What follows belongs to an exercise in optimizing a design on an open flow for small area and a short achievable clock period; a production flow would make more cautious choices.
In this exercise RTL edits were held to simulation tests only and were not proved equivalent to the original.
Some runs may be left out. An edit can pass the tests and still lose a function that they never use.
Power and IR drop assume default switching activity.

**flow/run.sh**
```bash
#!/bin/bash
# synth_recipe.tcl (not shown) runs the flow's synth.tcl, then flattens the netlist and writes it again
# the make line also repeats each setting of config.mk as NAME=value (left out here)
make -C /OpenROAD-flow-scripts/flow DESIGN_CONFIG=/design/flow/config.mk WORK_HOME=/design/flow/orfs CLKGATE_MAP_FILE= SYNTH_SCRIPT=/design/flow/synth_recipe.tcl finish
```
**flow/config.mk**
```make
export PLATFORM = sky130hd
export DESIGN_NAME = SCPU
export DESIGN_NICKNAME = SCPU
export VERILOG_FILES = /design/flow/design.v
export SDC_FILE = /design/flow/constraint.sdc
export NUM_CORES = 8
export LEC_CHECK = 0
export ABC_CLOCK_PERIOD_IN_PS = 4000
export CAP_MARGIN = 20
export CORE_MARGIN = 2
export CORE_UTILIZATION = 50
export SETUP_SLACK_MARGIN = 5
export SLEW_MARGIN = 20
export SYNTH_HIERARCHICAL = 1
export SYNTH_MINIMUM_KEEP_SIZE = 0
```
**flow/constraint.sdc**
```tcl
create_clock -name core_clock -period 10.0 [get_ports {clk}]
set_input_delay 2.0000 -clock core_clock [delete_from_list [all_inputs] [get_ports {clk}]]
set_output_delay 2.0000 -clock core_clock [all_outputs]
set_load 0.01 [all_outputs]
```
**flow/design.v**
```verilog
`timescale 1ns / 1ps
module SCPU(
    input         clk,
    input         rst,
    input  [31:0] inst,
    input  [31:0] data_in,   
    output [31:0] addr_out,  
    output [31:0] data_out,  
    output [31:0] pc_out,    
    output        mem_write,
    output [31:0] out,
    output [6:0]  exmem_opcode,
    input         cache_resp_stall
    );
    localparam [31:0] NOP = 32'h00000013;
    wire stall = cache_resp_stall;
    wire run   = ~cache_resp_stall;
    localparam [2:0] S_N = 3'd0, S_J1 = 3'd1, S_J2 = 3'd2, S_J3 = 3'd3,
                     S_J4 = 3'd4, S_L1 = 3'd5, S_L2 = 3'd6;
    reg  [2:0]  fs;
    reg  [31:0] pc;
    reg  [31:0] if_inst;
    reg         jf;       
    reg  [31:0] jt;       
    wire [6:0] op  = if_inst[6:0];
    wire [2:0] f3  = if_inst[14:12];
    wire [6:0] top = if_inst[31:25];
    wire d_lui   = op == 7'b0110111;
    wire d_r     = op == 7'b0110011;
    wire d_ld    = op == 7'b0000011;
    wire d_st    = op == 7'b0100011;
    wire d_i     = op == 7'b0010011;
    wire d_b     = op == 7'b1100011;
    wire d_jal   = op == 7'b1101111;
    wire d_jalr  = op == 7'b1100111;
    wire d_sys   = op == 7'b1110011;
    wire d_auipc = op == 7'b0010111;
    wire d_em    = d_sys & (f3 == 3'b000) & ((top == 7'b0000000) | (top == 7'b0011000));
    wire d_mret  = d_sys & (f3 == 3'b000) & (top == 7'b0011000);
    wire d_ecall = d_sys & (f3 == 3'b000) & (top == 7'b0000000);
    wire d_csr   = d_sys & (f3[1:0] != 2'b00);
    wire d_jmp   = d_b | d_jal | d_jalr | d_em;
    wire d_csrrs = d_sys & (f3 == 3'b010);
    wire d_csrrw = d_sys & (f3 == 3'b001);
    wire d_341   = if_inst[31:20] == 12'h341;
    wire d_305   = if_inst[31:20] == 12'h305;
    wire bubble = ((fs == S_N) & (d_jmp | d_ld)) | (fs == S_J1) | (fs == S_J2) |
                  (fs == S_J3) | (fs == S_L1);
    always @(posedge clk) begin
        if (run) begin
            case (fs)
                S_N:  fs <= d_jmp ? S_J1 : (d_ld ? S_L1 : S_N);
                S_J1: fs <= S_J2;
                S_J2: fs <= S_J3;
                S_J3: fs <= S_J4;
                S_L1: fs <= S_L2;
                default: fs <= S_N;
            endcase
            if (bubble)
                if_inst <= NOP;
            else
                if_inst <= inst;
        end
    end
    wire fs_j = (fs == S_J1) | (fs == S_J2) | (fs == S_J3) | (fs == S_J4);
    wire [31:0] pcm4 = pc - 32'd4;
    always @(posedge clk or posedge rst) begin
        if (rst)
            pc <= 32'b0;
        else if (run) begin
            if (jf & fs_j)
                pc <= jt;
            else if (~jf & ((fs == S_J1) | (fs == S_J2)))
                pc <= pc;
            else if (~jf & ((fs == S_J3) | (fs == S_L1)))
                pc <= pcm4;
            else
                pc <= pc + 32'd4;
        end
    end
    assign pc_out = pc;
    reg  [31:0] rf [1:31];
    reg  [31:1] rv;           
    reg  [31:0] mtvec, mepc;
    reg [31:0] e_d1, e_r2, e_imm;
    reg [4:0]  e_rd;
    reg [6:0]  e_op;
    reg        e_we, e_asb, e_mw, e_lui, e_link, e_ld, e_ujmp, e_beq, e_bne,
               e_jr, e_wmtvec, e_wmepc, e_341, e_ls, e_eqw, e_eqm;
    reg [1:0]  e_fa, e_fb;
    reg        e_sub, e_add, e_slt, e_sll, e_srl, e_or, e_and;
    reg [31:0] m_addr, m_res, m_do1, m_dout;
    reg [4:0]  m_rd;
    reg [6:0]  m_op;
    reg        m_we, m_mw, m_ld, m_link, m_jr, m_flagj, m_wmtvec, m_wmepc, m_eq;
    reg [31:0] w_val;
    reg        w_wmtvec, w_wmepc;
    wire [4:0] rs1 = if_inst[19:15];
    wire [4:0] rs2 = if_inst[24:20];
    wire [4:0] rd  = if_inst[11:7];
    reg [31:0] imm;
    always @(*) begin
        case (op)
            7'b0010011, 7'b0000011: imm = {{20{if_inst[31]}}, if_inst[31:20]};
            7'b0110111, 7'b0010111: imm = {if_inst[31:12], 12'b0};
            7'b1101111: imm = {{12{if_inst[31]}}, if_inst[19:12], if_inst[20], if_inst[30:21], 1'b0};
            7'b1100011: imm = {{20{if_inst[31]}}, if_inst[7], if_inst[30:25], if_inst[11:8], 1'b0};
            7'b0100011: imm = {{20{if_inst[31]}}, if_inst[31:25], if_inst[11:7]};
            default:    imm = 32'b0;
        endcase
    end
    reg [3:0] aop;
    always @(*) begin
        aop = {if_inst[30], f3};
        if (d_lui | d_ld | d_st | d_csr) aop = 4'b0000;
        else if (d_i) begin
            if (f3 == 3'b000) aop = 4'b0000;
            else if (f3 == 3'b010) aop = 4'b0010;
            else if (f3 == 3'b110) aop = 4'b0110;
        end
        else if (d_b) aop = 4'b1000;
        else if (~(d_r | d_jal | d_jalr | d_sys | d_auipc)) aop = 4'b0000;
    end
    wire d_we  = d_lui | d_r | d_ld | d_i | d_jal | d_jalr | d_csr | d_em | d_auipc;
    wire d_asb = d_ld | d_st | d_i | d_csr | d_mret | d_auipc;
    wire [31:1] sel1, sel2;
    genvar gi;
    generate
        for (gi = 1; gi < 32; gi = gi + 1) begin : g_dec
            assign sel1[gi] = rv[gi] & (rs1 == gi);
            assign sel2[gi] = rv[gi] & (rs2 == gi);
        end
    endgenerate
    wire [32*31-1:0] rflat;
    generate
        for (gi = 1; gi < 32; gi = gi + 1) begin : g_flat
            assign rflat[32*(gi-1) +: 32] = rf[gi];
        end
    endgenerate
    wire [31:0] rv1, rv2;
    RdPort rp1(.d(rflat), .s(sel1), .y(rv1));
    RdPort rp2(.d(rflat), .s(sel2), .y(rv2));
    reg [31:0] d1;
    always @(*) begin
        if (d_auipc)               d1 = pcm4;
        else if (d_ecall)          d1 = mtvec;
        else if (d_mret)           d1 = mepc;
        else if (d_csrrs & d_341)  d1 = mepc | rv1;
        else                       d1 = rv1;
    end
    wire fE  = e_we;
    wire fW  = m_we;
    wire a1  = rs1 == e_rd;
    wire b1  = rs2 == e_rd;
    wire a2  = rs1 == m_rd;
    wire b2  = rs2 == m_rd;
    reg [1:0] fa, fb;
    reg       fls;
    always @(*) begin
        fa = 2'b00; fb = 2'b00; fls = 1'b0;
        if (e_341 & d_mret) begin
            fa = 2'b10;
        end else if (a1 & b1) begin
            if (fE) begin
                fa = 2'b10;
                fb = d_asb ? 2'b00 : 2'b10;
            end
        end else if (a1) begin
            fa = fE ? 2'b10 : 2'b00;
            fb = (b2 & fW) ? 2'b01 : 2'b00;
        end else if (b1) begin
            fa = (a2 & fW) ? 2'b01 : 2'b00;
            if (fE) begin
                fb  = d_asb ? 2'b00 : 2'b10;
                fls = d_asb & d_st;
            end
        end else begin
            fa = (a2 & fW) ? 2'b01 : 2'b00;
            fb = (b2 & fW & ~d_asb) ? 2'b01 : 2'b00;
        end
        if (d_auipc) fa = 2'b00;
    end
    wire [31:0] A  = (e_fa == 2'b10) ? m_res : (e_fa == 2'b01) ? w_val : e_d1;
    wire [31:0] B0 = e_asb ? e_imm : e_r2;
    wire [31:0] B  = (e_fb == 2'b10) ? m_res : (e_fb == 2'b01) ? w_val : B0;
    wire [32:0] as  = {1'b0, A} + {1'b0, e_sub ? ~B : B} + {32'b0, e_sub};
    wire        lt  = (A[31] != B[31]) ? A[31] : as[31];
    wire        eq  = A == B;
    wire [31:0] alu = ({32{e_add}} & as[31:0]) |
                      ({32{e_slt}} & {31'b0, lt}) |
                      ({32{e_sll}} & (A << B[4:0])) |
                      ({32{e_srl}} & (A >> B[4:0])) |
                      ({32{e_or}}  & (A | B)) |
                      ({32{e_and}} & (A & B));
    wire [31:0] res = e_lui ? e_imm : alu;
    wire        flagj = e_ujmp | (e_beq & eq) | (e_bne & ~eq);
    wire [31:0] wb_next = m_link ? pcm4 : (m_ld ? data_in : m_res);
    always @(posedge clk) begin
        if (rst) begin
            e_op <= 7'b0;
            e_wmtvec <= 1'b0;
            e_wmepc  <= 1'b0;
            m_wmtvec <= 1'b0;
            m_wmepc  <= 1'b0;
            w_wmtvec <= 1'b0;
            w_wmepc  <= 1'b0;
        end else if (run) begin
            e_op <= op;
            e_wmtvec <= d_csrrw & d_305;
            e_wmepc  <= ((d_csrrw | d_csrrs) & d_341) | d_ecall;
            m_wmtvec <= e_wmtvec;
            m_wmepc  <= e_wmepc;
            w_wmtvec <= m_wmtvec;
            w_wmepc  <= m_wmepc;
        end
    end
    always @(posedge clk) begin
        if (run) begin
            e_d1  <= d1;
            e_r2  <= rv2;
            e_imm <= imm;
            e_rd  <= rd;
            e_eqw <= rs2 == m_rd;
            e_eqm <= b1;
            e_we  <= d_we & (rd != 5'd0);
            e_asb <= d_asb;
            e_mw  <= d_st;
            e_lui <= d_lui;
            e_link <= d_jal | d_jalr | d_em;
            e_ld  <= d_ld;
            e_ujmp <= d_jal | d_jalr | d_em;
            e_beq <= d_b & ((f3 == 3'b000) | (f3 == 3'b111));
            e_bne <= d_b & ~((f3 == 3'b000) | (f3 == 3'b111));
            e_jr  <= d_jalr | d_em;
            e_341 <= d_341;
            e_fa  <= fa;
            e_fb  <= fb;
            e_ls  <= fls;
            e_sub <= (aop == 4'b1000) | (aop == 4'b0010);
            e_add <= (aop == 4'b0000) | (aop == 4'b1000);
            e_slt <= aop == 4'b0010;
            e_sll <= aop == 4'b0001;
            e_srl <= aop == 4'b0101;
            e_or  <= aop == 4'b0110;
            e_and <= aop == 4'b0111;
            m_addr <= alu;
            m_res  <= res;
            m_do1  <= e_ls ? m_res : e_r2;
            m_rd   <= e_rd;
            m_eq   <= e_eqm;
            m_link <= e_link;
            m_op   <= e_op;
            m_we   <= e_we;
            m_mw   <= e_mw;
            m_ld   <= e_ld;
            m_jr   <= e_jr;
            m_flagj <= flagj;
            w_val  <= wb_next;
        end
    end
    wire        n_eq  = run ? e_eqw : m_eq;
    wire [31:0] n_do1 = run ? (e_ls ? m_res : e_r2) : m_do1;
    always @(posedge clk) begin
        m_dout <= n_eq ? w_val : n_do1;
    end
    always @(posedge clk) begin
        jf <= m_flagj;
        if (run & (d_b | d_jal))
            jt <= pcm4 + imm;
        else if (m_flagj & m_jr)
            jt <= m_addr;
    end
    always @(posedge clk or posedge rst) begin
        if (rst)
            rv <= 31'b0;
        else if (run & m_we)
            rv[m_rd] <= 1'b1;
    end
    always @(posedge clk) begin
        if (run & m_we)
            rf[m_rd] <= wb_next;
    end
    always @(posedge clk) begin
        if (w_wmtvec) mtvec <= w_val;
        if (w_wmepc)  mepc  <= w_val;
    end
    assign addr_out     = m_addr;
    assign data_out     = m_dout;
    assign mem_write    = m_mw;
    assign exmem_opcode = m_op;
    assign out          = rv[20] ? rf[20] : 32'b0;
endmodule
module RdPort(input [32*31-1:0] d, input [31:1] s, output [31:0] y);
    wire [32*33-1:0] dd = {64'b0, d};
    wire [33:1] ss = {2'b0, s};
    wire [31:0] n [0:10];
    genvar g;
    generate
        for (g = 0; g < 11; g = g + 1) begin : grp
            Aoi3 u(.a1(dd[32*(3*g) +: 32]),   .b1({32{ss[3*g+1]}}),
                   .a2(dd[32*(3*g+1) +: 32]), .b2({32{ss[3*g+2]}}),
                   .a3(dd[32*(3*g+2) +: 32]), .b3({32{ss[3*g+3]}}), .y(n[g]));
        end
    endgenerate
    assign y = ~(n[0] & n[1] & n[2] & n[3] & n[4] & n[5] & n[6] & n[7] & n[8] & n[9] & n[10]);
endmodule
module Aoi3(input [31:0] a1, input [31:0] b1, input [31:0] a2, input [31:0] b2,
            input [31:0] a3, input [31:0] b3, output [31:0] y);
    assign y = ~((a1 & b1) | (a2 & b2) | (a3 & b3));
endmodule
```
Fig. 1: run 1, cell sizes after repair
Scale bar: 100 µm.
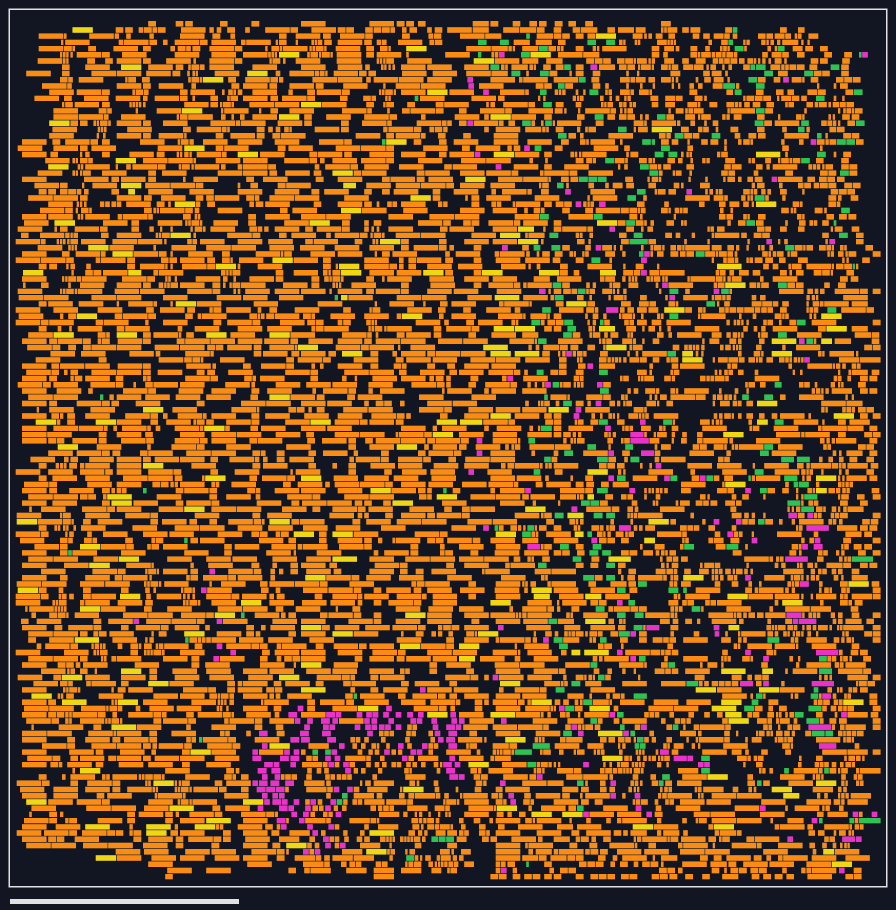
[orange] _0 and _1 cells | cells: 5,385 | share: 88% | most used: edfxtp_1
[magenta] _3 and _4 cells | cells: 256 | share: 4.2% | most used: buf_4
[green] _2 cells | cells: 248 | share: 4.1% | most used: mux2_2
[yellow] _6 and larger | cells: 211 | share: 3.5% | most used: clkbuf_16

Fig. 2: run 1, nets reached from selected ports
Scale bar: 100 µm.
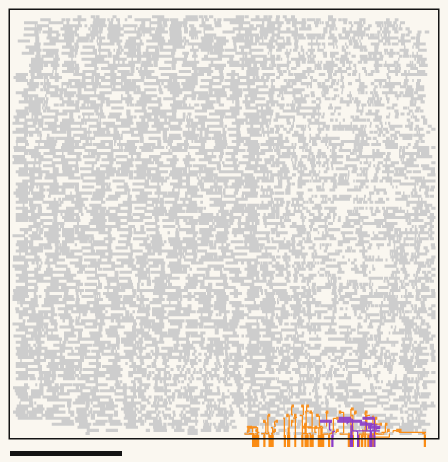
[orange] `inst` | bits: 32 | direction: input | end cells: 32 | buffers: 32 | wire: 706 µm
[purple] `exmem_opcode` | bits: 7 | direction: output | end cells: 7 | buffers: 7 | wire: 144 µm

Fig. 3: run 1, cell area per tile
38 x 38 tiles, from black (low) to pale yellow (high), 0 to 100% covered.
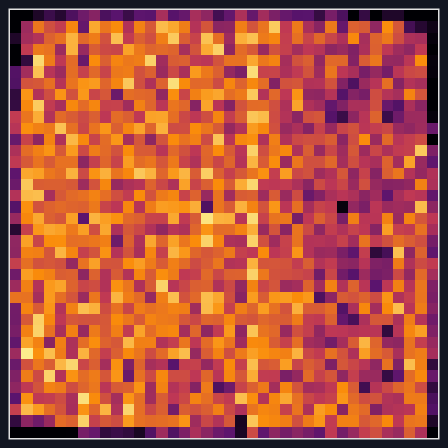
tiles over 75% full: 14%
emptiest ninth of the die: top right
nearly empty tiles: 1.8%

run 1: cells in the mapped netlist (11+ instances only):
master	n	share of area
nand4_1	158	0.014
clkbuf_1	167	0.0087
ha_1	140	0.024
inv_1	117	0.0061
dfrtp_1	63	0.022
o21bai_1	38	0.0040
nor2_1	220	0.012
and3_1	106	0.0092
a21o_1	50	0.0052
xor2_1	70	0.0085
buf_2	26	0.0018
nand2_1	347	0.018
o21a_1	14	0.0015
nor2b_1	34	0.0030
or3_1	86	0.0075
buf_1	28	0.0015
a31oi_1	18	0.0016
mux2i_1	319	0.045
o22ai_1	25	0.0022
xnor2_1	65	0.0079
nor4_1	25	0.0022
mux2_2	121	0.019
a221oi_1	30	0.0037
a211oi_1	31	0.0032
o21ai_0	218	0.015
a222oi_1	710	0.099
nor3_1	55	0.0038
edfxtp_1	1363	0.57
and2_1	89	0.0078
nand3b_1	11	0.0012
nand2b_1	21	0.0018
o211ai_1	52	0.0054
a21oi_1	185	0.013
dfxtp_1	78	0.022
nand3_1	122	0.0085
run 1: sequential cells by signal, indices dropped and copies added, names as in the netlist, 7 cells and up:
signal   flops
e_d1        32
e_imm       32
e_op         7
e_r2        32
if_inst     32
jt          32
m_addr      32
m_do1       32
m_dout      32
m_op         7
m_res       32
mepc        32
mtvec       32
pc          32
rf         992
rv          31
w_val       32
run 1: through the flow:
stage	instances	hold slack [ns]
final	8003	0.373
after global placement	7677	0.357
after global routing	7990	0.395
after CTS	7977	0.378
after detailed placement	7677	0.364
after floorplan	5624	0.348
run 1: power by group:
part	internal [W]	total (W)	leakage (nW)	switching (W)
clock	0.00344	0.00608	2.57	0.00264
combinational	0.00131	0.00382	13.7	0.00251
sequential	0.00747	0.00797	13.9	0.000497
run 1: metal layers:
layer	part of all wire	routed length, µm	global-route usage
met1	0.35	109000	0.519
met2	0.44	134000	0.610
met3	0.13	40800	0.117
met4	0.078	23900	0.264
met5	0.00047	144	0.000661
run 1: per-module statistics from Yosys (local to each module, per instance):
| module | cells | cell area (µm²) |
|---|---|---|
| SCPU | 4408 | 63100 |
| RdPort | 129 | 764 |
| Aoi3 | 32 | 320 |
run 1: layout make-up:
class / instances / area [µm²]
clock buffer: 201 / 4260
tap: 1890 / 2360
inverter: 121 / 462
multi-input combinational: 3778 / 28100
antenna: 13 / 32.5
sequential: 1504 / 44100
timing repair buffer: 403 / 3670
fill: 11400 / 57900
clock inverter: 93 / 1080
==> out/results.txt, run 1 <==
Slew HR = 0.273
most common cell after layout, fill and taps aside = edfxtp_1
worst-path fanout max = 52
layout cells sized above 1 = 0.117
post-DP HPWL = 199,000 µm
slowest CP cell = a221o_1
WP data required = 10.56 ns
largest vdd supply drop = 0.000157 V
Async SR Flop Fraction = 0.0419
H-tree levels = 4
Mapped Cells = 5,370
DR vias/cell = 7.24
Compound-Gate Fraction of Synth Area = 0.168
Avg Cell Area, Syn = 13.4 µm²
synthesized area = 71,700 µm²
Hold Path Class = flip-flop to flip-flop
Total GRT Usage = 0.408
cts hold-fix bufs = 0
overall power = 0.0179 W
Adder-Cell Fraction of Synth Area = 0.0250
nets = 6,176
pin count of the biggest net entering global routing = 146
critical path endpoint = m_res[1]
clk slew on worst S/H paths = 0.06 ns
Num CTS Buffers = 159
critical path launch point type = flip-flop
Detailed Route WL = 308,000 µm
simple-gate share of the synthesized area = 0.0932
largest family of logic cells by synthesized area = compound AO/OA/AOI/OAI gates
1st-iter DRT viols = 12,200
post-CTS sizing = 37
status = no timing/DRC/antenna violations
# clock sinks = 1,504
Layout Skew = 0.0640 ns
row count = 138
GPL Wtd Cong = 1.03
Detailed Routing Iterations Pass 1 = 12
CTS tree = done
min Tclk post-route = 4.97 ns
fin worst setup slack = 5.03 ns
Distinct cells, synth = 84
mux contribution to synthesized area = 0.0638
Hold Fails Final Rpt = 0
Hold Crit Depth = 0
IO Pins = 203
crit-path cells = buf_12 > clkinv_2 > buf_12 > o21ba_2 > o21ba_4 > buf_4 > buf_4 > buf_4 > mux2i_1 > mux2i_1 > mux2i_1 > a221o_1 > mux2_2
post-route cell area = 84,000 µm²
# DRC = 0
area grow syn2layout = 17.2%
Slew @ Worst Pin = 1.09 ns
IO Port Bufs = 202
Crit path depth = 13
vias in the first global route = 54,200
placed inst area = 78,000 µm²
WP buf/inv = 6
Place WS = 3.76 ns
power per cell area = 213 nW/µm²
f_max = 201 MHz
commonest register cell after synthesis = edfxtp_1
kind of critical path = flip-flop to flip-flop
Fig. 4: run 1, gate-type map
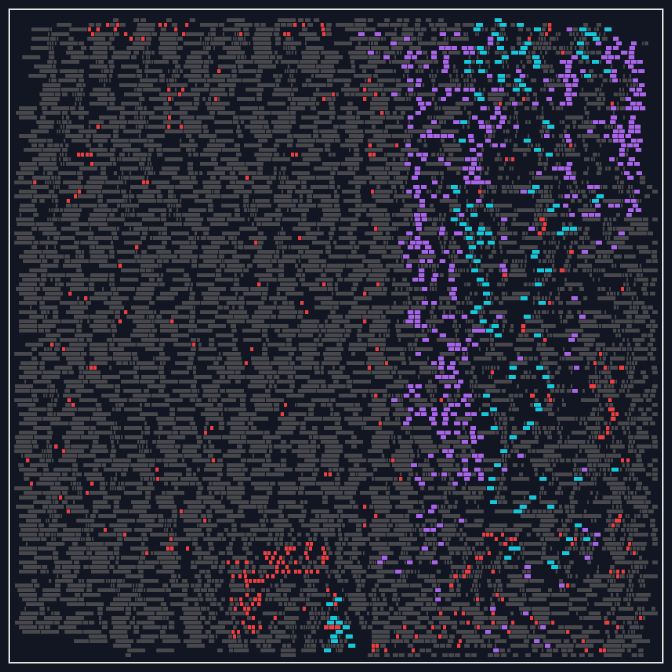

--- run 2 (diff from run 1) ---
--- a/flow/design.v
+++ b/flow/design.v
@@ -291,17 +291,16 @@
     assign out          = rv[20] ? rf[20] : 32'b0;
 endmodule
 module RdPort(input [32*31-1:0] d, input [31:1] s, output [31:0] y);
-    wire [32*33-1:0] dd = {64'b0, d};
-    wire [33:1] ss = {2'b0, s};
     wire [31:0] n [0:10];
     genvar g;
     generate
-        for (g = 0; g < 11; g = g + 1) begin : grp
-            Aoi3 u(.a1(dd[32*(3*g) +: 32]),   .b1({32{ss[3*g+1]}}),
-                   .a2(dd[32*(3*g+1) +: 32]), .b2({32{ss[3*g+2]}}),
-                   .a3(dd[32*(3*g+2) +: 32]), .b3({32{ss[3*g+3]}}), .y(n[g]));
+        for (g = 0; g < 10; g = g + 1) begin : grp
+            Aoi3 u(.a1(d[32*(3*g) +: 32]),   .b1({32{s[3*g+1]}}),
+                   .a2(d[32*(3*g+1) +: 32]), .b2({32{s[3*g+2]}}),
+                   .a3(d[32*(3*g+2) +: 32]), .b3({32{s[3*g+3]}}), .y(n[g]));
         end
     endgenerate
+    assign n[10] = ~(d[32*30 +: 32] & {32{s[31]}});
     assign y = ~(n[0] & n[1] & n[2] & n[3] & n[4] & n[5] & n[6] & n[7] & n[8] & n[9] & n[10]);
 endmodule
 module Aoi3(input [31:0] a1, input [31:0] b1, input [31:0] a2, input [31:0] b2,
--- a/flow/config.mk
+++ b/flow/config.mk
@@ -5,7 +5,6 @@
 export SDC_FILE = /design/flow/constraint.sdc
 export NUM_CORES = 8
 export LEC_CHECK = 0
-export ABC_CLOCK_PERIOD_IN_PS = 4000
 export CAP_MARGIN = 20
 export CORE_MARGIN = 2
 export CORE_UTILIZATION = 50
Fig. 5: run 2, gate-type map
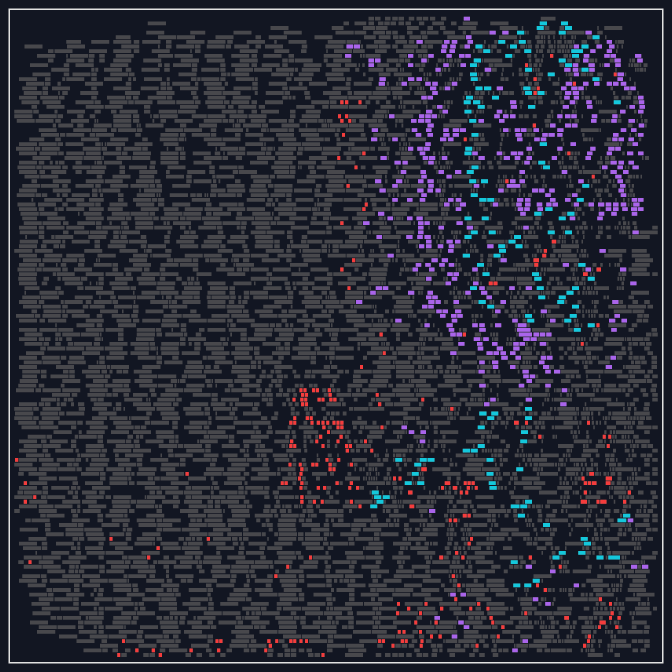
[purple] multiplexers | cells: 442 | most used: mux2i_1
[cyan] adder and majority cells | cells: 142 | most used: ha_1 | where: a vertical strip on the right
[red] AND and OR gates | cells: 248 | most used: and3_1

Fig. 6: run 2, clock tree branches
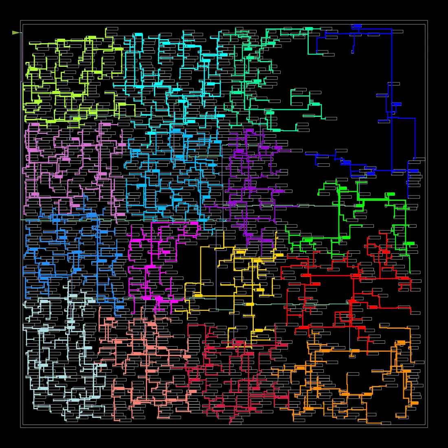
Num CTS Buffers: 159
H-tree levels: 4

==> run 2 against run 1 <==
Maximum frequency shrank 0.98%; clock power shrank 1%; core utilization shrank 0.93 points; critical path depth grew 3; first-iteration DRC count shrank 5.0%.
==> out/results.txt, run 2 <==
WP buf/inv = 3 (-3)
post-DP HPWL = 191,000 µm (-4.3%)
critical path endpoint = m_addr[30]
Hold Path Class = flip-flop to flip-flop
Yosys top cell area share = 0.574 (+0.00272)
Synth area leader = edfxtp_1
Slew HR = 0.117 (-0.156)
die area = 146,000 µm²
status = no timing/DRC/antenna violations
power per cell area = 215 nW/µm² (+1.2%)
Commonest cells post-synth = edfxtp_1 (1,363), a222oi_1 (646), nand2_1 (411)
Distinct cells, synth = 83 (-1.2%)
largest vdd supply drop = 0.000148 V (-5.7%)
GPL Wtd Cong = 1.05 (+1.7%)
Async SR Flop Fraction = 0.0419 (unchanged)
IO Port Bufs = 202 (unchanged)
Hold Crit Depth = 0 (unchanged)
worst-path fanout max = 27 (-48%)
max reg flops = 992 (unchanged)
Hold Fails Final Rpt = 0 (unchanged)
critical path launch point type = flip-flop
DR vias/cell = 7.33 (+1.2%)
Slew @ Worst Pin = 1.31 ns (+0.222 ns)
Core Area = 142,000 µm²
crit-path cells = clkinvlp_4 > buf_6 > mux2i_4 > mux2_4 > buf_6 > xnor2_1 > ha_1 > a21oi_1 > o211ai_1 > a31oi_2 > a211oi_1 > o21ai_0 > a31o_2 > o21ai_0 > xnor2_1 > a21o_1
cts hold-fix bufs = 0 (unchanged)
CTS tree = done
pin count of the biggest net entering global routing = 148 (+1.4%)
Crit path largest cell delay = 0.58 ns
1st-iter DRT viols = 11,600 (-5.0%)
IO Pins = 203 (unchanged)
fin worst setup slack = 4.98 ns (-0.0492 ns)
Detailed Routing Iterations Pass 1 = 13 (+1)
most common cell in the netlist = edfxtp_1
# DRC = 0 (unchanged)
slowest CP cell = a211oi_1
area grow syn2layout = 15.6%
f_max = 199 MHz (-0.98%)
WP data required = 10.55 ns (about the same)
min Tclk post-route = 5.02 ns (+0.0492 ns)
Total GRT Usage = 0.397 (-0.0110)
synthesized area = 71,400 µm² (-0.47%)
Largest Register = rf
row count = 138 (unchanged)
nets = 5,861 (-5.1%)
Mapped Cells = 5,310 (-1.1%)
layout cells sized above 1 = 0.123 (+0.00608)
Layout Skew = 0.0589 ns (-0.00506 ns)
Crit path depth = 16 (+3)
kind of critical path = flip-flop to flip-flop
commonest register cell after synthesis = edfxtp_1
Place WS = 4.02 ns (+0.263 ns)
delay-heaviest family, CP = compound AO/OA/AOI/OAI gates
# clock sinks = 1,504 (unchanged)
Detailed Route WL = 298,000 µm (-3.3%)
top post-synthesis cells by area = edfxtp_1 (57%), a222oi_1 (9.1%), mux2i_1 (4.5%), ha_1 (2.5%), dfrtp_1 (2.2%)
Avg Cell Area, Syn = 13.4 µm² (+0.65%)
clk slew on worst S/H paths = 0.06 ns (about the same)
Tcrit/Tclk final = 0.502
most common cell after layout, fill and taps aside = edfxtp_1
Fig. 7: run 2, cell sizes after repair
Scale bar: 100 µm.
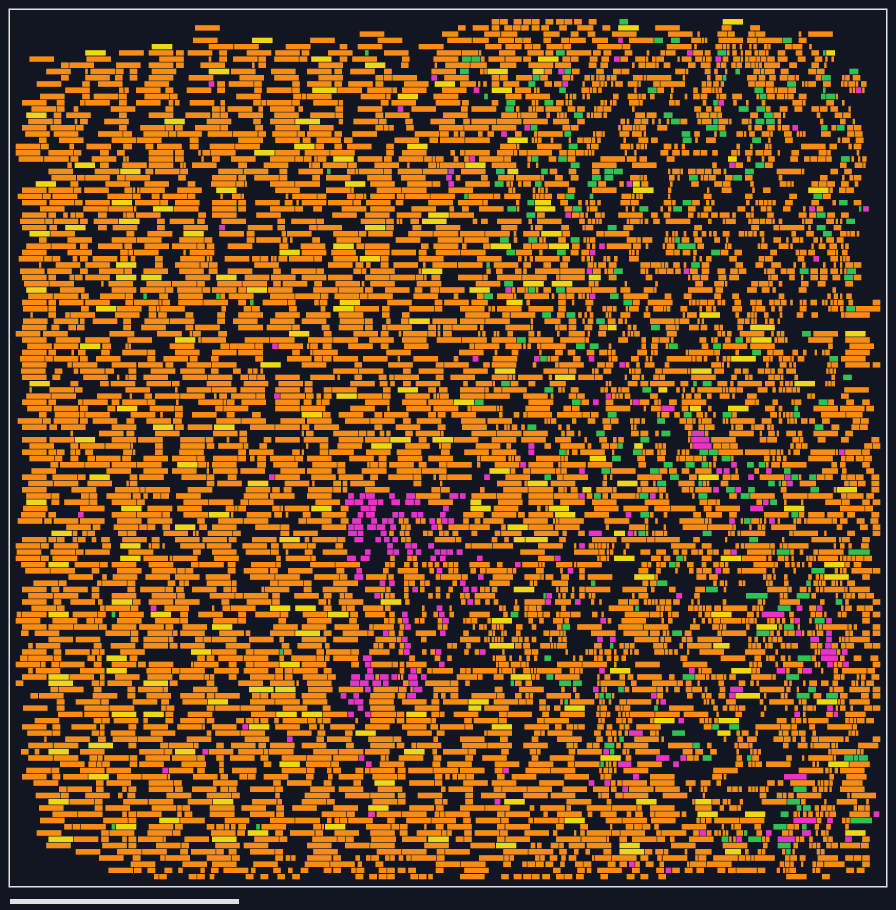
[magenta] _3 and _4 cells | cells: 257 | share: 4.5% | most used: buf_4
[yellow] _6 and larger | cells: 206 | share: 3.6% | most used: clkbuf_16
[green] _2 cells | cells: 249 | share: 4.3% | most used: mux2_2
[orange] _0 and _1 cells | cells: 5,063 | share: 88% | most used: edfxtp_1

==> run 2: cell type report <==
type                            instances  area, µm²
Sequential cell                      1504      44100
Multi-Input combinational cell       3458      26700
Clock buffer                          200       4330
Timing Repair Buffer                  407       3640
Inverter                              121        464
Tap cell                             1890       2360
Clock inverter                         84        902
Fill cell                           11500      59100
Antenna cell                            9       22.5
Timing Repair inverter                  1       5.00
==> run 2: kinds of logic (layout without fill, tap and decap cells) <==
group / after synthesis / after routing / synth area share
flops: 1504 / 1504 / 0.617
compound gates: 1487 / 1487 / 0.170
other cells: 0 / 9 / 0
buf+inv: 349 / 813 / 0.0195
xor+xnor: 136 / 136 / 0.0168
simple gates: 1251 / 1251 / 0.0869
fa+ha+maj: 142 / 142 / 0.0251
mux: 441 / 442 / 0.0641
==> run 2: what timing repair did <==
| action | CTS | global route |
|---|---|---|
| pin swaps | 1 | 4 |
| gates resized for setup | 44 | 36 |
| endpoints found under the hold margin | 0 | 0 |
| setup endpoints to repair | 67 | 34 |
| buffers inserted | 4 | 12 |
| cloned | 2 | 0 |
==> run 2: routing by layer <==
layer	routed length (µm)	track usage	vias up
li1	-	-	23100
met1	104000	0.502	27900
met2	131000	0.599	4408
met3	38000	0.0989	879
met4	24400	0.275	14
met5	115	0.00231	-
==> run 2: power breakdown <==
| group | total [W] | internal (W) | switching, W |
|---|---|---|---|
| clock | 0.00601 | 0.00342 | 0.00259 |
| sequential | 0.00800 | 0.00748 | 0.000517 |
| combinational | 0.00375 | 0.00130 | 0.00244 |
==> run 2: worst reg2reg max path, delay by kind of cell (launching register included) <==
family                     cells  cell delay, ns
AOI/OAI and AO/OA              8            2.24
DFF                            1            0.50
adders and majority gates      1            0.41
xor gates and xnor gates       2            0.23
buffers and inverters          3            0.70
muxes                          2            0.71
==> run 2: metrics by stage <==
| stage | cell area (µm²) | total power (W) | utilization | instances | hold WS, ns |
|---|---|---|---|---|---|
| after floorplan | 71400 | 0.00981 | - | 5310 | 0.348 |
| after global placement | 76700 | 0.0116 | 0.541 | 7362 | 0.356 |
| after detailed placement | 76700 | 0.0116 | 0.542 | 7362 | 0.364 |
| after CTS | 82200 | 0.0176 | 0.581 | 7652 | 0.377 |
| after global routing | 82500 | 0.0182 | 0.583 | 7665 | 0.397 |
| final | 82500 | 0.0178 | 0.583 | 7674 | 0.376 |
Fig. 8: run 2, cell area per tile
38 x 38 tiles, from black (low) to pale yellow (high), 0 to 100% covered.
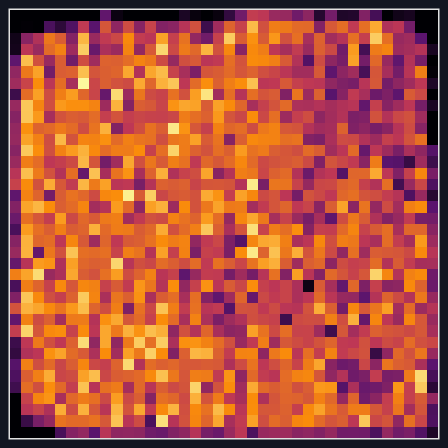

--- run 3 (diff from run 2) ---
==> flow/flow/run.sh (new file) <==
#!/bin/bash
# Standard layout, with a tighter setup target for timing repair and no
# dummy loads in clock tree synthesis. Each tool's output goes to a log here.
set -euo pipefail
export SETUP_SLACK_MARGIN=7
export CTS_ARGS="-sink_clustering_enable -repair_clock_nets -dont_use_dummy_load"
bash standard.sh > standard_flow.log 2>&1
==> flow/standard.sh (new file) <==
#!/bin/bash
# synth_recipe.tcl (not shown) runs the flow's synth.tcl, then flattens the netlist and writes it again
# the make line also repeats each setting of config.mk as NAME=value (left out here)
make -C /OpenROAD-flow-scripts/flow DESIGN_CONFIG=/design/flow/config.mk WORK_HOME=/design/flow/orfs CLKGATE_MAP_FILE= SYNTH_SCRIPT=/design/flow/synth_recipe.tcl "${@:-finish}"
--- a/flow/config.mk
+++ b/flow/config.mk
@@ -8,7 +8,6 @@
 export CAP_MARGIN = 20
 export CORE_MARGIN = 2
 export CORE_UTILIZATION = 50
-export SETUP_SLACK_MARGIN = 5
 export SLEW_MARGIN = 20
 export SYNTH_HIERARCHICAL = 1
 export SYNTH_MINIMUM_KEEP_SIZE = 0
removed: flow/run.sh
Fig. 9: run 3, cell area per tile
38 x 38 tiles, from black (low) to pale yellow (high), 0 to 100% covered.
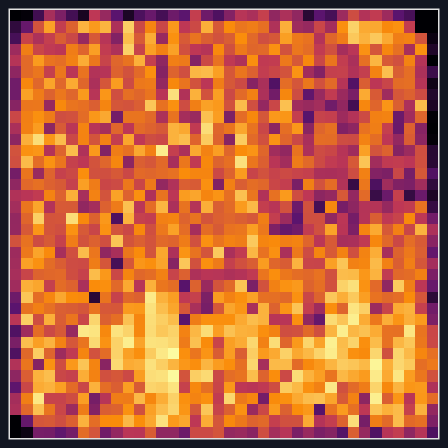
mean over tiles: 62%
nearly empty tiles: 0.80%
tiles over 75% full: 27%
fullest tile: 99%

Fig. 10: run 3, clock tree branches
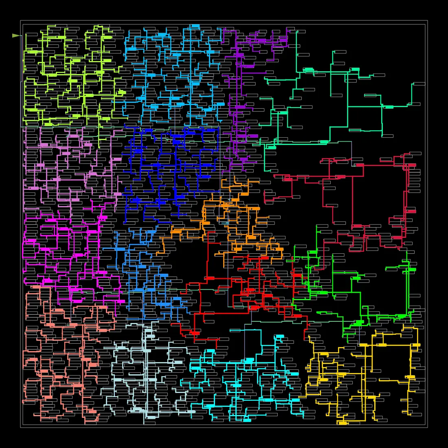
# clock sinks: 1,504
clock root cell: clkbuf_16
num sequential: 1,504
Num CTS Buffers: 160

==> run 3 against run 2 <==
Still clean on timing, DRC and antenna; clock power shrank 15%; core utilization rose by 7.2 points; via count up 8.9%; non-clock buffer count is 615 higher; global-route usage is 4.9 points higher; critical path depth grew 2; first-iteration DRC count rose by 10%; maximum frequency grew 13%; register-to-register slack better by 0.59 ns; hold slack barely moved; cell area grew 12%; worst setup slack gained 0.59 ns; critical endpoint is now m_res[20].
==> out/results.txt, run 3 <==
overall power = 0.0187 W (+5.2%)
Slew HR = 0.194 (+0.0767)
die area = 146,000 µm² (unchanged)
DR vias/cell = 7.49 (+2.2%)
IO Pins = 203 (unchanged)
Largest Register = rf
Hold Fails Final Rpt = 0 (unchanged)
GR peak layer = met2
post-DP HPWL = 194,000 µm (+1.8%)
Total GRT Usage = 0.445 (+0.0486)
GR met1 Demand/Resource = 0.554 (+0.0517)
Compound-Gate Fraction of Synth Area = 0.170 (unchanged)
Core Area = 142,000 µm² (unchanged)
kind of critical path = flip-flop to flip-flop
Layout Skew = 0.0858 ns (+0.0269 ns)
Slew @ Worst Pin = 1.20 ns (-0.110 ns)
Adder-Cell Fraction of Synth Area = 0.0251 (unchanged)
area grow syn2layout = 29.8%
WP data required = 10.49 ns (-0.06 ns)
Detailed Route WL = 338,000 µm (+14%)
min Tclk post-route = 4.43 ns (-0.594 ns)
worst-path fanout max = 6 (-78%)
met2 WL = 145,000 µm (+11%)
f_max = 226 MHz (+13%)
placed insts = 7,359 (-0.041%)
largest vdd supply drop = 0.000174 V (+18%)
pin count of the biggest net entering global routing = 115 (-22%)
commonest register cell after synthesis = edfxtp_1
most common cell in the netlist = edfxtp_1
mux contribution to synthesized area = 0.0641 (unchanged)
Tcrit/Tclk final = 0.443 (-0.0594)
status = no timing/DRC/antenna violations
simple-gate share of the synthesized area = 0.0869 (unchanged)
placed inst area = 77,100 µm² (+0.55%)
Synth area leader = edfxtp_1
Routed met1 length = 114,000 µm (+9.8%)
non-filler cells, final = 8,180 (+6.6%)
Commonest cells post-synth = edfxtp_1 (1,363), a222oi_1 (646), nand2_1 (411)
cts hold-fix bufs = 0 (unchanged)
Detailed Routing Iterations Pass 1 = 13 (unchanged)
# DRC = 0 (unchanged)
met3 wire len = 46,400 µm (+22%)
Fill cells = 10,300 (-11%)
Yosys top cell area share = 0.574 (unchanged)
Mapped Cells = 5,310 (unchanged)
nets = 6,485 (+11%)
M2 GR Usage = 0.661 (+0.0617)
synthesized area = 71,400 µm² (unchanged)
row count = 138 (unchanged)
H-tree levels = 4 (unchanged)
Hold Crit Depth = 0 (unchanged)
clk slew on worst S/H paths = 0.05 ns (about the same)
IO Port Bufs = 202 (unchanged)
Post-Synth XOR/XNOR Area = 0.0168 (unchanged)
grt met3 use = 0.139 (+0.0400)
CTS tree = done
Avg Cell Area, Syn = 13.4 µm² (unchanged)
largest family of logic cells by synthesized area = compound AO/OA/AOI/OAI gates
Max Used Layer = met5
Fig. 11: run 3, cell sizes after repair
Scale bar: 100 µm.
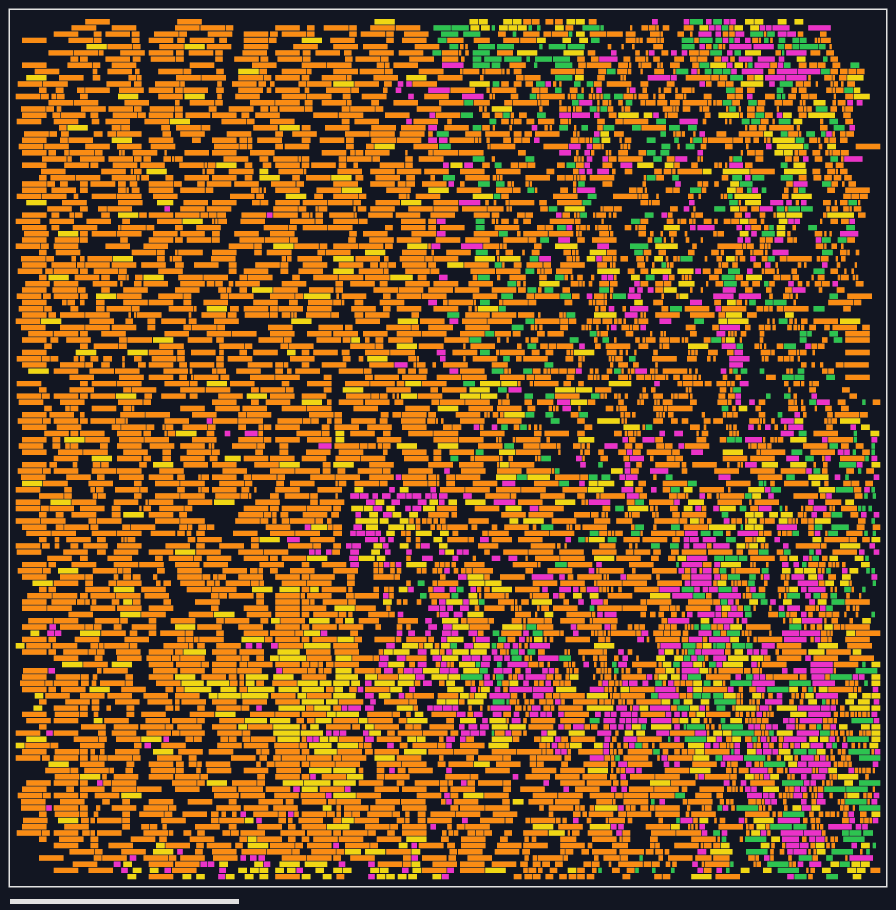
[orange] _0 and _1 cells | cells: 4,345 | share: 69% | most used: edfxtp_1
[yellow] _6 and larger | cells: 644 | share: 10% | most used: buf_6
[magenta] _3 and _4 cells | cells: 792 | share: 13% | most used: buf_4
[green] _2 cells | cells: 493 | share: 7.9% | most used: mux2_2

==> run 3: repair_timing <==
action,in CTS,in global routing
endpoints found under the hold margin,0,0
gates cloned,58,9
resized for setup,1533,339
setup buffers,458,119
pin swaps,360,261
setup endpoints to repair,2078,949
==> run 3: cell type report <==
class | instances | area (µm²) | area share
clock buffers | 160 | 4000 | 0.0432
flip-flops and latches | 1504 | 44100 | 0.477
inverters | 121 | 533 | 0.00575
well taps | 1890 | 2360 | 0.0255
repair inverters | 3 | 23.8 | 0.000257
multi-input cells | 3464 | 30200 | 0.326
diodes | 16 | 40.0 | 0.000432
repair buffers | 1022 | 11400 | 0.123
==> run 3: worst max-delay path: stages, from the launching register on <==
cell      delay, ns
edfxtp_1       0.44
buf_12         0.17
buf_4          0.13
mux2_4         0.36
buf_6          0.14
mux2i_4        0.15
o21ba_4        0.26
xnor2_4        0.11
fa_2           0.42
a21oi_2        0.16
o211ai_1       0.14
a31oi_4        0.28
buf_6          0.14
o21ai_2        0.06
o31a_1         0.26
o41ai_2        0.23
xnor2_1        0.11
a211o_1        0.33
mux2_2         0.27
==> run 3: report_power, final <==
part           switching (W)  total (W)  internal, W  leakage (nW)
clock                0.00231    0.00510      0.00279          1.97
sequential          0.000364    0.00786      0.00749          13.9
combinational        0.00334    0.00572      0.00237          18.4
total                0.00601     0.0187       0.0127          34.3
==> run 3: how the worst max path moves through the flow <==
stage	cells past startpoint	startpoint	to	slack, ns
global placement	18	pc[2]	jt[31]	4.20
finish	18	e_asb	m_res[20]	5.57
floorplan	5	cache_resp_stall	jt[0]	2.75
CTS	14	pc[17]	jt[31]	5.61
detailed placement	17	pc[2]	jt[31]	4.18
global route	20	e_asb	m_res[0]	5.51
==> run 3: logic make-up (layout without fill, tap and decap cells) <==
logic type | Yosys count | count (layout)
muxes | 441 | 441
xor gates and xnor gates | 136 | 136
AOI/OAI and AO/OA | 1487 | 1494
other | 0 | 16
adders and majority gates | 142 | 142
DFF | 1504 | 1504
buffers and inverters | 349 | 1306
and+or+nand+nor | 1251 | 1251
==> run 3: metrics by stage <==
stage	worst slack [ns]	util
detailed placement	4.18	0.545
CTS	5.61	0.636
global placement	4.20	0.545
finish	5.57	0.654
floorplan	2.75	-
global route	5.51	0.654
==> run 3: modules after synthesis, one instance, submodules excluded <==
module,copies in the design,cells inside
Aoi3,20,32
RdPort,2,131
SCPU,1,4408
Fig. 12: run 3, nets reached from selected ports
Scale bar: 100 µm.
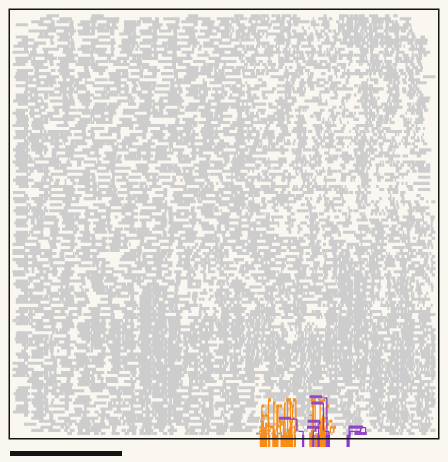

--- run 4 (diff from run 3) ---
--- a/flow/design.v
+++ b/flow/design.v
@@ -81,14 +81,15 @@
     assign pc_out = pc;
     reg  [31:0] rf [1:31];
     reg  [31:1] rv;           
+    reg  [31:0] x20;
     reg  [31:0] mtvec, mepc;
     reg [31:0] e_d1, e_r2, e_imm;
     reg [4:0]  e_rd;
     reg [6:0]  e_op;
     reg        e_we, e_asb, e_mw, e_lui, e_link, e_ld, e_ujmp, e_beq, e_bne,
                e_jr, e_wmtvec, e_wmepc, e_341, e_ls, e_eqw, e_eqm;
-    reg [1:0]  e_fa, e_fb;
-    reg        e_sub, e_add, e_slt, e_sll, e_srl, e_or, e_and;
+    reg        e_aR, e_aW, e_aD, e_bR, e_bW, e_bI, e_bS;
+    reg        e_sub, e_add, e_addn, e_slt, e_sll, e_srl, e_or, e_and;
     reg [31:0] m_addr, m_res, m_do1, m_dout;
     reg [4:0]  m_rd;
     reg [6:0]  m_op;
@@ -127,14 +128,23 @@
     genvar gi;
     generate
         for (gi = 1; gi < 32; gi = gi + 1) begin : g_dec
-            assign sel1[gi] = rv[gi] & (rs1 == gi);
-            assign sel2[gi] = rv[gi] & (rs2 == gi);
+            if (gi == 20) begin : g_x20
+                assign sel1[gi] = rs1 == gi;
+                assign sel2[gi] = rs2 == gi;
+            end else begin : g_rf
+                assign sel1[gi] = rv[gi] & (rs1 == gi);
+                assign sel2[gi] = rv[gi] & (rs2 == gi);
+            end
         end
     endgenerate
     wire [32*31-1:0] rflat;
     generate
         for (gi = 1; gi < 32; gi = gi + 1) begin : g_flat
-            assign rflat[32*(gi-1) +: 32] = rf[gi];
+            if (gi == 20) begin : g_x20
+                assign rflat[32*(gi-1) +: 32] = x20;
+            end else begin : g_rf
+                assign rflat[32*(gi-1) +: 32] = rf[gi];
+            end
         end
     endgenerate
     wire [31:0] rv1, rv2;
@@ -180,19 +190,21 @@
         end
         if (d_auipc) fa = 2'b00;
     end
-    wire [31:0] A  = (e_fa == 2'b10) ? m_res : (e_fa == 2'b01) ? w_val : e_d1;
-    wire [31:0] B0 = e_asb ? e_imm : e_r2;
-    wire [31:0] B  = (e_fb == 2'b10) ? m_res : (e_fb == 2'b01) ? w_val : B0;
-    wire [32:0] as  = {1'b0, A} + {1'b0, e_sub ? ~B : B} + {32'b0, e_sub};
+    wire [31:0] A = ({32{e_aR}} & m_res) | ({32{e_aW}} & w_val) | ({32{e_aD}} & e_d1);
+    wire [31:0] B = ({32{e_bR}} & m_res) | ({32{e_bW}} & w_val) |
+                    ({32{e_bI}} & e_imm) | ({32{e_bS}} & e_r2);
+    wire [31:0] sum;
+    Add32 u_add(.a(A), .b(B ^ {32{e_sub}}), .cin(e_sub), .s(sum));
+    wire [32:0] as = {1'b0, sum};
     wire        lt  = (A[31] != B[31]) ? A[31] : as[31];
     wire        eq  = A == B;
-    wire [31:0] alu = ({32{e_add}} & as[31:0]) |
-                      ({32{e_slt}} & {31'b0, lt}) |
-                      ({32{e_sll}} & (A << B[4:0])) |
-                      ({32{e_srl}} & (A >> B[4:0])) |
-                      ({32{e_or}}  & (A | B)) |
-                      ({32{e_and}} & (A & B));
-    wire [31:0] res = e_lui ? e_imm : alu;
+    wire [31:0] alu_o = ({32{e_slt}} & {31'b0, lt}) |
+                        ({32{e_sll}} & (A << B[4:0])) |
+                        ({32{e_srl}} & (A >> B[4:0])) |
+                        ({32{e_or}}  & (A | B)) |
+                        ({32{e_and}} & (A & B));
+    wire [31:0] alu = ({32{e_add}} & as[31:0]) | alu_o;
+    wire [31:0] res = ({32{e_addn}} & as[31:0]) | alu_o | ({32{e_lui}} & e_imm);
     wire        flagj = e_ujmp | (e_beq & eq) | (e_bne & ~eq);
     wire [31:0] wb_next = m_link ? pcm4 : (m_ld ? data_in : m_res);
     always @(posedge clk) begin
@@ -206,6 +218,7 @@
             w_wmepc  <= 1'b0;
         end else if (run) begin
             e_op <= op;
+            m_op <= e_op;    
             e_wmtvec <= d_csrrw & d_305;
             e_wmepc  <= ((d_csrrw | d_csrrs) & d_341) | d_ecall;
             m_wmtvec <= e_wmtvec;
@@ -233,11 +246,17 @@
             e_bne <= d_b & ~((f3 == 3'b000) | (f3 == 3'b111));
             e_jr  <= d_jalr | d_em;
             e_341 <= d_341;
-            e_fa  <= fa;
-            e_fb  <= fb;
+            e_aR  <= fa == 2'b10;
+            e_aW  <= fa == 2'b01;
+            e_aD  <= fa[1] == fa[0];
+            e_bR  <= fb == 2'b10;
+            e_bW  <= fb == 2'b01;
+            e_bI  <= (fb[1] == fb[0]) & d_asb;
+            e_bS  <= (fb[1] == fb[0]) & ~d_asb;
             e_ls  <= fls;
             e_sub <= (aop == 4'b1000) | (aop == 4'b0010);
             e_add <= (aop == 4'b0000) | (aop == 4'b1000);
+            e_addn <= ((aop == 4'b0000) | (aop == 4'b1000)) & ~d_lui;
             e_slt <= aop == 4'b0010;
             e_sll <= aop == 4'b0001;
             e_srl <= aop == 4'b0101;
@@ -249,7 +268,6 @@
             m_rd   <= e_rd;
             m_eq   <= e_eqm;
             m_link <= e_link;
-            m_op   <= e_op;
             m_we   <= e_we;
             m_mw   <= e_mw;
             m_ld   <= e_ld;
@@ -263,10 +281,17 @@
     always @(posedge clk) begin
         m_dout <= n_eq ? w_val : n_do1;
     end
+    wire [31:0] jimm = if_inst[2] ?
+        {{12{if_inst[31]}}, if_inst[19:12], if_inst[20], if_inst[30:21], 1'b0} :
+        {{20{if_inst[31]}}, if_inst[7], if_inst[30:25], if_inst[11:8], 1'b0};
+    wire [31:0] js  = {~(pc[31:2] ^ jimm[31:2]), pc[1:0] ^ jimm[1:0]};
+    wire [31:0] jmj = {pc[31:2] | jimm[31:2], pc[1:0] & jimm[1:0]};
+    wire [31:0] jsum;
+    Add32 u_jadd(.a(js), .b({jmj[30:0], 1'b0}), .cin(1'b0), .s(jsum));
     always @(posedge clk) begin
         jf <= m_flagj;
         if (run & (d_b | d_jal))
-            jt <= pcm4 + imm;
+            jt <= jsum;
         else if (m_flagj & m_jr)
             jt <= m_addr;
     end
@@ -277,9 +302,15 @@
             rv[m_rd] <= 1'b1;
     end
     always @(posedge clk) begin
-        if (run & m_we)
+        if (run & m_we & (m_rd != 5'd20))
             rf[m_rd] <= wb_next;
     end
+    always @(posedge clk or posedge rst) begin
+        if (rst)
+            x20 <= 32'b0;
+        else if (run & m_we & (m_rd == 5'd20))
+            x20 <= wb_next;
+    end
     always @(posedge clk) begin
         if (w_wmtvec) mtvec <= w_val;
         if (w_wmepc)  mepc  <= w_val;
@@ -288,7 +319,7 @@
     assign data_out     = m_dout;
     assign mem_write    = m_mw;
     assign exmem_opcode = m_op;
-    assign out          = rv[20] ? rf[20] : 32'b0;
+    assign out          = x20;
 endmodule
 module RdPort(input [32*31-1:0] d, input [31:1] s, output [31:0] y);
     wire [31:0] n [0:10];
@@ -307,3 +338,56 @@
             input [31:0] a3, input [31:0] b3, output [31:0] y);
     assign y = ~((a1 & b1) | (a2 & b2) | (a3 & b3));
 endmodule
+module Add32(input [31:0] a, input [31:0] b, input cin, output [31:0] s);
+    wire [31:0] p0, g0, c;
+    AddPG u_pg(.a(a), .b(b), .p(p0), .g(g0));
+    AddTree u_tree(.p(p0), .g(g0), .cin(cin), .c(c));
+    assign s = p0 ^ c;
+endmodule
+module AddPG(input [31:0] a, input [31:0] b, output [31:0] p, output [31:0] g);
+    assign p = a ^ b;
+    assign g = a & b;
+endmodule
+module AddTree(input [31:0] p, input [31:0] g, input cin, output [31:0] c);
+    wire [31:0] g0 = {g[31:1], g[0] | (p[0] & cin)};
+    wire [31:0] g1, p1, g2, p2, g3, p3, g4, p4, g5;
+    genvar i;
+    generate
+        for (i = 0; i < 32; i = i + 1) begin : lv
+            if (i >= 1) begin : l1
+                assign g1[i] = g0[i] | (p[i] & g0[i-1]);
+                assign p1[i] = p[i] & p[i-1];
+            end else begin : l1b
+                assign g1[i] = g0[i];
+                assign p1[i] = p[i];
+            end
+            if (i >= 2) begin : l2
+                assign g2[i] = g1[i] | (p1[i] & g1[i-2]);
+                assign p2[i] = p1[i] & p1[i-2];
+            end else begin : l2b
+                assign g2[i] = g1[i];
+                assign p2[i] = p1[i];
+            end
+            if (i >= 4) begin : l3
+                assign g3[i] = g2[i] | (p2[i] & g2[i-4]);
+                assign p3[i] = p2[i] & p2[i-4];
+            end else begin : l3b
+                assign g3[i] = g2[i];
+                assign p3[i] = p2[i];
+            end
+            if (i >= 8) begin : l4
+                assign g4[i] = g3[i] | (p3[i] & g3[i-8]);
+                assign p4[i] = p3[i] & p3[i-8];
+            end else begin : l4b
+                assign g4[i] = g3[i];
+                assign p4[i] = p3[i];
+            end
+            if (i >= 16) begin : l5
+                assign g5[i] = g4[i] | (p4[i] & g4[i-16]);
+            end else begin : l5b
+                assign g5[i] = g4[i];
+            end
+        end
+    endgenerate
+    assign c = {g5[30:0], cin};
+endmodule
==> flow/run.sh (new file) <==
#!/bin/bash
# synth_recipe.tcl (not shown) runs the flow's synth.tcl, then flattens the netlist and writes it again
# the make line also repeats each setting of config.mk as NAME=value (left out here)
make -C /OpenROAD-flow-scripts/flow DESIGN_CONFIG=/design/flow/config.mk WORK_HOME=/design/flow/orfs CLKGATE_MAP_FILE= SYNTH_SCRIPT=/design/flow/synth_recipe.tcl finish
--- a/flow/config.mk
+++ b/flow/config.mk
@@ -8,6 +8,7 @@
 export CAP_MARGIN = 20
 export CORE_MARGIN = 2
 export CORE_UTILIZATION = 50
+export SETUP_SLACK_MARGIN = 5
 export SLEW_MARGIN = 20
 export SYNTH_HIERARCHICAL = 1
 export SYNTH_MINIMUM_KEEP_SIZE = 0
removed: flow/flow/run.sh
removed: flow/standard.sh
Fig. 13: run 4, nets reached from selected ports
Scale bar: 100 µm.
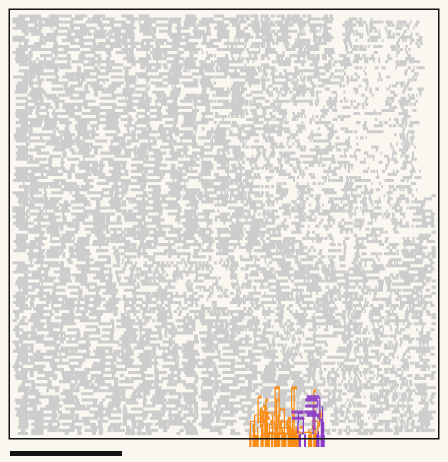
[purple] `exmem_opcode` | bits: 7 | direction: output | end cells: 7 | buffers: 7 | wire: 188 µm
[orange] `inst` | bits: 32 | direction: input | end cells: 32 | buffers: 32 | wire: 952 µm

Fig. 14: run 4, cell area per tile
38 x 38 tiles, from black (low) to pale yellow (high), 0 to 100% covered.
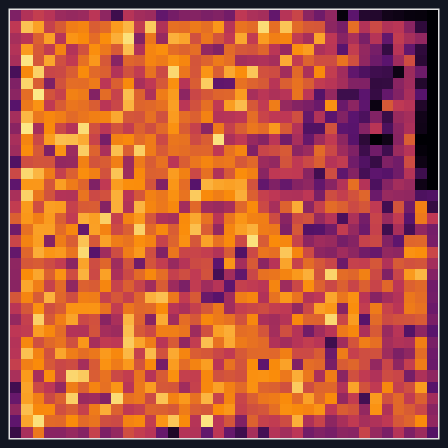
emptiest ninth of the die: top right
nearly empty tiles: 1.5%
mean over tiles: 55%
fullest tile: 95%
tiles over 75% full: 15%

==> run 4 against run 3 <==
Sequential share of layout area up 5.5 points; hold slack better by 0.043 ns; cell area fell by 11%; worst setup slack worse by 0.33 ns; maximum frequency shrank 6.9%; still clean; core utilization down 7.0 points.
==> out/results.txt, run 4 <==
status = no timing/DRC/antenna violations
Layout Skew = 0.0771 ns (-0.00869 ns)
GR peak layer = met2
M2 GR Usage = 0.608 (-0.0532)
# DRC = 0 (unchanged)
die area = 146,000 µm² (+0.14%)
pin count of the biggest net entering global routing = 160 (+39%)
Compound-Gate Fraction of Synth Area = 0.190 (+0.0196)
Total GRT Usage = 0.399 (-0.0467)
Detailed Route WL = 299,000 µm (-11%)
Mapped Cells = 5,404 (+1.8%)
met3 wire len = 34,500 µm (-26%)
Routed met1 length = 110,000 µm (-4.2%)
row count = 138 (unchanged)
Hold Fails Final Rpt = 0 (unchanged)
Num CTS Buffers = 162 (+1.3%)
# clock sinks = 1,506 (+0.13%)
Core Area = 142,000 µm² (+0.12%)
post-DP HPWL = 203,000 µm (+4.5%)
placed inst area = 77,200 µm² (about the same)
Synth area leader = edfxtp_1
min Tclk post-route = 4.76 ns (+0.328 ns)
mux contribution to synthesized area = 0.0286 (-0.0355)
IO Port Bufs = 202 (unchanged)
slowest CP cell = buf_4
GR met1 Demand/Resource = 0.527 (-0.0270)
Commonest cells post-synth = edfxtp_1 (1,334), a222oi_1 (678), nand2_1 (376)
clk slew on worst S/H paths = 0.06 ns (about the same)
worst-path fanout max = 53 (+47)
Tcrit/Tclk final = 0.476 (+0.0328)
cts hold-fix bufs = 0 (unchanged)
crit-path cells = buf_4 > a22oi_2 > buf_4 > nand2_1 > buf_6 > inv_4 > xnor2_1 > ha_1 > a21o_1 > a21oi_1 > a21o_1 > nand3_1 > o21ai_2 > o21ai_0 > xor2_1 > nor2_1 > a21oi_1 > a21oi_1 > o31ai_1 > a21o_1 > nand4b_1
H-tree levels = 4 (unchanged)
nets = 6,018 (-7.2%)
met2 WL = 133,000 µm (-8.9%)
IO Pins = 203 (unchanged)
Fig. 15: run 4, cell sizes after repair
Scale bar: 100 µm.
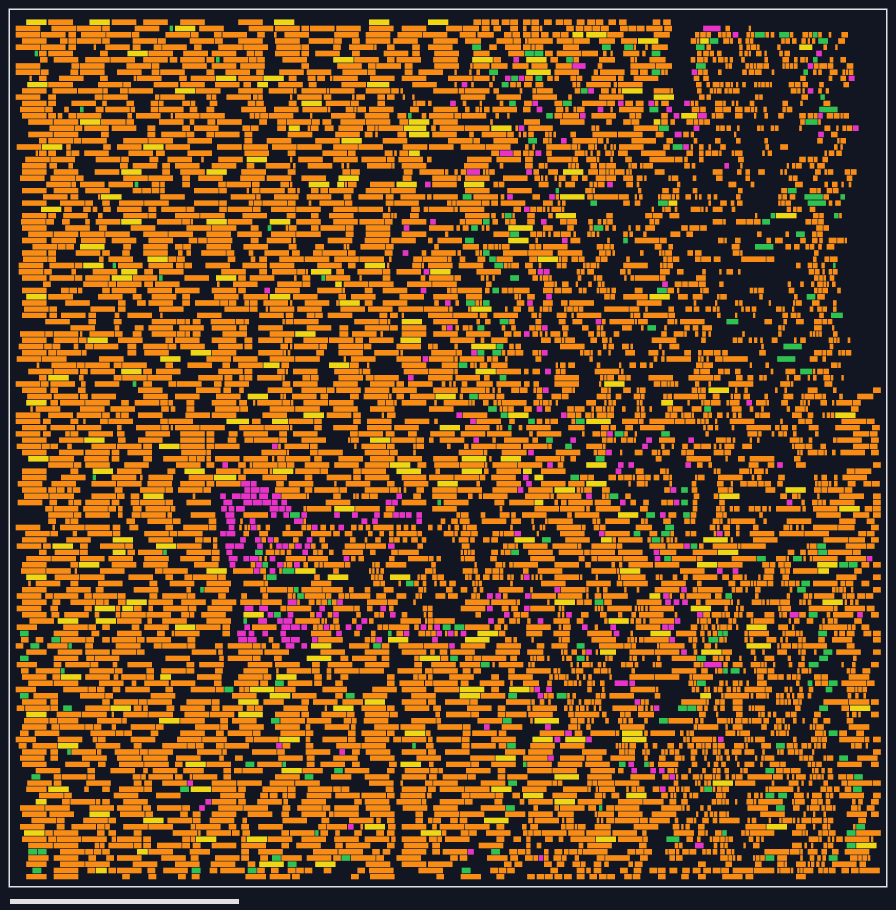
[orange] _0 and _1 cells | cells: 5,193 | share: 88% | most used: edfxtp_1
[yellow] _6 and larger | cells: 218 | share: 3.7% | most used: clkbuf_16
[magenta] _3 and _4 cells | cells: 280 | share: 4.7% | most used: buf_4
[green] _2 cells | cells: 222 | share: 3.8% | most used: mux2_2

[run 4: cell types whose count changed after synthesis, moves of 38 or more]
cell      previous run  this run
o211ai_1            52         9
mux2i_1            319        75
ha_1               140       178
a22oi_1              7       146
a211oi_1            31        78
and2_1              89        45
a21oi_1            185       259
o21ai_0            218       120
nand3_1             58       105
inv_1              117       187
[run 4: power breakdown]
group	leakage [nW]	switching, W	total [W]	internal [W]
Combinational	13.1	0.00290	0.00442	0.00152
Clock	2.61	0.00263	0.00605	0.00342
Sequential	14.0	0.000508	0.00800	0.00749
Total	29.8	0.00604	0.0185	0.0124
[run 4: per-module statistics from Yosys, one instance, submodules excluded]
module   cells  flip-flops and latches
SCPU      4072                    1506
RdPort     131                       0
AddTree    151                       0
AddPG       32                       0
Aoi3        32                       0
Add32       32                       0
[run 4: through the flow]
step | utilization | cells
after floorplan | - | 5407
after global placement | 0.544 | 7488
after detailed placement | 0.544 | 7491
after CTS | 0.583 | 7797
after global routing | 0.584 | 7803
final | 0.584 | 7811
[run 4: logic make-up (layout without fill, tap and decap cells)]
family,count (synthesis),after routing
AOI/OAI and AO/OA,1659,1659
xor gates and xnor gates,153,153
adders and majority gates,178,178
buffers and inverters,429,935
DFF,1506,1506
muxes,184,184
other,1,12
and+or+nand+nor,1294,1294
[run 4: path summary, 6_finish.rpt]
path	from	to	cells after the start
worst min-delay path	m_flagj	jf	0
max in group asynchronous	rst	rv[4]	3
worst min register to register	m_flagj	jf	0
worst max-delay path	e_bI	m_res[0]	21
min in group asynchronous	rst	x20[9]	2
worst max register to register	e_bI	m_res[0]	21
[run 4: repair_timing]
action | CTS | global route
resized for setup | 10 | 12
endpoints found under the setup margin | 3 | 4
buffers inserted | 2 | 2
gates cloned | 0 | 1
pin swaps | 1 | 2
[run 4: cell type report]
class	instances	area, µm²	area share
clock buffer	214	4420	0.0534
multi-input combinational	3472	26300	0.318
inverter	192	744	0.00899
clock inverter	90	981	0.0118
sequential	1506	44000	0.531
antenna	8	20.0	0.000242
tap	1890	2360	0.0286
timing repair buffer	439	3970	0.0480
[run 4: critical path, delay by kind of cell (launching register included)]
family	cells	cell delay (ns)
flops	1	0.35
xor+xnor	2	0.32
compound gates	10	1.65
fa+ha+maj	1	0.33
buf+inv	4	1.10
simple gates	4	0.59
Fig. 16: run 4, gate-type map
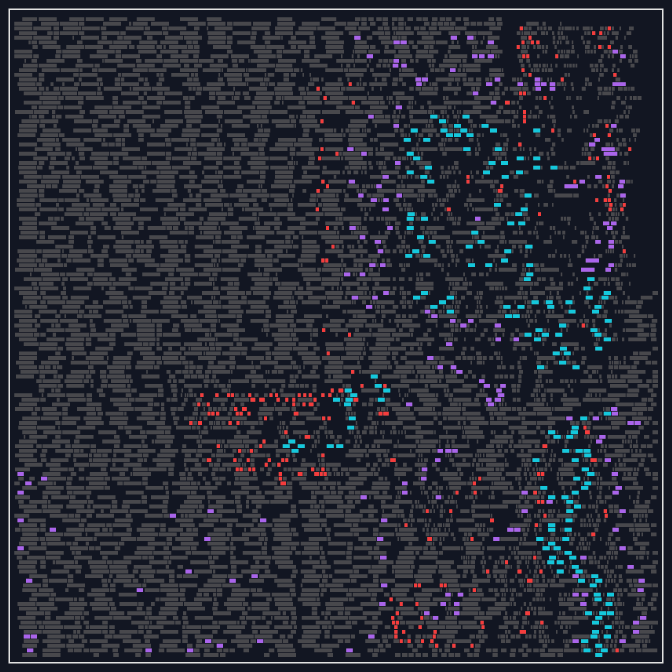

--- run 5 (diff from run 4) ---
==> flow/flow/run.sh (new file) <==
#!/bin/bash
# Standard layout, with a tighter setup target for timing repair and no
# dummy loads in clock tree synthesis. Each tool's output goes to a log here.
set -euo pipefail
export SETUP_SLACK_MARGIN=6.5
export CTS_ARGS="-sink_clustering_enable -repair_clock_nets -dont_use_dummy_load"
bash standard.sh > standard_flow.log 2>&1
==> flow/standard.sh (new file) <==
#!/bin/bash
# synth_recipe.tcl (not shown) runs the flow's synth.tcl, then flattens the netlist and writes it again
# the make line also repeats each setting of config.mk as NAME=value (left out here)
make -C /OpenROAD-flow-scripts/flow DESIGN_CONFIG=/design/flow/config.mk WORK_HOME=/design/flow/orfs CLKGATE_MAP_FILE= SYNTH_SCRIPT=/design/flow/synth_recipe.tcl "${@:-finish}"
--- a/flow/config.mk
+++ b/flow/config.mk
@@ -8,7 +8,6 @@
 export CAP_MARGIN = 20
 export CORE_MARGIN = 2
 export CORE_UTILIZATION = 50
-export SETUP_SLACK_MARGIN = 5
 export SLEW_MARGIN = 20
 export SYNTH_HIERARCHICAL = 1
 export SYNTH_MINIMUM_KEEP_SIZE = 0
removed: flow/run.sh
Fig. 17: run 5, gate-type map
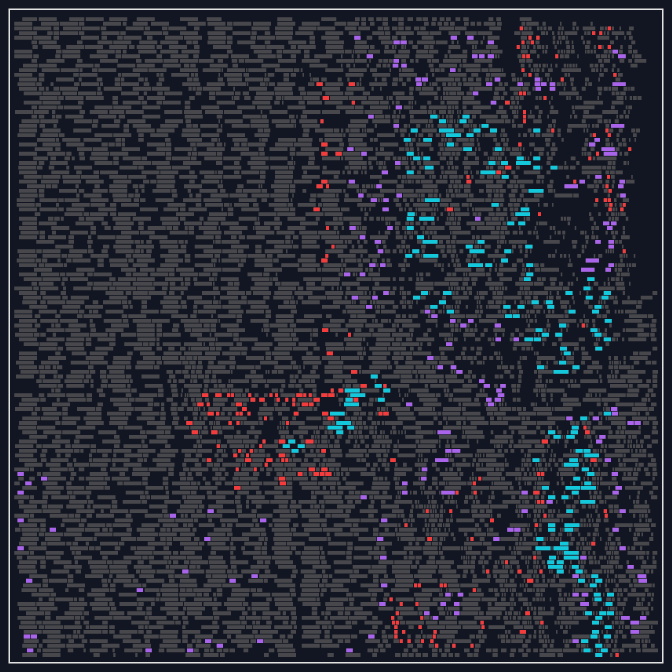
[red] AND and OR gates | cells: 211 | most used: and3_1
[cyan] adder and majority cells | cells: 178 | most used: ha_1
[purple] multiplexers | cells: 184 | most used: mux2_2 | where: spread over the die

Fig. 18: run 5, nets reached from selected ports
Scale bar: 100 µm.
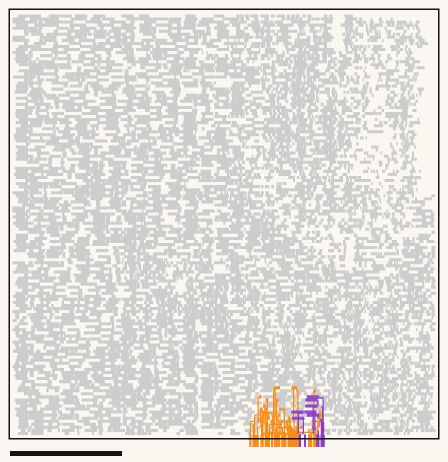
[orange] `inst` | bits: 32 | direction: input | end cells: 32 | buffers: 32 | wire: 972 µm
[purple] `exmem_opcode` | bits: 7 | direction: output | end cells: 7 | buffers: 7 | wire: 193 µm

==> run 5 against run 4 <==
Clock skew increased by 0.028 ns; largest cell class unchanged; global-route usage grew 2.3 points; clock-buffer cell count down 52; synthesized cell count unchanged; hold slack improved by 0.00068 ns; still clean on timing, DRC and antenna; flip-flop and latch count unchanged.
==> out/results.txt, run 5 <==
Synth area leader = edfxtp_1
Crit path depth = 18 (-14%)
Hold Fails Final Rpt = 0 (unchanged)
post-DP HPWL = 203,000 µm (unchanged)
Tcrit/Tclk final = 0.411 (-0.0649)
pin count of the biggest net entering global routing = 81 (-49%)
cts hold-fix bufs = 0 (unchanged)
Total GRT Usage = 0.421 (+0.0226)
Int Power = 0.0125 W (+0.53%)
clk slew on worst S/H paths = 0.06 ns (about the same)
status = no timing/DRC/antenna violations
Comb pwr share = 0.305 (+0.066)
Clk network pwr share = 0.274 (-0.053)
IO Pins = 203 (unchanged)
Largest Pwr Group = sequential cells
CP startpoint = e_aR
row count = 138 (unchanged)
Num CTS Buffers = 162 (unchanged)
Hold Crit Depth = 0 (unchanged)
worst reg-to-reg path cell count = 18 (-14%)
R2R Path Start = e_aR
critical path endpoint = m_res[24]
placed inst area = 77,200 µm² (unchanged)
Sw Pwr = 0.00614 W (+1.7%)
# clock sinks = 1,506 (unchanged)
final core utilization = 0.626 (+0.0423)
Core Area = 142,000 µm² (unchanged)
WP buf/inv = 7 (+3)
# DRC = 0 (unchanged)
min Tclk post-route = 4.11 ns (-0.649 ns)
Fig. 19: run 5, cell sizes after repair
Scale bar: 100 µm.
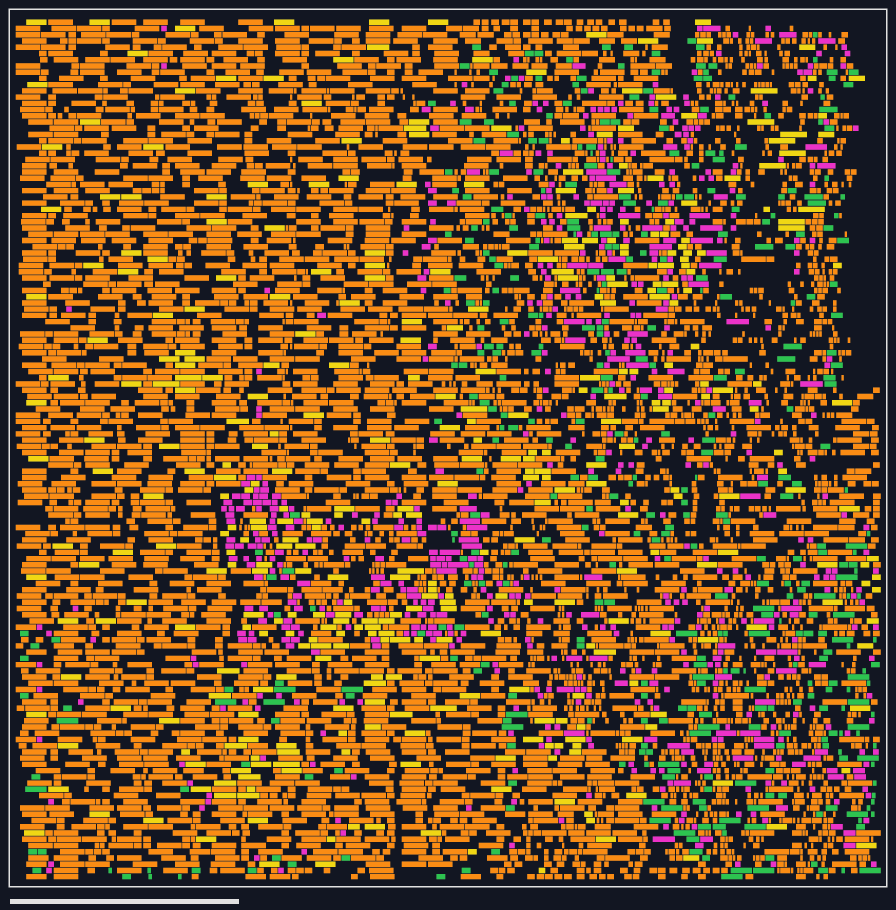
[yellow] _6 and larger | cells: 388 | share: 6.3% | most used: clkbuf_16
[green] _2 cells | cells: 431 | share: 6.9% | most used: mux2_2
[orange] _0 and _1 cells | cells: 4,724 | share: 76% | most used: edfxtp_1
[magenta] _3 and _4 cells | cells: 659 | share: 11% | most used: buf_4

-- run 5: cell counts after synthesis --
Identical to the previous run, type by type.
-- run 5: layout make-up --
| class | count | area [µm²] | area share |
|---|---|---|---|
| sequential | 1506 | 44000 | 0.496 |
| antenna | 2 | 5.00 | 0.0000564 |
| clock buffer | 162 | 4050 | 0.0457 |
| inverter | 192 | 798 | 0.00899 |
| timing repair inverter | 1 | 8.76 | 0.0000986 |
| tap | 1890 | 2360 | 0.0266 |
| multi-input combinational | 3473 | 28600 | 0.322 |
| timing repair buffer | 868 | 8940 | 0.101 |
-- run 5: how the worst min path moves through the flow --
stage / start / to / slack, ns
5_1_grt: e_eqm / m_eq / 0.43
2_1_floorplan: m_flagj / jf / 0.35
4_1_cts: m_flagj / jf / 0.40
6_report: e_eqm / m_eq / 0.42
3_3_place_gp: m_flagj / jf / 0.40
3_5_place_dp: m_flagj / jf / 0.38
-- run 5: cell families after synthesis --
kind of cell / after synthesis / share of synthesized area
AND/OR/NAND/NOR: 1294 / 0.0926
adder cells (fa/ha/maj): 178 / 0.0312
multiplexers: 184 / 0.0286
other: 1 / 0.0000525
AO/OA/AOI/OAI: 1659 / 0.190
flip-flops: 1506 / 0.615
buffers and inverters: 429 / 0.0239
XOR/XNOR: 153 / 0.0187
-- run 5: Yosys stat by module, one instance, submodules excluded --
module   flops+latches  copies in the design
AddPG                0                     2
SCPU              1506                     1
Add32                0                     2
Aoi3                 0                    20
RdPort               0                     2
AddTree              0                     2
-- run 5: stage by stage --
step	instances	worst slack [ns]	power (W)
global placement	7488	4.75	0.0123
finish	8094	5.89	0.0186
floorplan	5407	2.35	0.0103
global route	8092	5.78	0.0191
detailed placement	7491	4.75	0.0123
CTS	7973	5.98	0.0180
-- run 5: per-layer routing --
| metal | up-vias | GRT usage | wire length (µm) | share of wire |
|---|---|---|---|---|
| li1 | 24400 | - | - | - |
| met1 | 29900 | 0.544 | 113000 | 0.35 |
| met2 | 4934 | 0.628 | 140000 | 0.43 |
| met3 | 947 | 0.0965 | 40700 | 0.13 |
| met4 | 8 | 0.300 | 28900 | 0.089 |
| met5 | - | 0 | 61 | 0.00019 |
-- run 5: timing repair --
item	4_1_cts	5_1_grt
pin swaps	171	241
endpoints found under the setup margin	1334	1021
setup buffers	290	101
gates resized for setup	742	333
cloned	30	16
hold endpoints to repair	0	0
Fig. 20: run 5, cell area per tile
38 x 38 tiles, from black (low) to pale yellow (high), 0 to 100% covered.
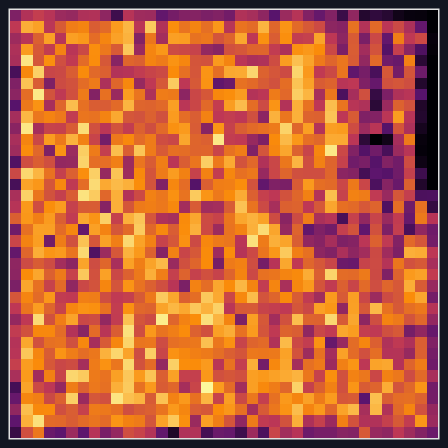

--- run 6 (diff from run 5) ---
--- a/flow/design.v
+++ b/flow/design.v
@@ -198,9 +198,21 @@
     wire [32:0] as = {1'b0, sum};
     wire        lt  = (A[31] != B[31]) ? A[31] : as[31];
     wire        eq  = A == B;
+    wire [31:0] Arev, shl, shr;
+    genvar ri;
+    generate
+        for (ri = 0; ri < 32; ri = ri + 1) begin : g_rev
+            assign Arev[ri] = A[31-ri];
+            assign shr[ri]  = shl[31-ri];
+        end
+    endgenerate
+    wire [4:0] shamt;
+    Fwd5 u_shamt(.sR(e_bR), .sW(e_bW), .sI(e_bI), .sS(e_bS),
+                 .r(m_res[4:0]), .w(w_val[4:0]), .i(e_imm[4:0]), .s(e_r2[4:0]), .y(shamt));
+    assign shl = (e_srl ? Arev : A) << shamt;
     wire [31:0] alu_o = ({32{e_slt}} & {31'b0, lt}) |
-                        ({32{e_sll}} & (A << B[4:0])) |
-                        ({32{e_srl}} & (A >> B[4:0])) |
+                        ({32{e_sll}} & shl) |
+                        ({32{e_srl}} & shr) |
                         ({32{e_or}}  & (A | B)) |
                         ({32{e_and}} & (A & B));
     wire [31:0] alu = ({32{e_add}} & as[31:0]) | alu_o;
@@ -287,7 +299,7 @@
     wire [31:0] js  = {~(pc[31:2] ^ jimm[31:2]), pc[1:0] ^ jimm[1:0]};
     wire [31:0] jmj = {pc[31:2] | jimm[31:2], pc[1:0] & jimm[1:0]};
     wire [31:0] jsum;
-    Add32 u_jadd(.a(js), .b({jmj[30:0], 1'b0}), .cin(1'b0), .s(jsum));
+    Add32F u_jadd(.a(js), .b({jmj[30:0], 1'b0}), .s(jsum));
     always @(posedge clk) begin
         jf <= m_flagj;
         if (run & (d_b | d_jal))
@@ -351,15 +363,38 @@
 module AddTree(input [31:0] p, input [31:0] g, input cin, output [31:0] c);
     wire [31:0] g0 = {g[31:1], g[0] | (p[0] & cin)};
     wire [31:0] g1, p1, g2, p2, g3, p3, g4, p4, g5;
+    PrefixLevel #(.D(1))  l1(.gi(g0), .pi(p),  .go(g1), .po(p1));
+    PrefixLevel #(.D(2))  l2(.gi(g1), .pi(p1), .go(g2), .po(p2));
+    PrefixLevel #(.D(4))  l3(.gi(g2), .pi(p2), .go(g3), .po(p3));
+    PrefixLevel #(.D(8))  l4(.gi(g3), .pi(p3), .go(g4), .po(p4));
+    PrefixLast  #(.D(16)) l5(.gi(g4), .pi(p4), .go(g5));
+    assign c = {g5[30:0], cin};
+endmodule
+module PrefixLevel #(parameter D = 1) (input [31:0] gi, input [31:0] pi,
+                                       output [31:0] go, output [31:0] po);
+    assign go = gi | (pi & {gi[31-D:0], {D{1'b0}}});
+    assign po = pi & {pi[31-D:0], {D{1'b0}}};
+endmodule
+module PrefixLast #(parameter D = 16) (input [31:0] gi, input [31:0] pi, output [31:0] go);
+    assign go = gi | (pi & {gi[31-D:0], {D{1'b0}}});
+endmodule
+module Fwd5(input sR, input sW, input sI, input sS, input [4:0] r, input [4:0] w,
+            input [4:0] i, input [4:0] s, output [4:0] y);
+    assign y = ({5{sR}} & r) | ({5{sW}} & w) | ({5{sI}} & i) | ({5{sS}} & s);
+endmodule
+module Add32F(input [31:0] a, input [31:0] b, output [31:0] s);
+    wire [31:0] p0, g0;
+    AddPG u_pg(.a(a), .b(b), .p(p0), .g(g0));
+    wire [31:0] g1, p1, g2, p2, g3, p3, g4, p4, g5;
     genvar i;
     generate
         for (i = 0; i < 32; i = i + 1) begin : lv
             if (i >= 1) begin : l1
-                assign g1[i] = g0[i] | (p[i] & g0[i-1]);
-                assign p1[i] = p[i] & p[i-1];
+                assign g1[i] = g0[i] | (p0[i] & g0[i-1]);
+                assign p1[i] = p0[i] & p0[i-1];
             end else begin : l1b
                 assign g1[i] = g0[i];
-                assign p1[i] = p[i];
+                assign p1[i] = p0[i];
             end
             if (i >= 2) begin : l2
                 assign g2[i] = g1[i] | (p1[i] & g1[i-2]);
@@ -389,5 +424,5 @@
             end
         end
     endgenerate
-    assign c = {g5[30:0], cin};
+    assign s = p0 ^ {g5[30:0], 1'b0};
 endmodule
Fig. 21: run 6, cell area per tile
38 x 38 tiles, from black (low) to pale yellow (high), 0 to 100% covered.
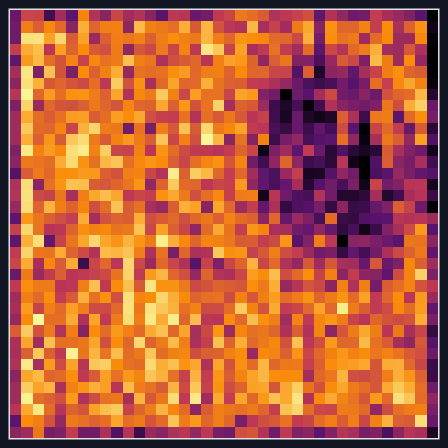
fullest tile: 98%
nearly empty tiles: 0.80%
emptiest ninth of the die: right middle
mean over tiles: 58%
tiles over 75% full: 22%

Fig. 22: run 6, gate-type map
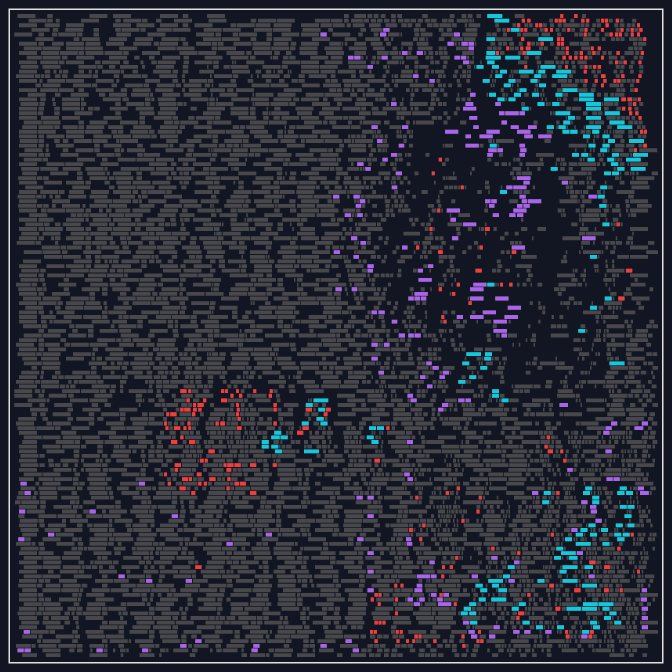
[cyan] adder and majority cells | cells: 179 | most used: ha_1
[purple] multiplexers | cells: 223 | most used: mux2_2
[red] AND and OR gates | cells: 259 | most used: and2_1 | where: spread over the die

Fig. 23: run 6, cell sizes after repair
Scale bar: 100 µm.
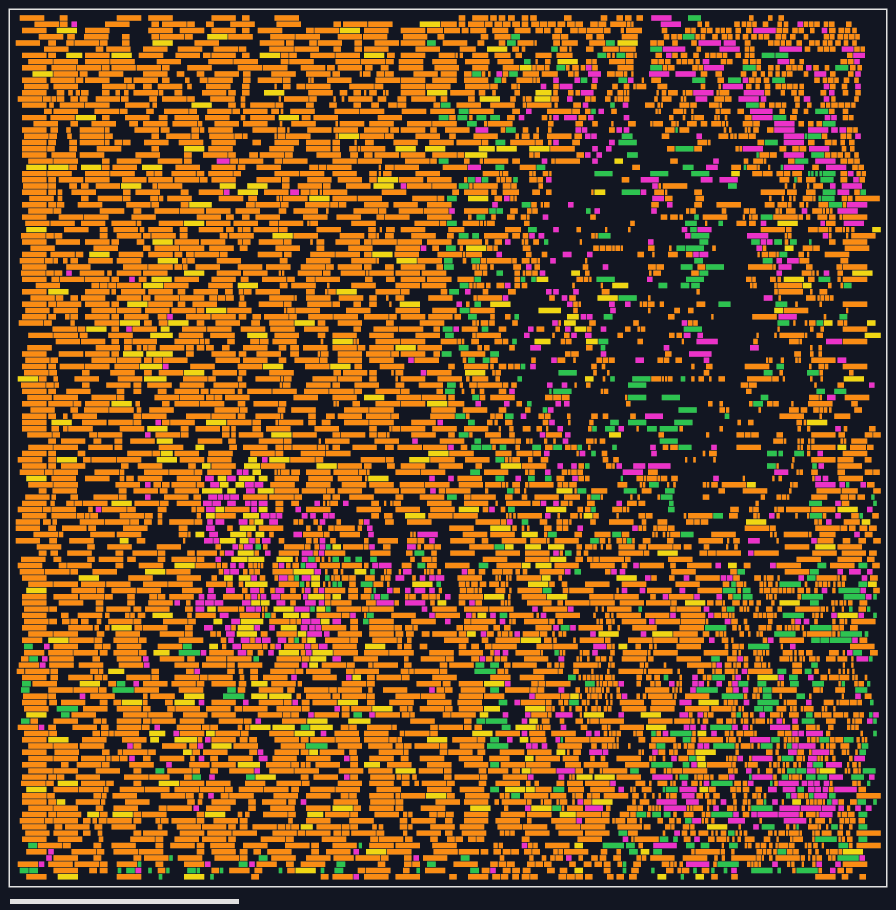
[orange] _0 and _1 cells | cells: 4,596 | share: 76% | most used: edfxtp_1
[yellow] _6 and larger | cells: 317 | share: 5.2% | most used: clkbuf_16
[green] _2 cells | cells: 474 | share: 7.8% | most used: mux2_2
[magenta] _3 and _4 cells | cells: 662 | share: 11% | most used: buf_4

==> run 6 against run 5 <==
Global-route usage rose by 0.37 points; sequential power about the same; core utilization is 1.4 points lower; critical endpoint is now m_res[0]; maximum frequency rose by 4.0%; final cell count decreased by 1.7%; clock power down 2%; hold slack got worse by 0.019 ns; first-iteration DRC count down 1.4%; clock skew fell by 0.0055 ns.
==> out/results.txt, run 6 <==
power per cell area = 214 nW/µm²
Layout Skew = 0.0993 ns
min Tclk post-route = 3.95 ns (-0.157 ns)
Hold Fails Final Rpt = 0 (unchanged)
Num CTS Buffers = 159 (-1.9%)
clk slew on worst S/H paths = 0.06 ns (about the same)
Total GRT Usage = 0.425 (+0.00373)
final core utilization = 0.612 (-0.0141)
Hold Crit Depth = 0 (unchanged)
f_max = 253 MHz
TNS Setup = 0 ns
max cap viols = 0
post-DP HPWL = 210,000 µm (+3.7%)
hold_sp = m_flagj
status = no timing/DRC/antenna violations
worst reg-to-reg path cell count = 18 (unchanged)
row count = 139 (+0.72%)
unrepaired setup endpoints after global routing = true
Slew @ Worst Pin = 1.29 ns
most frequent cells in the layout = edfxtp_1 (1,334), a222oi_1 (673), buf_4 (460)
kind of critical path = flip-flop to flip-flop
largest vdd supply drop = 0.000223 V
R2R Path Start = e_aR
Core Area = 143,000 µm² (+0.97%)
Fill cells = 11,100
area occupied by multi-input gates = 28,800 µm² (+0.61%)
Seq. cell area = 44,000 µm² (about the same)
IO Pins = 203 (unchanged)
clock root cell = clkbuf_16
worst-path fanout max = 16
# DRC = 0 (unchanged)
die area = 147,000 µm²
fin worst setup slack = 6.05 ns (+0.157 ns)
cts hold-fix bufs = 0 (unchanged)
initial antenna violation count = 16
placed inst area = 77,300 µm² (+0.22%)
# clock sinks = 1,506 (unchanged)
pin count of the biggest net entering global routing = 68 (-16%)
end of the worst hold path = jf
Place WS = 4.53 ns (-0.218 ns)
Tcrit/Tclk final = 0.395 (-0.0157)
Slew Viols, Final = 0
==> run 6: per-layer routing <==
| metal | track usage | wire (µm) | part of all wire | vias to the layer above |
|---|---|---|---|---|
| met4 | 0.294 | 29600 | 0.092 | 12 |
| met3 | 0.0936 | 38200 | 0.12 | 853 |
| li1 | - | - | - | 23900 |
| met5 | 0 | 67 | 0.00021 | - |
| met1 | 0.546 | 114000 | 0.35 | 29400 |
| met2 | 0.643 | 141000 | 0.44 | 4652 |
==> run 6: critical path, stage by stage, from the launching register on <==
cell	delay, ns
edfxtp_1	0.37
buf_6	0.16
buf_16	0.16
a222oi_1	0.35
buf_4	0.19
inv_1	0.12
ha_4	0.28
and2_1	0.18
a21o_1	0.21
a21o_1	0.20
a21o_1	0.20
a21o_4	0.26
xor2_2	0.20
nor2_1	0.10
a21oi_1	0.05
a21oi_1	0.12
o21ai_1	0.10
a221o_1	0.28
a21o_1	0.15
==> run 6: how the worst max path moves through the flow <==
| stage | start | to | slack (ns) | cells after the start |
|---|---|---|---|---|
| floorplan | cache_resp_stall | x20[0] | 2.36 | 6 |
| global placement | cache_resp_stall | rf[26][9] | 4.53 | 6 |
| detailed placement | cache_resp_stall | rf[30][22] | 4.53 | 6 |
| CTS | e_aR | m_res[0] | 6.07 | 18 |
| global route | e_aR | m_res[0] | 5.96 | 18 |
| finish | e_aR | m_res[0] | 6.05 | 18 |
==> run 6: final cells by class <==
class	count	area share
inverters	190	0.00840
repair buffers	815	0.0881
flip-flops and latches	1506	0.502
multi-input cells	3378	0.328
clock buffers	159	0.0454
diodes	4	0.000114
repair inverters	1	0.0000571
well taps	1903	0.0272
==> run 6: power breakdown <==
part / internal, W / total (W) / switching, W
clock: 0.00277 / 0.00503 / 0.00226
sequential: 0.00750 / 0.00786 / 0.000364
combinational: 0.00220 / 0.00584 / 0.00364
==> run 6: per-stage QoR <==
stage / total power [W] / std cells
after floorplan: 0.0104 / 5309
after global routing: 0.0192 / 7953
after global placement: 0.0126 / 7395
after CTS: 0.0181 / 7846
after detailed placement: 0.0126 / 7399
final: 0.0187 / 7956
==> run 6: repair_timing <==
action / CTS / global route
gates cloned: 16 / 7
gates resized for setup: 723 / 277
endpoints found under the setup margin: 1779 / 805
pin swaps: 153 / 221
buffers inserted: 272 / 99
Fig. 24: run 6, clock tree branches
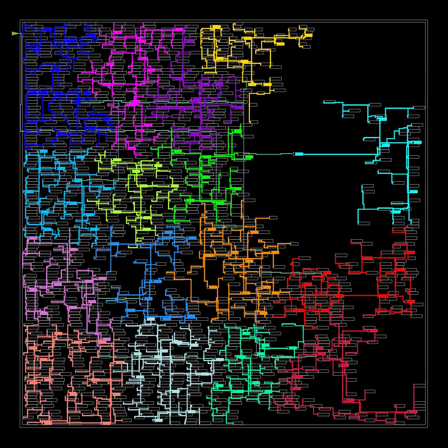

--- run 7 (diff from run 6) ---
==> flow/flow/run.sh (replaced) <==
#!/bin/bash
# Standard layout, with a tighter setup target for timing repair, smaller
# clock buffers and no dummy loads in clock tree synthesis, and plain buffers
# on the ports. Each tool's output goes to a log here.
set -euo pipefail
export SETUP_SLACK_MARGIN=6.5
export BUFFER_PORTS_ARGS="-buffer_cell sky130_fd_sc_hd__buf_2"
export CTS_ARGS="-sink_clustering_enable -repair_clock_nets -dont_use_dummy_load -buf_list {sky130_fd_sc_hd__clkbuf_4 sky130_fd_sc_hd__clkbuf_8}"
bash standard.sh > standard_flow.log 2>&1
Fig. 25: run 7, clock tree branches
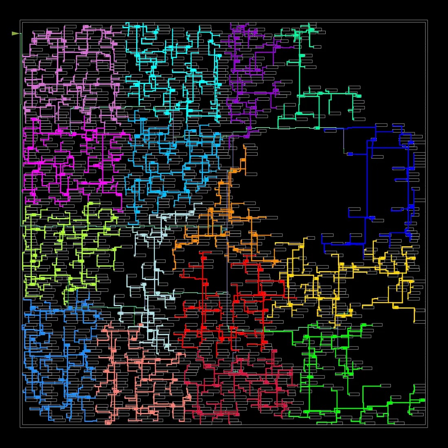
clock root cell: clkbuf_8
Num CTS Buffers: 240

Fig. 26: run 7, nets reached from selected ports
Scale bar: 100 µm.
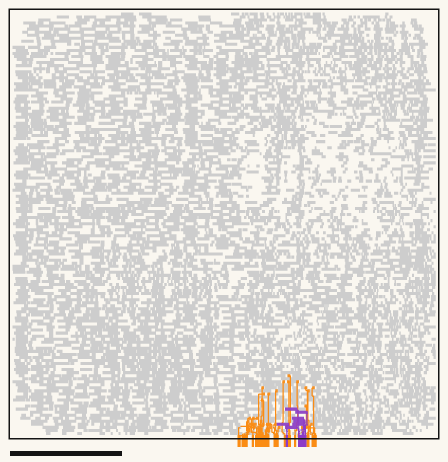
[purple] `exmem_opcode` | bits: 7 | direction: output | end cells: 7 | buffers: 7 | wire: 117 µm
[orange] `inst` | bits: 32 | direction: input | end cells: 32 | buffers: 32 | wire: 897 µm

==> run 7 against run 6 <==
Now fails the layout checks on max-capacitance violations, max-slew violations; wire length rose by 0.31%; highest routed layer unchanged; hold slack got worse by 0.0091 ns; synthesized area did not move; clock-buffer cell count rose by 81; non-clock buffer count rose by 77; worst setup slack got worse by 0.044 ns; sequential power barely moved; global-route usage rose by 0.16 points; register-to-register slack got worse by 0.04 ns; combinational power rose by 3.6%; final cell count rose by 2.0%.
==> out/results.txt, run 7 <==
Core Area = 143,000 µm² (unchanged)
# clock sinks = 1,506 (unchanged)
status = failed layout checks
Slew @ Worst Pin = 1.58 ns (+0.286 ns)
most frequent cells in the layout = edfxtp_1 (1,334), a222oi_1 (673), buf_4 (514)
slowest CP cell = a222oi_1
Slew Viols, Final = 3 (+3)
pin count of the biggest net entering global routing = 79 (+16%)
placed inst area = 76,300 µm² (-1.4%)
post-DP HPWL = 207,000 µm (-1.6%)
overall power = 0.0183 W (-2.5%)
f_max = 250 MHz (-1.1%)
WP buf/inv = 4 (unchanged)
# DRC = 0 (unchanged)
clk slew on worst S/H paths = 0.06 ns (about the same)
max cap viols = 1 (+1)
Total GRT Usage = 0.426 (+0.00155)
SO Viols = max-capacitance violations, max-slew violations
worst reg-to-reg path cell count = 18 (unchanged)
die area = 147,000 µm² (unchanged)
area occupied by multi-input gates = 29,200 µm² (+1.6%)
initial antenna violation count = 16 (unchanged)
Seq. cell area = 44,000 µm² (about the same)
TNS Setup = 0 ns (unchanged)
Fill cells = 11,200 (+0.37%)
worst-path fanout max = 8 (-8)
cts hold-fix bufs = 0 (unchanged)
Fig. 27: run 7, cell sizes after repair
Scale bar: 100 µm.
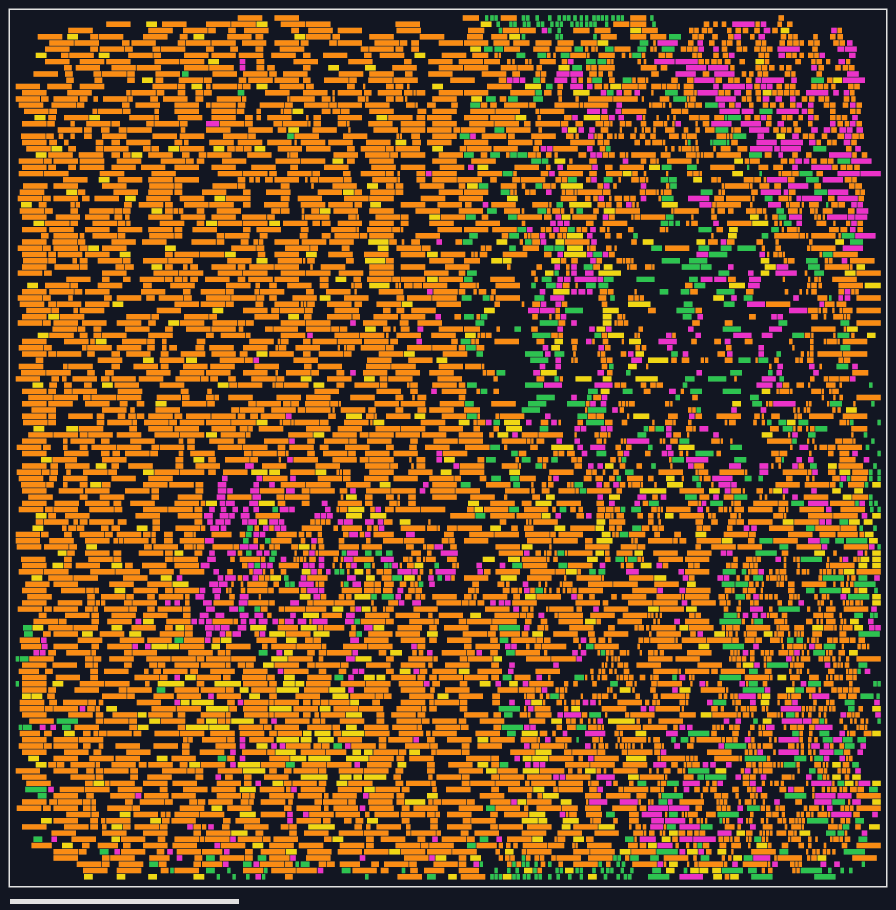
[yellow] _6 and larger | cells: 478 | share: 7.7% | most used: clkbuf_8
[orange] _0 and _1 cells | cells: 4,380 | share: 71% | most used: edfxtp_1
[magenta] _3 and _4 cells | cells: 765 | share: 12% | most used: buf_4
[green] _2 cells | cells: 584 | share: 9.4% | most used: buf_2

-- run 7: cell type report --
type,count,share of cell area
inverters,190,0.00875
multi-input cells,3379,0.332
well taps,1903,0.0270
flip-flops and latches,1506,0.500
repair buffers,892,0.0946
clock buffers,240,0.0375
diodes,6,0.000171
-- run 7: worst max-delay path by stage --
stage                           startpoint       end  slack, ns  cells after the start
after floorplan           cache_resp_stall    x20[0]       2.36                      6
after global placement    cache_resp_stall   x20[29]       4.67                      7
after detailed placement  cache_resp_stall   x20[22]       4.62                      7
after CTS                             e_aD  m_res[0]       6.13                     19
after global routing                  e_aD  m_res[0]       6.05                     18
final                                 e_aD  m_res[0]       6.00                     18
-- run 7: power by group --
group / leakage (nW) / internal, W / switching, W
Combinational: 17.0 / 0.00238 / 0.00366
Clock: 1.73 / 0.00209 / 0.00224
Sequential: 14.0 / 0.00750 / 0.000381
-- run 7: repair_timing --
action,CTS,global route
resized for setup,578,290
pin swaps,249,265
setup buffers,324,111
setup endpoints to repair,1173,492
hold endpoints to repair,0,0
cloned,29,9
-- run 7: stage by stage --
step / cells / hold slack, ns / utilization
2_1_floorplan: 5309 / 0.348 / -
3_3_place_gp: 7394 / 0.365 / 0.533
3_5_place_dp: 7395 / 0.368 / 0.533
4_1_cts: 7988 / 0.412 / 0.598
5_1_grt: 8111 / 0.399 / 0.615
6_report: 8116 / 0.392 / 0.615
-- run 7: metal layers --
| layer | vias to the layer above | global-route usage | wire length (µm) |
|---|---|---|---|
| li1 | 24200 | - | - |
| met1 | 29800 | 0.538 | 113000 |
| met2 | 4738 | 0.640 | 141000 |
| met3 | 930 | 0.108 | 40600 |
| met4 | 10 | 0.308 | 28500 |
| met5 | - | 0 | 62 |
Fig. 28: run 7, gate-type map
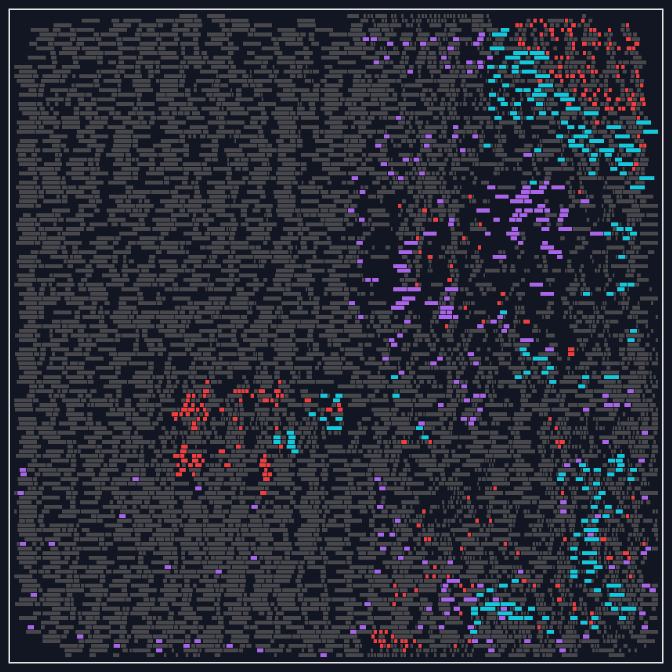

--- run 8 (diff from run 7) ---
--- a/flow/design.v
+++ b/flow/design.v
@@ -124,15 +124,16 @@
     end
     wire d_we  = d_lui | d_r | d_ld | d_i | d_jal | d_jalr | d_csr | d_em | d_auipc;
     wire d_asb = d_ld | d_st | d_i | d_csr | d_mret | d_auipc;
+    wire d1_special = d_auipc | d_em;
     wire [31:1] sel1, sel2;
     genvar gi;
     generate
         for (gi = 1; gi < 32; gi = gi + 1) begin : g_dec
             if (gi == 20) begin : g_x20
-                assign sel1[gi] = rs1 == gi;
+                assign sel1[gi] = (rs1 == gi) & ~d1_special;
                 assign sel2[gi] = rs2 == gi;
             end else begin : g_rf
-                assign sel1[gi] = rv[gi] & (rs1 == gi);
+                assign sel1[gi] = rv[gi] & (rs1 == gi) & ~d1_special;
                 assign sel2[gi] = rv[gi] & (rs2 == gi);
             end
         end
@@ -147,17 +148,10 @@
             end
         end
     endgenerate
-    wire [31:0] rv1, rv2;
-    RdPort rp1(.d(rflat), .s(sel1), .y(rv1));
+    wire [31:0] rv2, d1;
+    RdPort1 rp1(.d({pcm4, mepc, mtvec, rflat}),
+                .s({d_auipc, d_mret | (d_csrrs & d_341), d_ecall, sel1}), .y(d1));
     RdPort rp2(.d(rflat), .s(sel2), .y(rv2));
-    reg [31:0] d1;
-    always @(*) begin
-        if (d_auipc)               d1 = pcm4;
-        else if (d_ecall)          d1 = mtvec;
-        else if (d_mret)           d1 = mepc;
-        else if (d_csrrs & d_341)  d1 = mepc | rv1;
-        else                       d1 = rv1;
-    end
     wire fE  = e_we;
     wire fW  = m_we;
     wire a1  = rs1 == e_rd;
@@ -426,3 +420,17 @@
     endgenerate
     assign s = p0 ^ {g5[30:0], 1'b0};
 endmodule
+module RdPort1(input [32*34-1:0] d, input [34:1] s, output [31:0] y);
+    wire [31:0] n [0:11];
+    genvar g;
+    generate
+        for (g = 0; g < 11; g = g + 1) begin : grp
+            Aoi3 u(.a1(d[32*(3*g) +: 32]),   .b1({32{s[3*g+1]}}),
+                   .a2(d[32*(3*g+1) +: 32]), .b2({32{s[3*g+2]}}),
+                   .a3(d[32*(3*g+2) +: 32]), .b3({32{s[3*g+3]}}), .y(n[g]));
+        end
+    endgenerate
+    assign n[11] = ~(d[32*33 +: 32] & {32{s[34]}});
+    assign y = ~(n[0] & n[1] & n[2] & n[3] & n[4] & n[5] & n[6] & n[7] & n[8] & n[9] &
+                 n[10] & n[11]);
+endmodule
==> flow/flow/run.sh (replaced) <==
#!/bin/bash
# Standard layout, with a tighter setup target for timing repair and no
# dummy loads in clock tree synthesis. Each tool's output goes to a log here.
set -euo pipefail
export SETUP_SLACK_MARGIN=6.5
export CTS_ARGS="-sink_clustering_enable -repair_clock_nets -dont_use_dummy_load"
bash standard.sh > standard_flow.log 2>&1
Fig. 29: run 8, gate-type map
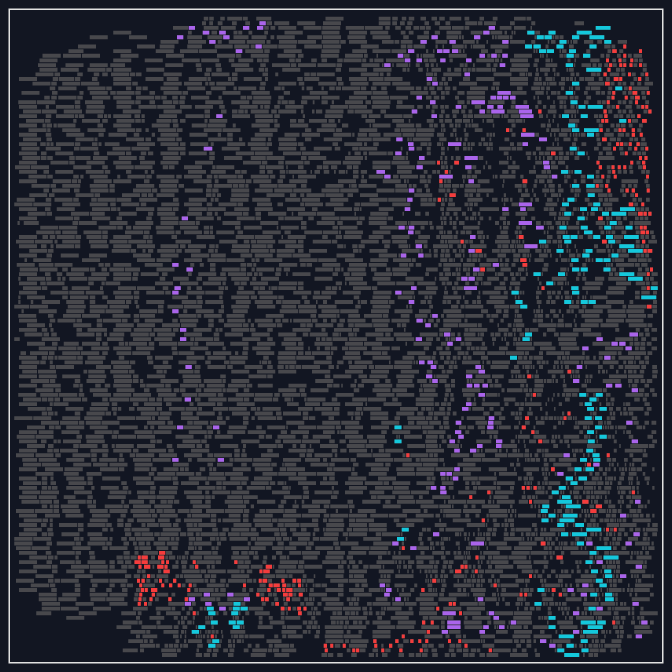
[red] AND and OR gates | cells: 253 | most used: and2_1 | where: spread over the die
[purple] multiplexers | cells: 215 | most used: mux2_2
[cyan] adder and majority cells | cells: 179 | most used: ha_1 | where: a vertical strip on the right

Fig. 30: run 8, clock tree branches
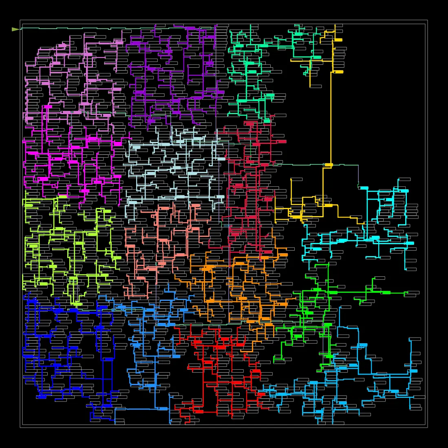
Num CTS Buffers: 158
clock root cell: clkbuf_16
# clock sinks: 1,506
num sequential: 1,506

==> run 8 against run 7 <==
Largest power group unchanged; non-clock buffer count down 54; highest routed layer unchanged; critical path type unchanged; critical endpoint is now e_d1[25]; sequential power hardly changed; cell area hardly changed; the run now finishes clean.
==> out/results.txt, run 8 <==
Int Power = 0.0124 W (+3.7%)
f_max = 247 MHz (-1.2%)
initial antenna violation count = 13 (-3)
worst-path fanout max = 13 (+5)
kind of critical path = flip-flop to flip-flop
clk slew on worst S/H paths = 0.06 ns (about the same)
Slew @ Worst Pin = 1.21 ns (-0.367 ns)
Sw Pwr = 0.00605 W (-3.7%)
Seq. cell area = 44,000 µm² (about the same)
# DRC = 0 (unchanged)
critical path endpoint = e_d1[25]
Clk network pwr share = 0.271 (+0.034)
CP startpoint = if_inst[30]
Net Sw Frac = 0.328 (-0.0165)
Comb pwr share = 0.301 (-0.030)
Hold WS = 0.403 ns (+0.0112 ns)
most frequent cells in the layout = edfxtp_1 (1,334), a222oi_1 (708), buf_4 (483)
area occupied by multi-input gates = 28,900 µm² (-1.3%)
TNS Setup = 0 ns (unchanged)
post-DP HPWL = 203,000 µm (-2.2%)
Core Area = 142,000 µm² (-1.1%)
Seq pwr share = 0.427 (-0.005)
Fill cells = 11,000 (-1.5%)
worst reg-to-reg path cell count = 11 (-7)
Slew Viols, Final = 0 (-3)
status = no timing/DRC/antenna violations
Total GRT Usage = 0.401 (-0.0255)
Fig. 31: run 8, cell area per tile
38 x 38 tiles, from black (low) to pale yellow (high), 0 to 100% covered.
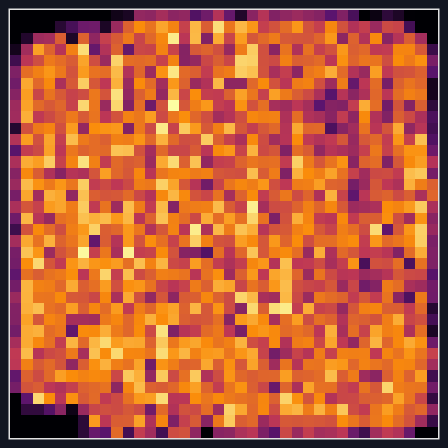
fullest tile: 100%
mean over tiles: 59%
tiles over 75% full: 20%
nearly empty tiles: 2.6%

==> run 8: cell type report <==
type | instances | area share
Antenna cell | 4 | 0.000114
Tap cell | 1890 | 0.0268
Timing Repair Buffer | 838 | 0.0922
Clock buffer | 158 | 0.0449
Inverter | 193 | 0.00859
Sequential cell | 1506 | 0.500
Multi-Input combinational cell | 3355 | 0.328
==> run 8: how the worst min path moves through the flow <==
stage	endpoint	cells after the start	slack, ns
floorplan	jf	0	0.35
global placement	jf	0	0.35
detailed placement	jf	0	0.37
CTS	jf	0	0.40
global route	m_jr	0	0.41
finish	m_jr	0	0.40
==> run 8: layer usage <==
layer  global-route usage  vias up  share of wire  wire (µm)
met2                0.616     4857           0.45     137000
met5                    0        -        0.00043        131
li1                     -    23800              -          -
met3                0.107      777           0.14      42100
met1                0.531    29500           0.35     109000
met4                0.187       20          0.063      19500
==> run 8: through the flow <==
stage	instance area (µm²)	setup WS, ns	util	total power [W]	instances
2_1_floorplan	71400	2.36	-	0.0103	5256
3_3_place_gp	76500	4.85	0.540	0.0122	7304
3_5_place_dp	76600	4.81	0.541	0.0122	7310
4_1_cts	85300	6.07	0.603	0.0179	7787
5_1_grt	88100	5.94	0.622	0.0189	7940
6_report	88100	5.95	0.622	0.0185	7944
==> run 8: critical path, cell delays in order, from the launching register on <==
cell	delay (ns)
edfxtp_1	0.40
or4_4	0.58
nor2_4	0.11
nand4_1	0.24
buf_4	0.24
nand3_4	0.11
nor3_4	0.07
and3_4	0.26
buf_12	0.18
a222oi_1	0.56
nand4_1	0.45
a2111o_1	0.55
==> run 8: power by group through the flow <==
stage	Sequential, W	Combinational [W]	Clock [W]
global route	0.00789	0.00578	0.00525
global placement	0.00809	0.00407	0
CTS	0.00786	0.00497	0.00502
finish	0.00789	0.00557	0.00501
floorplan	0.00785	0.00242	0
detailed placement	0.00809	0.00410	0
==> run 8: what timing repair did <==
| item | in CTS | in global routing |
|---|---|---|
| gates resized for setup | 734 | 277 |
| setup endpoints to repair | 1583 | 1319 |
| cloned | 21 | 17 |
| pin swaps | 234 | 250 |
| hold buffers | 0 | 0 |
| setup buffers | 298 | 132 |
Fig. 32: run 8, nets reached from selected ports
Scale bar: 100 µm.
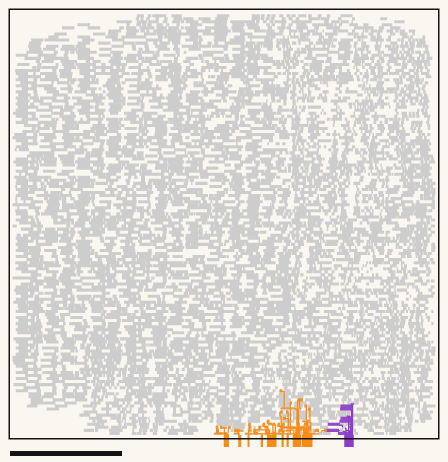

--- run 9 (diff from run 8) ---
--- a/flow/design.v
+++ b/flow/design.v
@@ -87,7 +87,7 @@
     reg [4:0]  e_rd;
     reg [6:0]  e_op;
     reg        e_we, e_asb, e_mw, e_lui, e_link, e_ld, e_ujmp, e_beq, e_bne,
-               e_jr, e_wmtvec, e_wmepc, e_341, e_ls, e_eqw, e_eqm;
+               e_jr, e_jt, e_wmtvec, e_wmepc, e_341, e_ls, e_eqw, e_eqm;
     reg        e_aR, e_aW, e_aD, e_bR, e_bW, e_bI, e_bS;
     reg        e_sub, e_add, e_addn, e_slt, e_sll, e_srl, e_or, e_and;
     reg [31:0] m_addr, m_res, m_do1, m_dout;
@@ -130,10 +130,10 @@
     generate
         for (gi = 1; gi < 32; gi = gi + 1) begin : g_dec
             if (gi == 20) begin : g_x20
-                assign sel1[gi] = (rs1 == gi) & ~d1_special;
+                assign sel1[gi] = rs1 == gi;
                 assign sel2[gi] = rs2 == gi;
             end else begin : g_rf
-                assign sel1[gi] = rv[gi] & (rs1 == gi) & ~d1_special;
+                assign sel1[gi] = rv[gi] & (rs1 == gi);
                 assign sel2[gi] = rv[gi] & (rs2 == gi);
             end
         end
@@ -149,8 +149,8 @@
         end
     endgenerate
     wire [31:0] rv2, d1;
-    RdPort1 rp1(.d({pcm4, mepc, mtvec, rflat}),
-                .s({d_auipc, d_mret | (d_csrrs & d_341), d_ecall, sel1}), .y(d1));
+    RdPort1 rp1(.d(rflat), .s(sel1), .kill(d1_special),
+                .x({pcm4, mepc, mtvec}), .xs({d_auipc, d_mret | (d_csrrs & d_341), d_ecall}), .y(d1));
     RdPort rp2(.d(rflat), .s(sel2), .y(rv2));
     wire fE  = e_we;
     wire fW  = m_we;
@@ -190,7 +190,6 @@
     wire [31:0] sum;
     Add32 u_add(.a(A), .b(B ^ {32{e_sub}}), .cin(e_sub), .s(sum));
     wire [32:0] as = {1'b0, sum};
-    wire        lt  = (A[31] != B[31]) ? A[31] : as[31];
     wire        eq  = A == B;
     wire [31:0] Arev, shl, shr;
     genvar ri;
@@ -204,13 +203,20 @@
     Fwd5 u_shamt(.sR(e_bR), .sW(e_bW), .sI(e_bI), .sS(e_bS),
                  .r(m_res[4:0]), .w(w_val[4:0]), .i(e_imm[4:0]), .s(e_r2[4:0]), .y(shamt));
     assign shl = (e_srl ? Arev : A) << shamt;
-    wire [31:0] alu_o = ({32{e_slt}} & {31'b0, lt}) |
-                        ({32{e_sll}} & shl) |
+    wire [31:0] alu_o = ({32{e_sll}} & shl) |
                         ({32{e_srl}} & shr) |
                         ({32{e_or}}  & (A | B)) |
                         ({32{e_and}} & (A & B));
-    wire [31:0] alu = ({32{e_add}} & as[31:0]) | alu_o;
-    wire [31:0] res = ({32{e_addn}} & as[31:0]) | alu_o | ({32{e_lui}} & e_imm);
+    wire        ltd = A[31] ^ B[31];
+    wire        slt_k = e_slt & ~ltd;
+    wire        slt_j = e_slt & ltd & A[31];
+    wire [31:0] alu0 = ({32{e_add}} & as[31:0]) | alu_o;
+    wire [31:0] res0 = ({32{e_addn}} & as[31:0]) | alu_o | ({32{e_lui}} & e_imm);
+    wire        alu_b0, res_b0;
+    LateAo u_lt_a(.a(alu0[0] | slt_j), .b(slt_k), .c(as[31]), .y(alu_b0));
+    LateAo u_lt_r(.a(res0[0] | slt_j), .b(slt_k), .c(as[31]), .y(res_b0));
+    wire [31:0] alu = {alu0[31:1], alu_b0};
+    wire [31:0] res = {res0[31:1], res_b0};
     wire        flagj = e_ujmp | (e_beq & eq) | (e_bne & ~eq);
     wire [31:0] wb_next = m_link ? pcm4 : (m_ld ? data_in : m_res);
     always @(posedge clk) begin
@@ -251,6 +257,7 @@
             e_beq <= d_b & ((f3 == 3'b000) | (f3 == 3'b111));
             e_bne <= d_b & ~((f3 == 3'b000) | (f3 == 3'b111));
             e_jr  <= d_jalr | d_em;
+            e_jt  <= d_b | d_jal;
             e_341 <= d_341;
             e_aR  <= fa == 2'b10;
             e_aW  <= fa == 2'b01;
@@ -287,16 +294,13 @@
     always @(posedge clk) begin
         m_dout <= n_eq ? w_val : n_do1;
     end
-    wire [31:0] jimm = if_inst[2] ?
-        {{12{if_inst[31]}}, if_inst[19:12], if_inst[20], if_inst[30:21], 1'b0} :
-        {{20{if_inst[31]}}, if_inst[7], if_inst[30:25], if_inst[11:8], 1'b0};
-    wire [31:0] js  = {~(pc[31:2] ^ jimm[31:2]), pc[1:0] ^ jimm[1:0]};
-    wire [31:0] jmj = {pc[31:2] | jimm[31:2], pc[1:0] & jimm[1:0]};
+    wire [31:0] js  = {~(pc[31:3] ^ e_imm[31:3]), pc[2:0] ^ e_imm[2:0]};
+    wire [31:0] jmj = {pc[31:3] | e_imm[31:3], pc[2:0] & e_imm[2:0]};
     wire [31:0] jsum;
     Add32F u_jadd(.a(js), .b({jmj[30:0], 1'b0}), .s(jsum));
     always @(posedge clk) begin
         jf <= m_flagj;
-        if (run & (d_b | d_jal))
+        if (run & e_jt)
             jt <= jsum;
         else if (m_flagj & m_jr)
             jt <= m_addr;
@@ -420,17 +424,24 @@
     endgenerate
     assign s = p0 ^ {g5[30:0], 1'b0};
 endmodule
-module RdPort1(input [32*34-1:0] d, input [34:1] s, output [31:0] y);
-    wire [31:0] n [0:11];
+module RdPort1(input [32*31-1:0] d, input [31:1] s, input kill,
+               input [32*3-1:0] x, input [3:1] xs, output [31:0] y);
+    wire [31:0] n [0:10];
+    wire [31:0] nx;
     genvar g;
     generate
-        for (g = 0; g < 11; g = g + 1) begin : grp
+        for (g = 0; g < 10; g = g + 1) begin : grp
             Aoi3 u(.a1(d[32*(3*g) +: 32]),   .b1({32{s[3*g+1]}}),
                    .a2(d[32*(3*g+1) +: 32]), .b2({32{s[3*g+2]}}),
                    .a3(d[32*(3*g+2) +: 32]), .b3({32{s[3*g+3]}}), .y(n[g]));
         end
     endgenerate
-    assign n[11] = ~(d[32*33 +: 32] & {32{s[34]}});
-    assign y = ~(n[0] & n[1] & n[2] & n[3] & n[4] & n[5] & n[6] & n[7] & n[8] & n[9] &
-                 n[10] & n[11]);
+    assign n[10] = ~(d[32*30 +: 32] & {32{s[31]}});
+    Aoi3 ux(.a1(x[31:0]),  .b1({32{xs[1]}}), .a2(x[63:32]), .b2({32{xs[2]}}),
+            .a3(x[95:64]), .b3({32{xs[3]}}), .y(nx));
+    wire [31:0] r = ~(n[0] & n[1] & n[2] & n[3] & n[4] & n[5] & n[6] & n[7] & n[8] & n[9] & n[10]);
+    assign y = (r & {32{~kill}}) | ~nx;
+endmodule
+module LateAo(input a, input b, input c, output y);
+    assign y = a | (b & c);
 endmodule
Fig. 33: run 9, nets reached from selected ports
Scale bar: 100 µm.
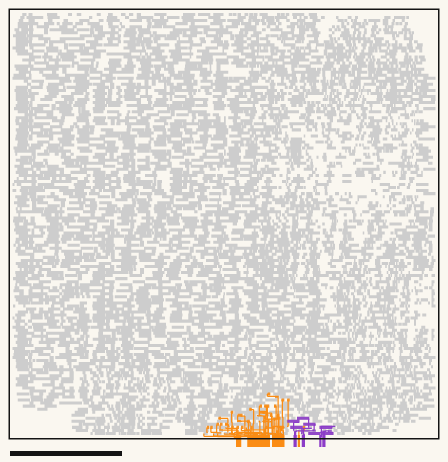
[orange] `inst` | bits: 32 | direction: input | end cells: 32 | buffers: 32 | wire: 1,040 µm
[purple] `exmem_opcode` | bits: 7 | direction: output | end cells: 7 | buffers: 7 | wire: 137 µm

Fig. 34: run 9, cell sizes after repair
Scale bar: 100 µm.
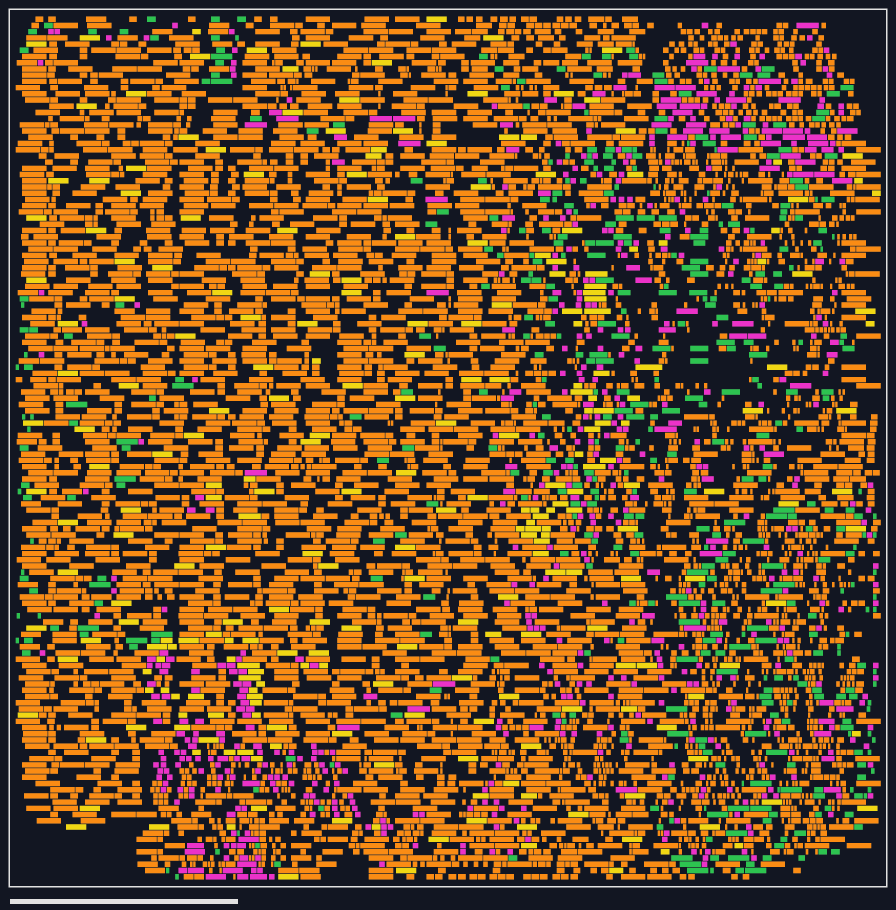
[yellow] _6 and larger | cells: 263 | share: 4.4% | most used: clkbuf_16
[magenta] _3 and _4 cells | cells: 611 | share: 10% | most used: buf_4
[orange] _0 and _1 cells | cells: 4,639 | share: 78% | most used: edfxtp_1
[green] _2 cells | cells: 458 | share: 7.7% | most used: mux2_2

Fig. 35: run 9, gate-type map
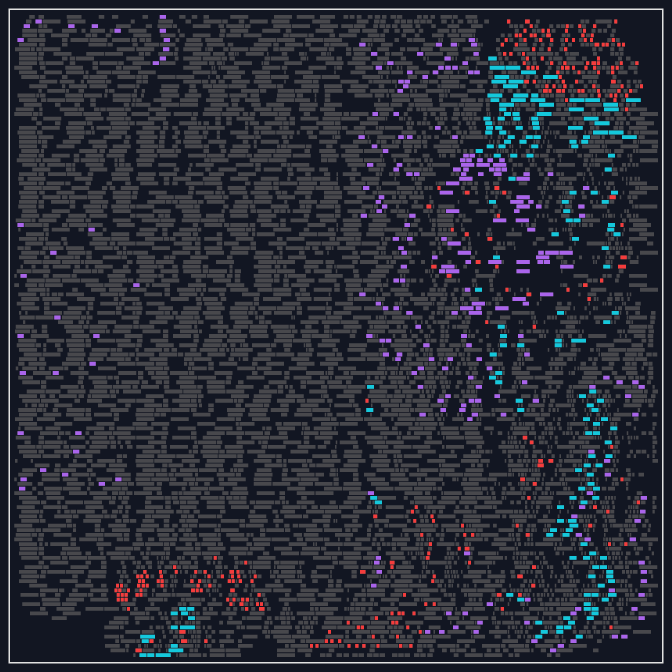
[purple] multiplexers | cells: 241 | most used: mux2_2 | where: spread over the die
[cyan] adder and majority cells | cells: 180 | most used: ha_1 | where: a vertical strip on the right
[red] AND and OR gates | cells: 265 | most used: and2_1 | where: spread over the die

==> run 9 against run 8 <==
Wire length shrank 2.0%; cell area is 1.9% lower; clock-buffer cell count up 2; sequential power is 2% higher; critical path depth grew 1; still clean on timing, DRC and antenna; via count down 2.2%; clock power up 1%; synthesized area is 0.91% higher.
==> out/results.txt, run 9 <==
# clock sinks = 1,507 (+0.066%)
Max Used Layer = met5
slowest CP cell = edfxtp_1
clk slew on worst S/H paths = 0.06 ns (about the same)
final core utilization = 0.603 (-0.0189)
Total GRT Usage = 0.397 (-0.00429)
clock root cell = clkbuf_16
post-route cell area = 86,500 µm² (-1.9%)
M2 GR Usage = 0.621 (+0.00551)
WP buf/inv = 2 (unchanged)
status = no timing/DRC/antenna violations
Num CTS Buffers = 160 (+1.3%)
most frequent cells in the layout = edfxtp_1 (1,335), a222oi_1 (704), buf_4 (441)
area occupied by multi-input gates = 28,500 µm² (-1.3%)
Seq. cell area = 44,100 µm² (about the same)
worst-path fanout max = 5 (-8)
cts hold-fix bufs = 0 (unchanged)
critical path's most frequent cell = a21o_1
f_max = 266 MHz (+7.7%)
met2 WL = 136,000 µm (-0.86%)
Core Area = 143,000 µm² (+1.2%)
# DRC = 0 (unchanged)
grt met3 use = 0.101 (-0.00587)
initial antenna violation count = 17 (+4)
delay-heaviest family, CP = compound AO/OA/AOI/OAI gates
met3 wire len = 37,800 µm (-10%)
TNS Setup = 0 ns (unchanged)
GR met1 Demand/Resource = 0.515 (-0.0168)
post-DP HPWL = 197,000 µm (-2.5%)
Crit path largest cell delay = 0.55 ns (-0.03 ns)
Routed met1 length = 109,000 µm (about the same)
-- run 9: timing repair --
item / CTS / global route
cloned: 14 / 3
gates resized for setup: 615 / 200
buffers inserted: 266 / 63
pin swaps: 73 / 99
setup endpoints to repair: 1702 / 995
-- run 9: layout make-up --
class / count / area share
diodes: 5 / 0.000145
repair buffers: 738 / 0.0773
multi-input cells: 3355 / 0.330
flip-flops and latches: 1507 / 0.509
inverters: 211 / 0.00981
clock buffers: 160 / 0.0463
well taps: 1903 / 0.0275
-- run 9: stage by stage --
step | hold slack [ns] | total power (W) | std cells | setup slack (ns)
3_5_place_dp | 0.406 | 0.0131 | 7368 | 4.58
4_1_cts | 0.419 | 0.0186 | 7808 | 6.27
3_3_place_gp | 0.408 | 0.0131 | 7363 | 4.62
2_1_floorplan | 0.348 | 0.0109 | 5285 | 2.28
6_report | 0.420 | 0.0191 | 7879 | 6.24
5_1_grt | 0.428 | 0.0197 | 7875 | 6.25
-- run 9: power by group --
part           switching, W  internal [W]  total (W)
combinational       0.00373       0.00228    0.00601
clock               0.00228       0.00279    0.00506
sequential         0.000436       0.00762    0.00806
-- run 9: path summary, 6_finish.rpt --
kind | start | endpoint | slack (ns) | cells after the start
setup / recovery | m_res[2] | m_res[25] | 6.24 | 12
hold / removal | e_ld | m_ld | 0.42 | 0
setup reg to reg | m_res[2] | m_res[25] | 6.24 | 12
hold reg to reg | e_ld | m_ld | 0.42 | 0
max in group asynchronous | rst | x20[12] | 6.70 | 3
min in group asynchronous | rst | rv[23] | 2.19 | 2

static timing again, ports no longer ideal:
How much do the figures lean on ideal ports? The routed layouts below were timed once more, with nothing changed but the port constraints.
Step 1 assumes that a clkbuf_16 drives the clock port and a buf_2 every other input.
Step 2 times the ports against the registers' clock, not the clock port: input delays grow and output delays shrink by t, the midpoint of the rising clock arrivals with the driver on.
Three values: ideal, step 1, step 2; two values: the first two.
| run | t (ns) | slack for setup (ns) | hold slack, ns | worst setup path after step 2 | clock arrival spread, ns |
|---|---|---|---|---|---|
| run 1 | 0.897 | 5.025 / 4.946 / 4.751 | 0.373 / 0.373 / 0.373 | input to register | 0.065 / 0.065 |
| run 2 | 0.882 | 4.976 / 4.976 / 4.976 | 0.376 / 0.376 / 0.376 | register to register | 0.060 / 0.060 |
| run 3 | 0.860 | 5.570 / 5.570 / 5.570 | 0.376 / 0.376 / 0.376 | register to register | 0.088 / 0.088 |
| run 4 | 0.877 | 5.242 / 5.242 / 4.892 | 0.419 / 0.419 / 0.419 | input to register | 0.083 / 0.083 |
| run 5 | 0.845 | 5.891 / 5.891 / 5.648 | 0.420 / 0.420 / 0.420 | input to register | 0.114 / 0.113 |
| run 6 | 0.863 | 6.047 / 6.047 / 5.602 | 0.401 / 0.401 / 0.401 | input to register | 0.101 / 0.101 |
| run 7 | 0.994 | 6.003 / 6.003 / 5.596 | 0.392 / 0.392 / 0.392 | input to register | 0.188 / 0.189 |
| run 8 | 0.845 | 5.954 / 5.954 / 5.698 | 0.403 / 0.403 / 0.403 | input to register | 0.112 / 0.112 |
| run 9 | 0.849 | 6.245 / 6.245 / 5.688 | 0.420 / 0.420 / 0.420 | input to register | 0.112 / 0.113 |
For run 9, which loses most, drivers alone change the setup slack by 0.000 ns; drivers and shift together by -0.557 ns.
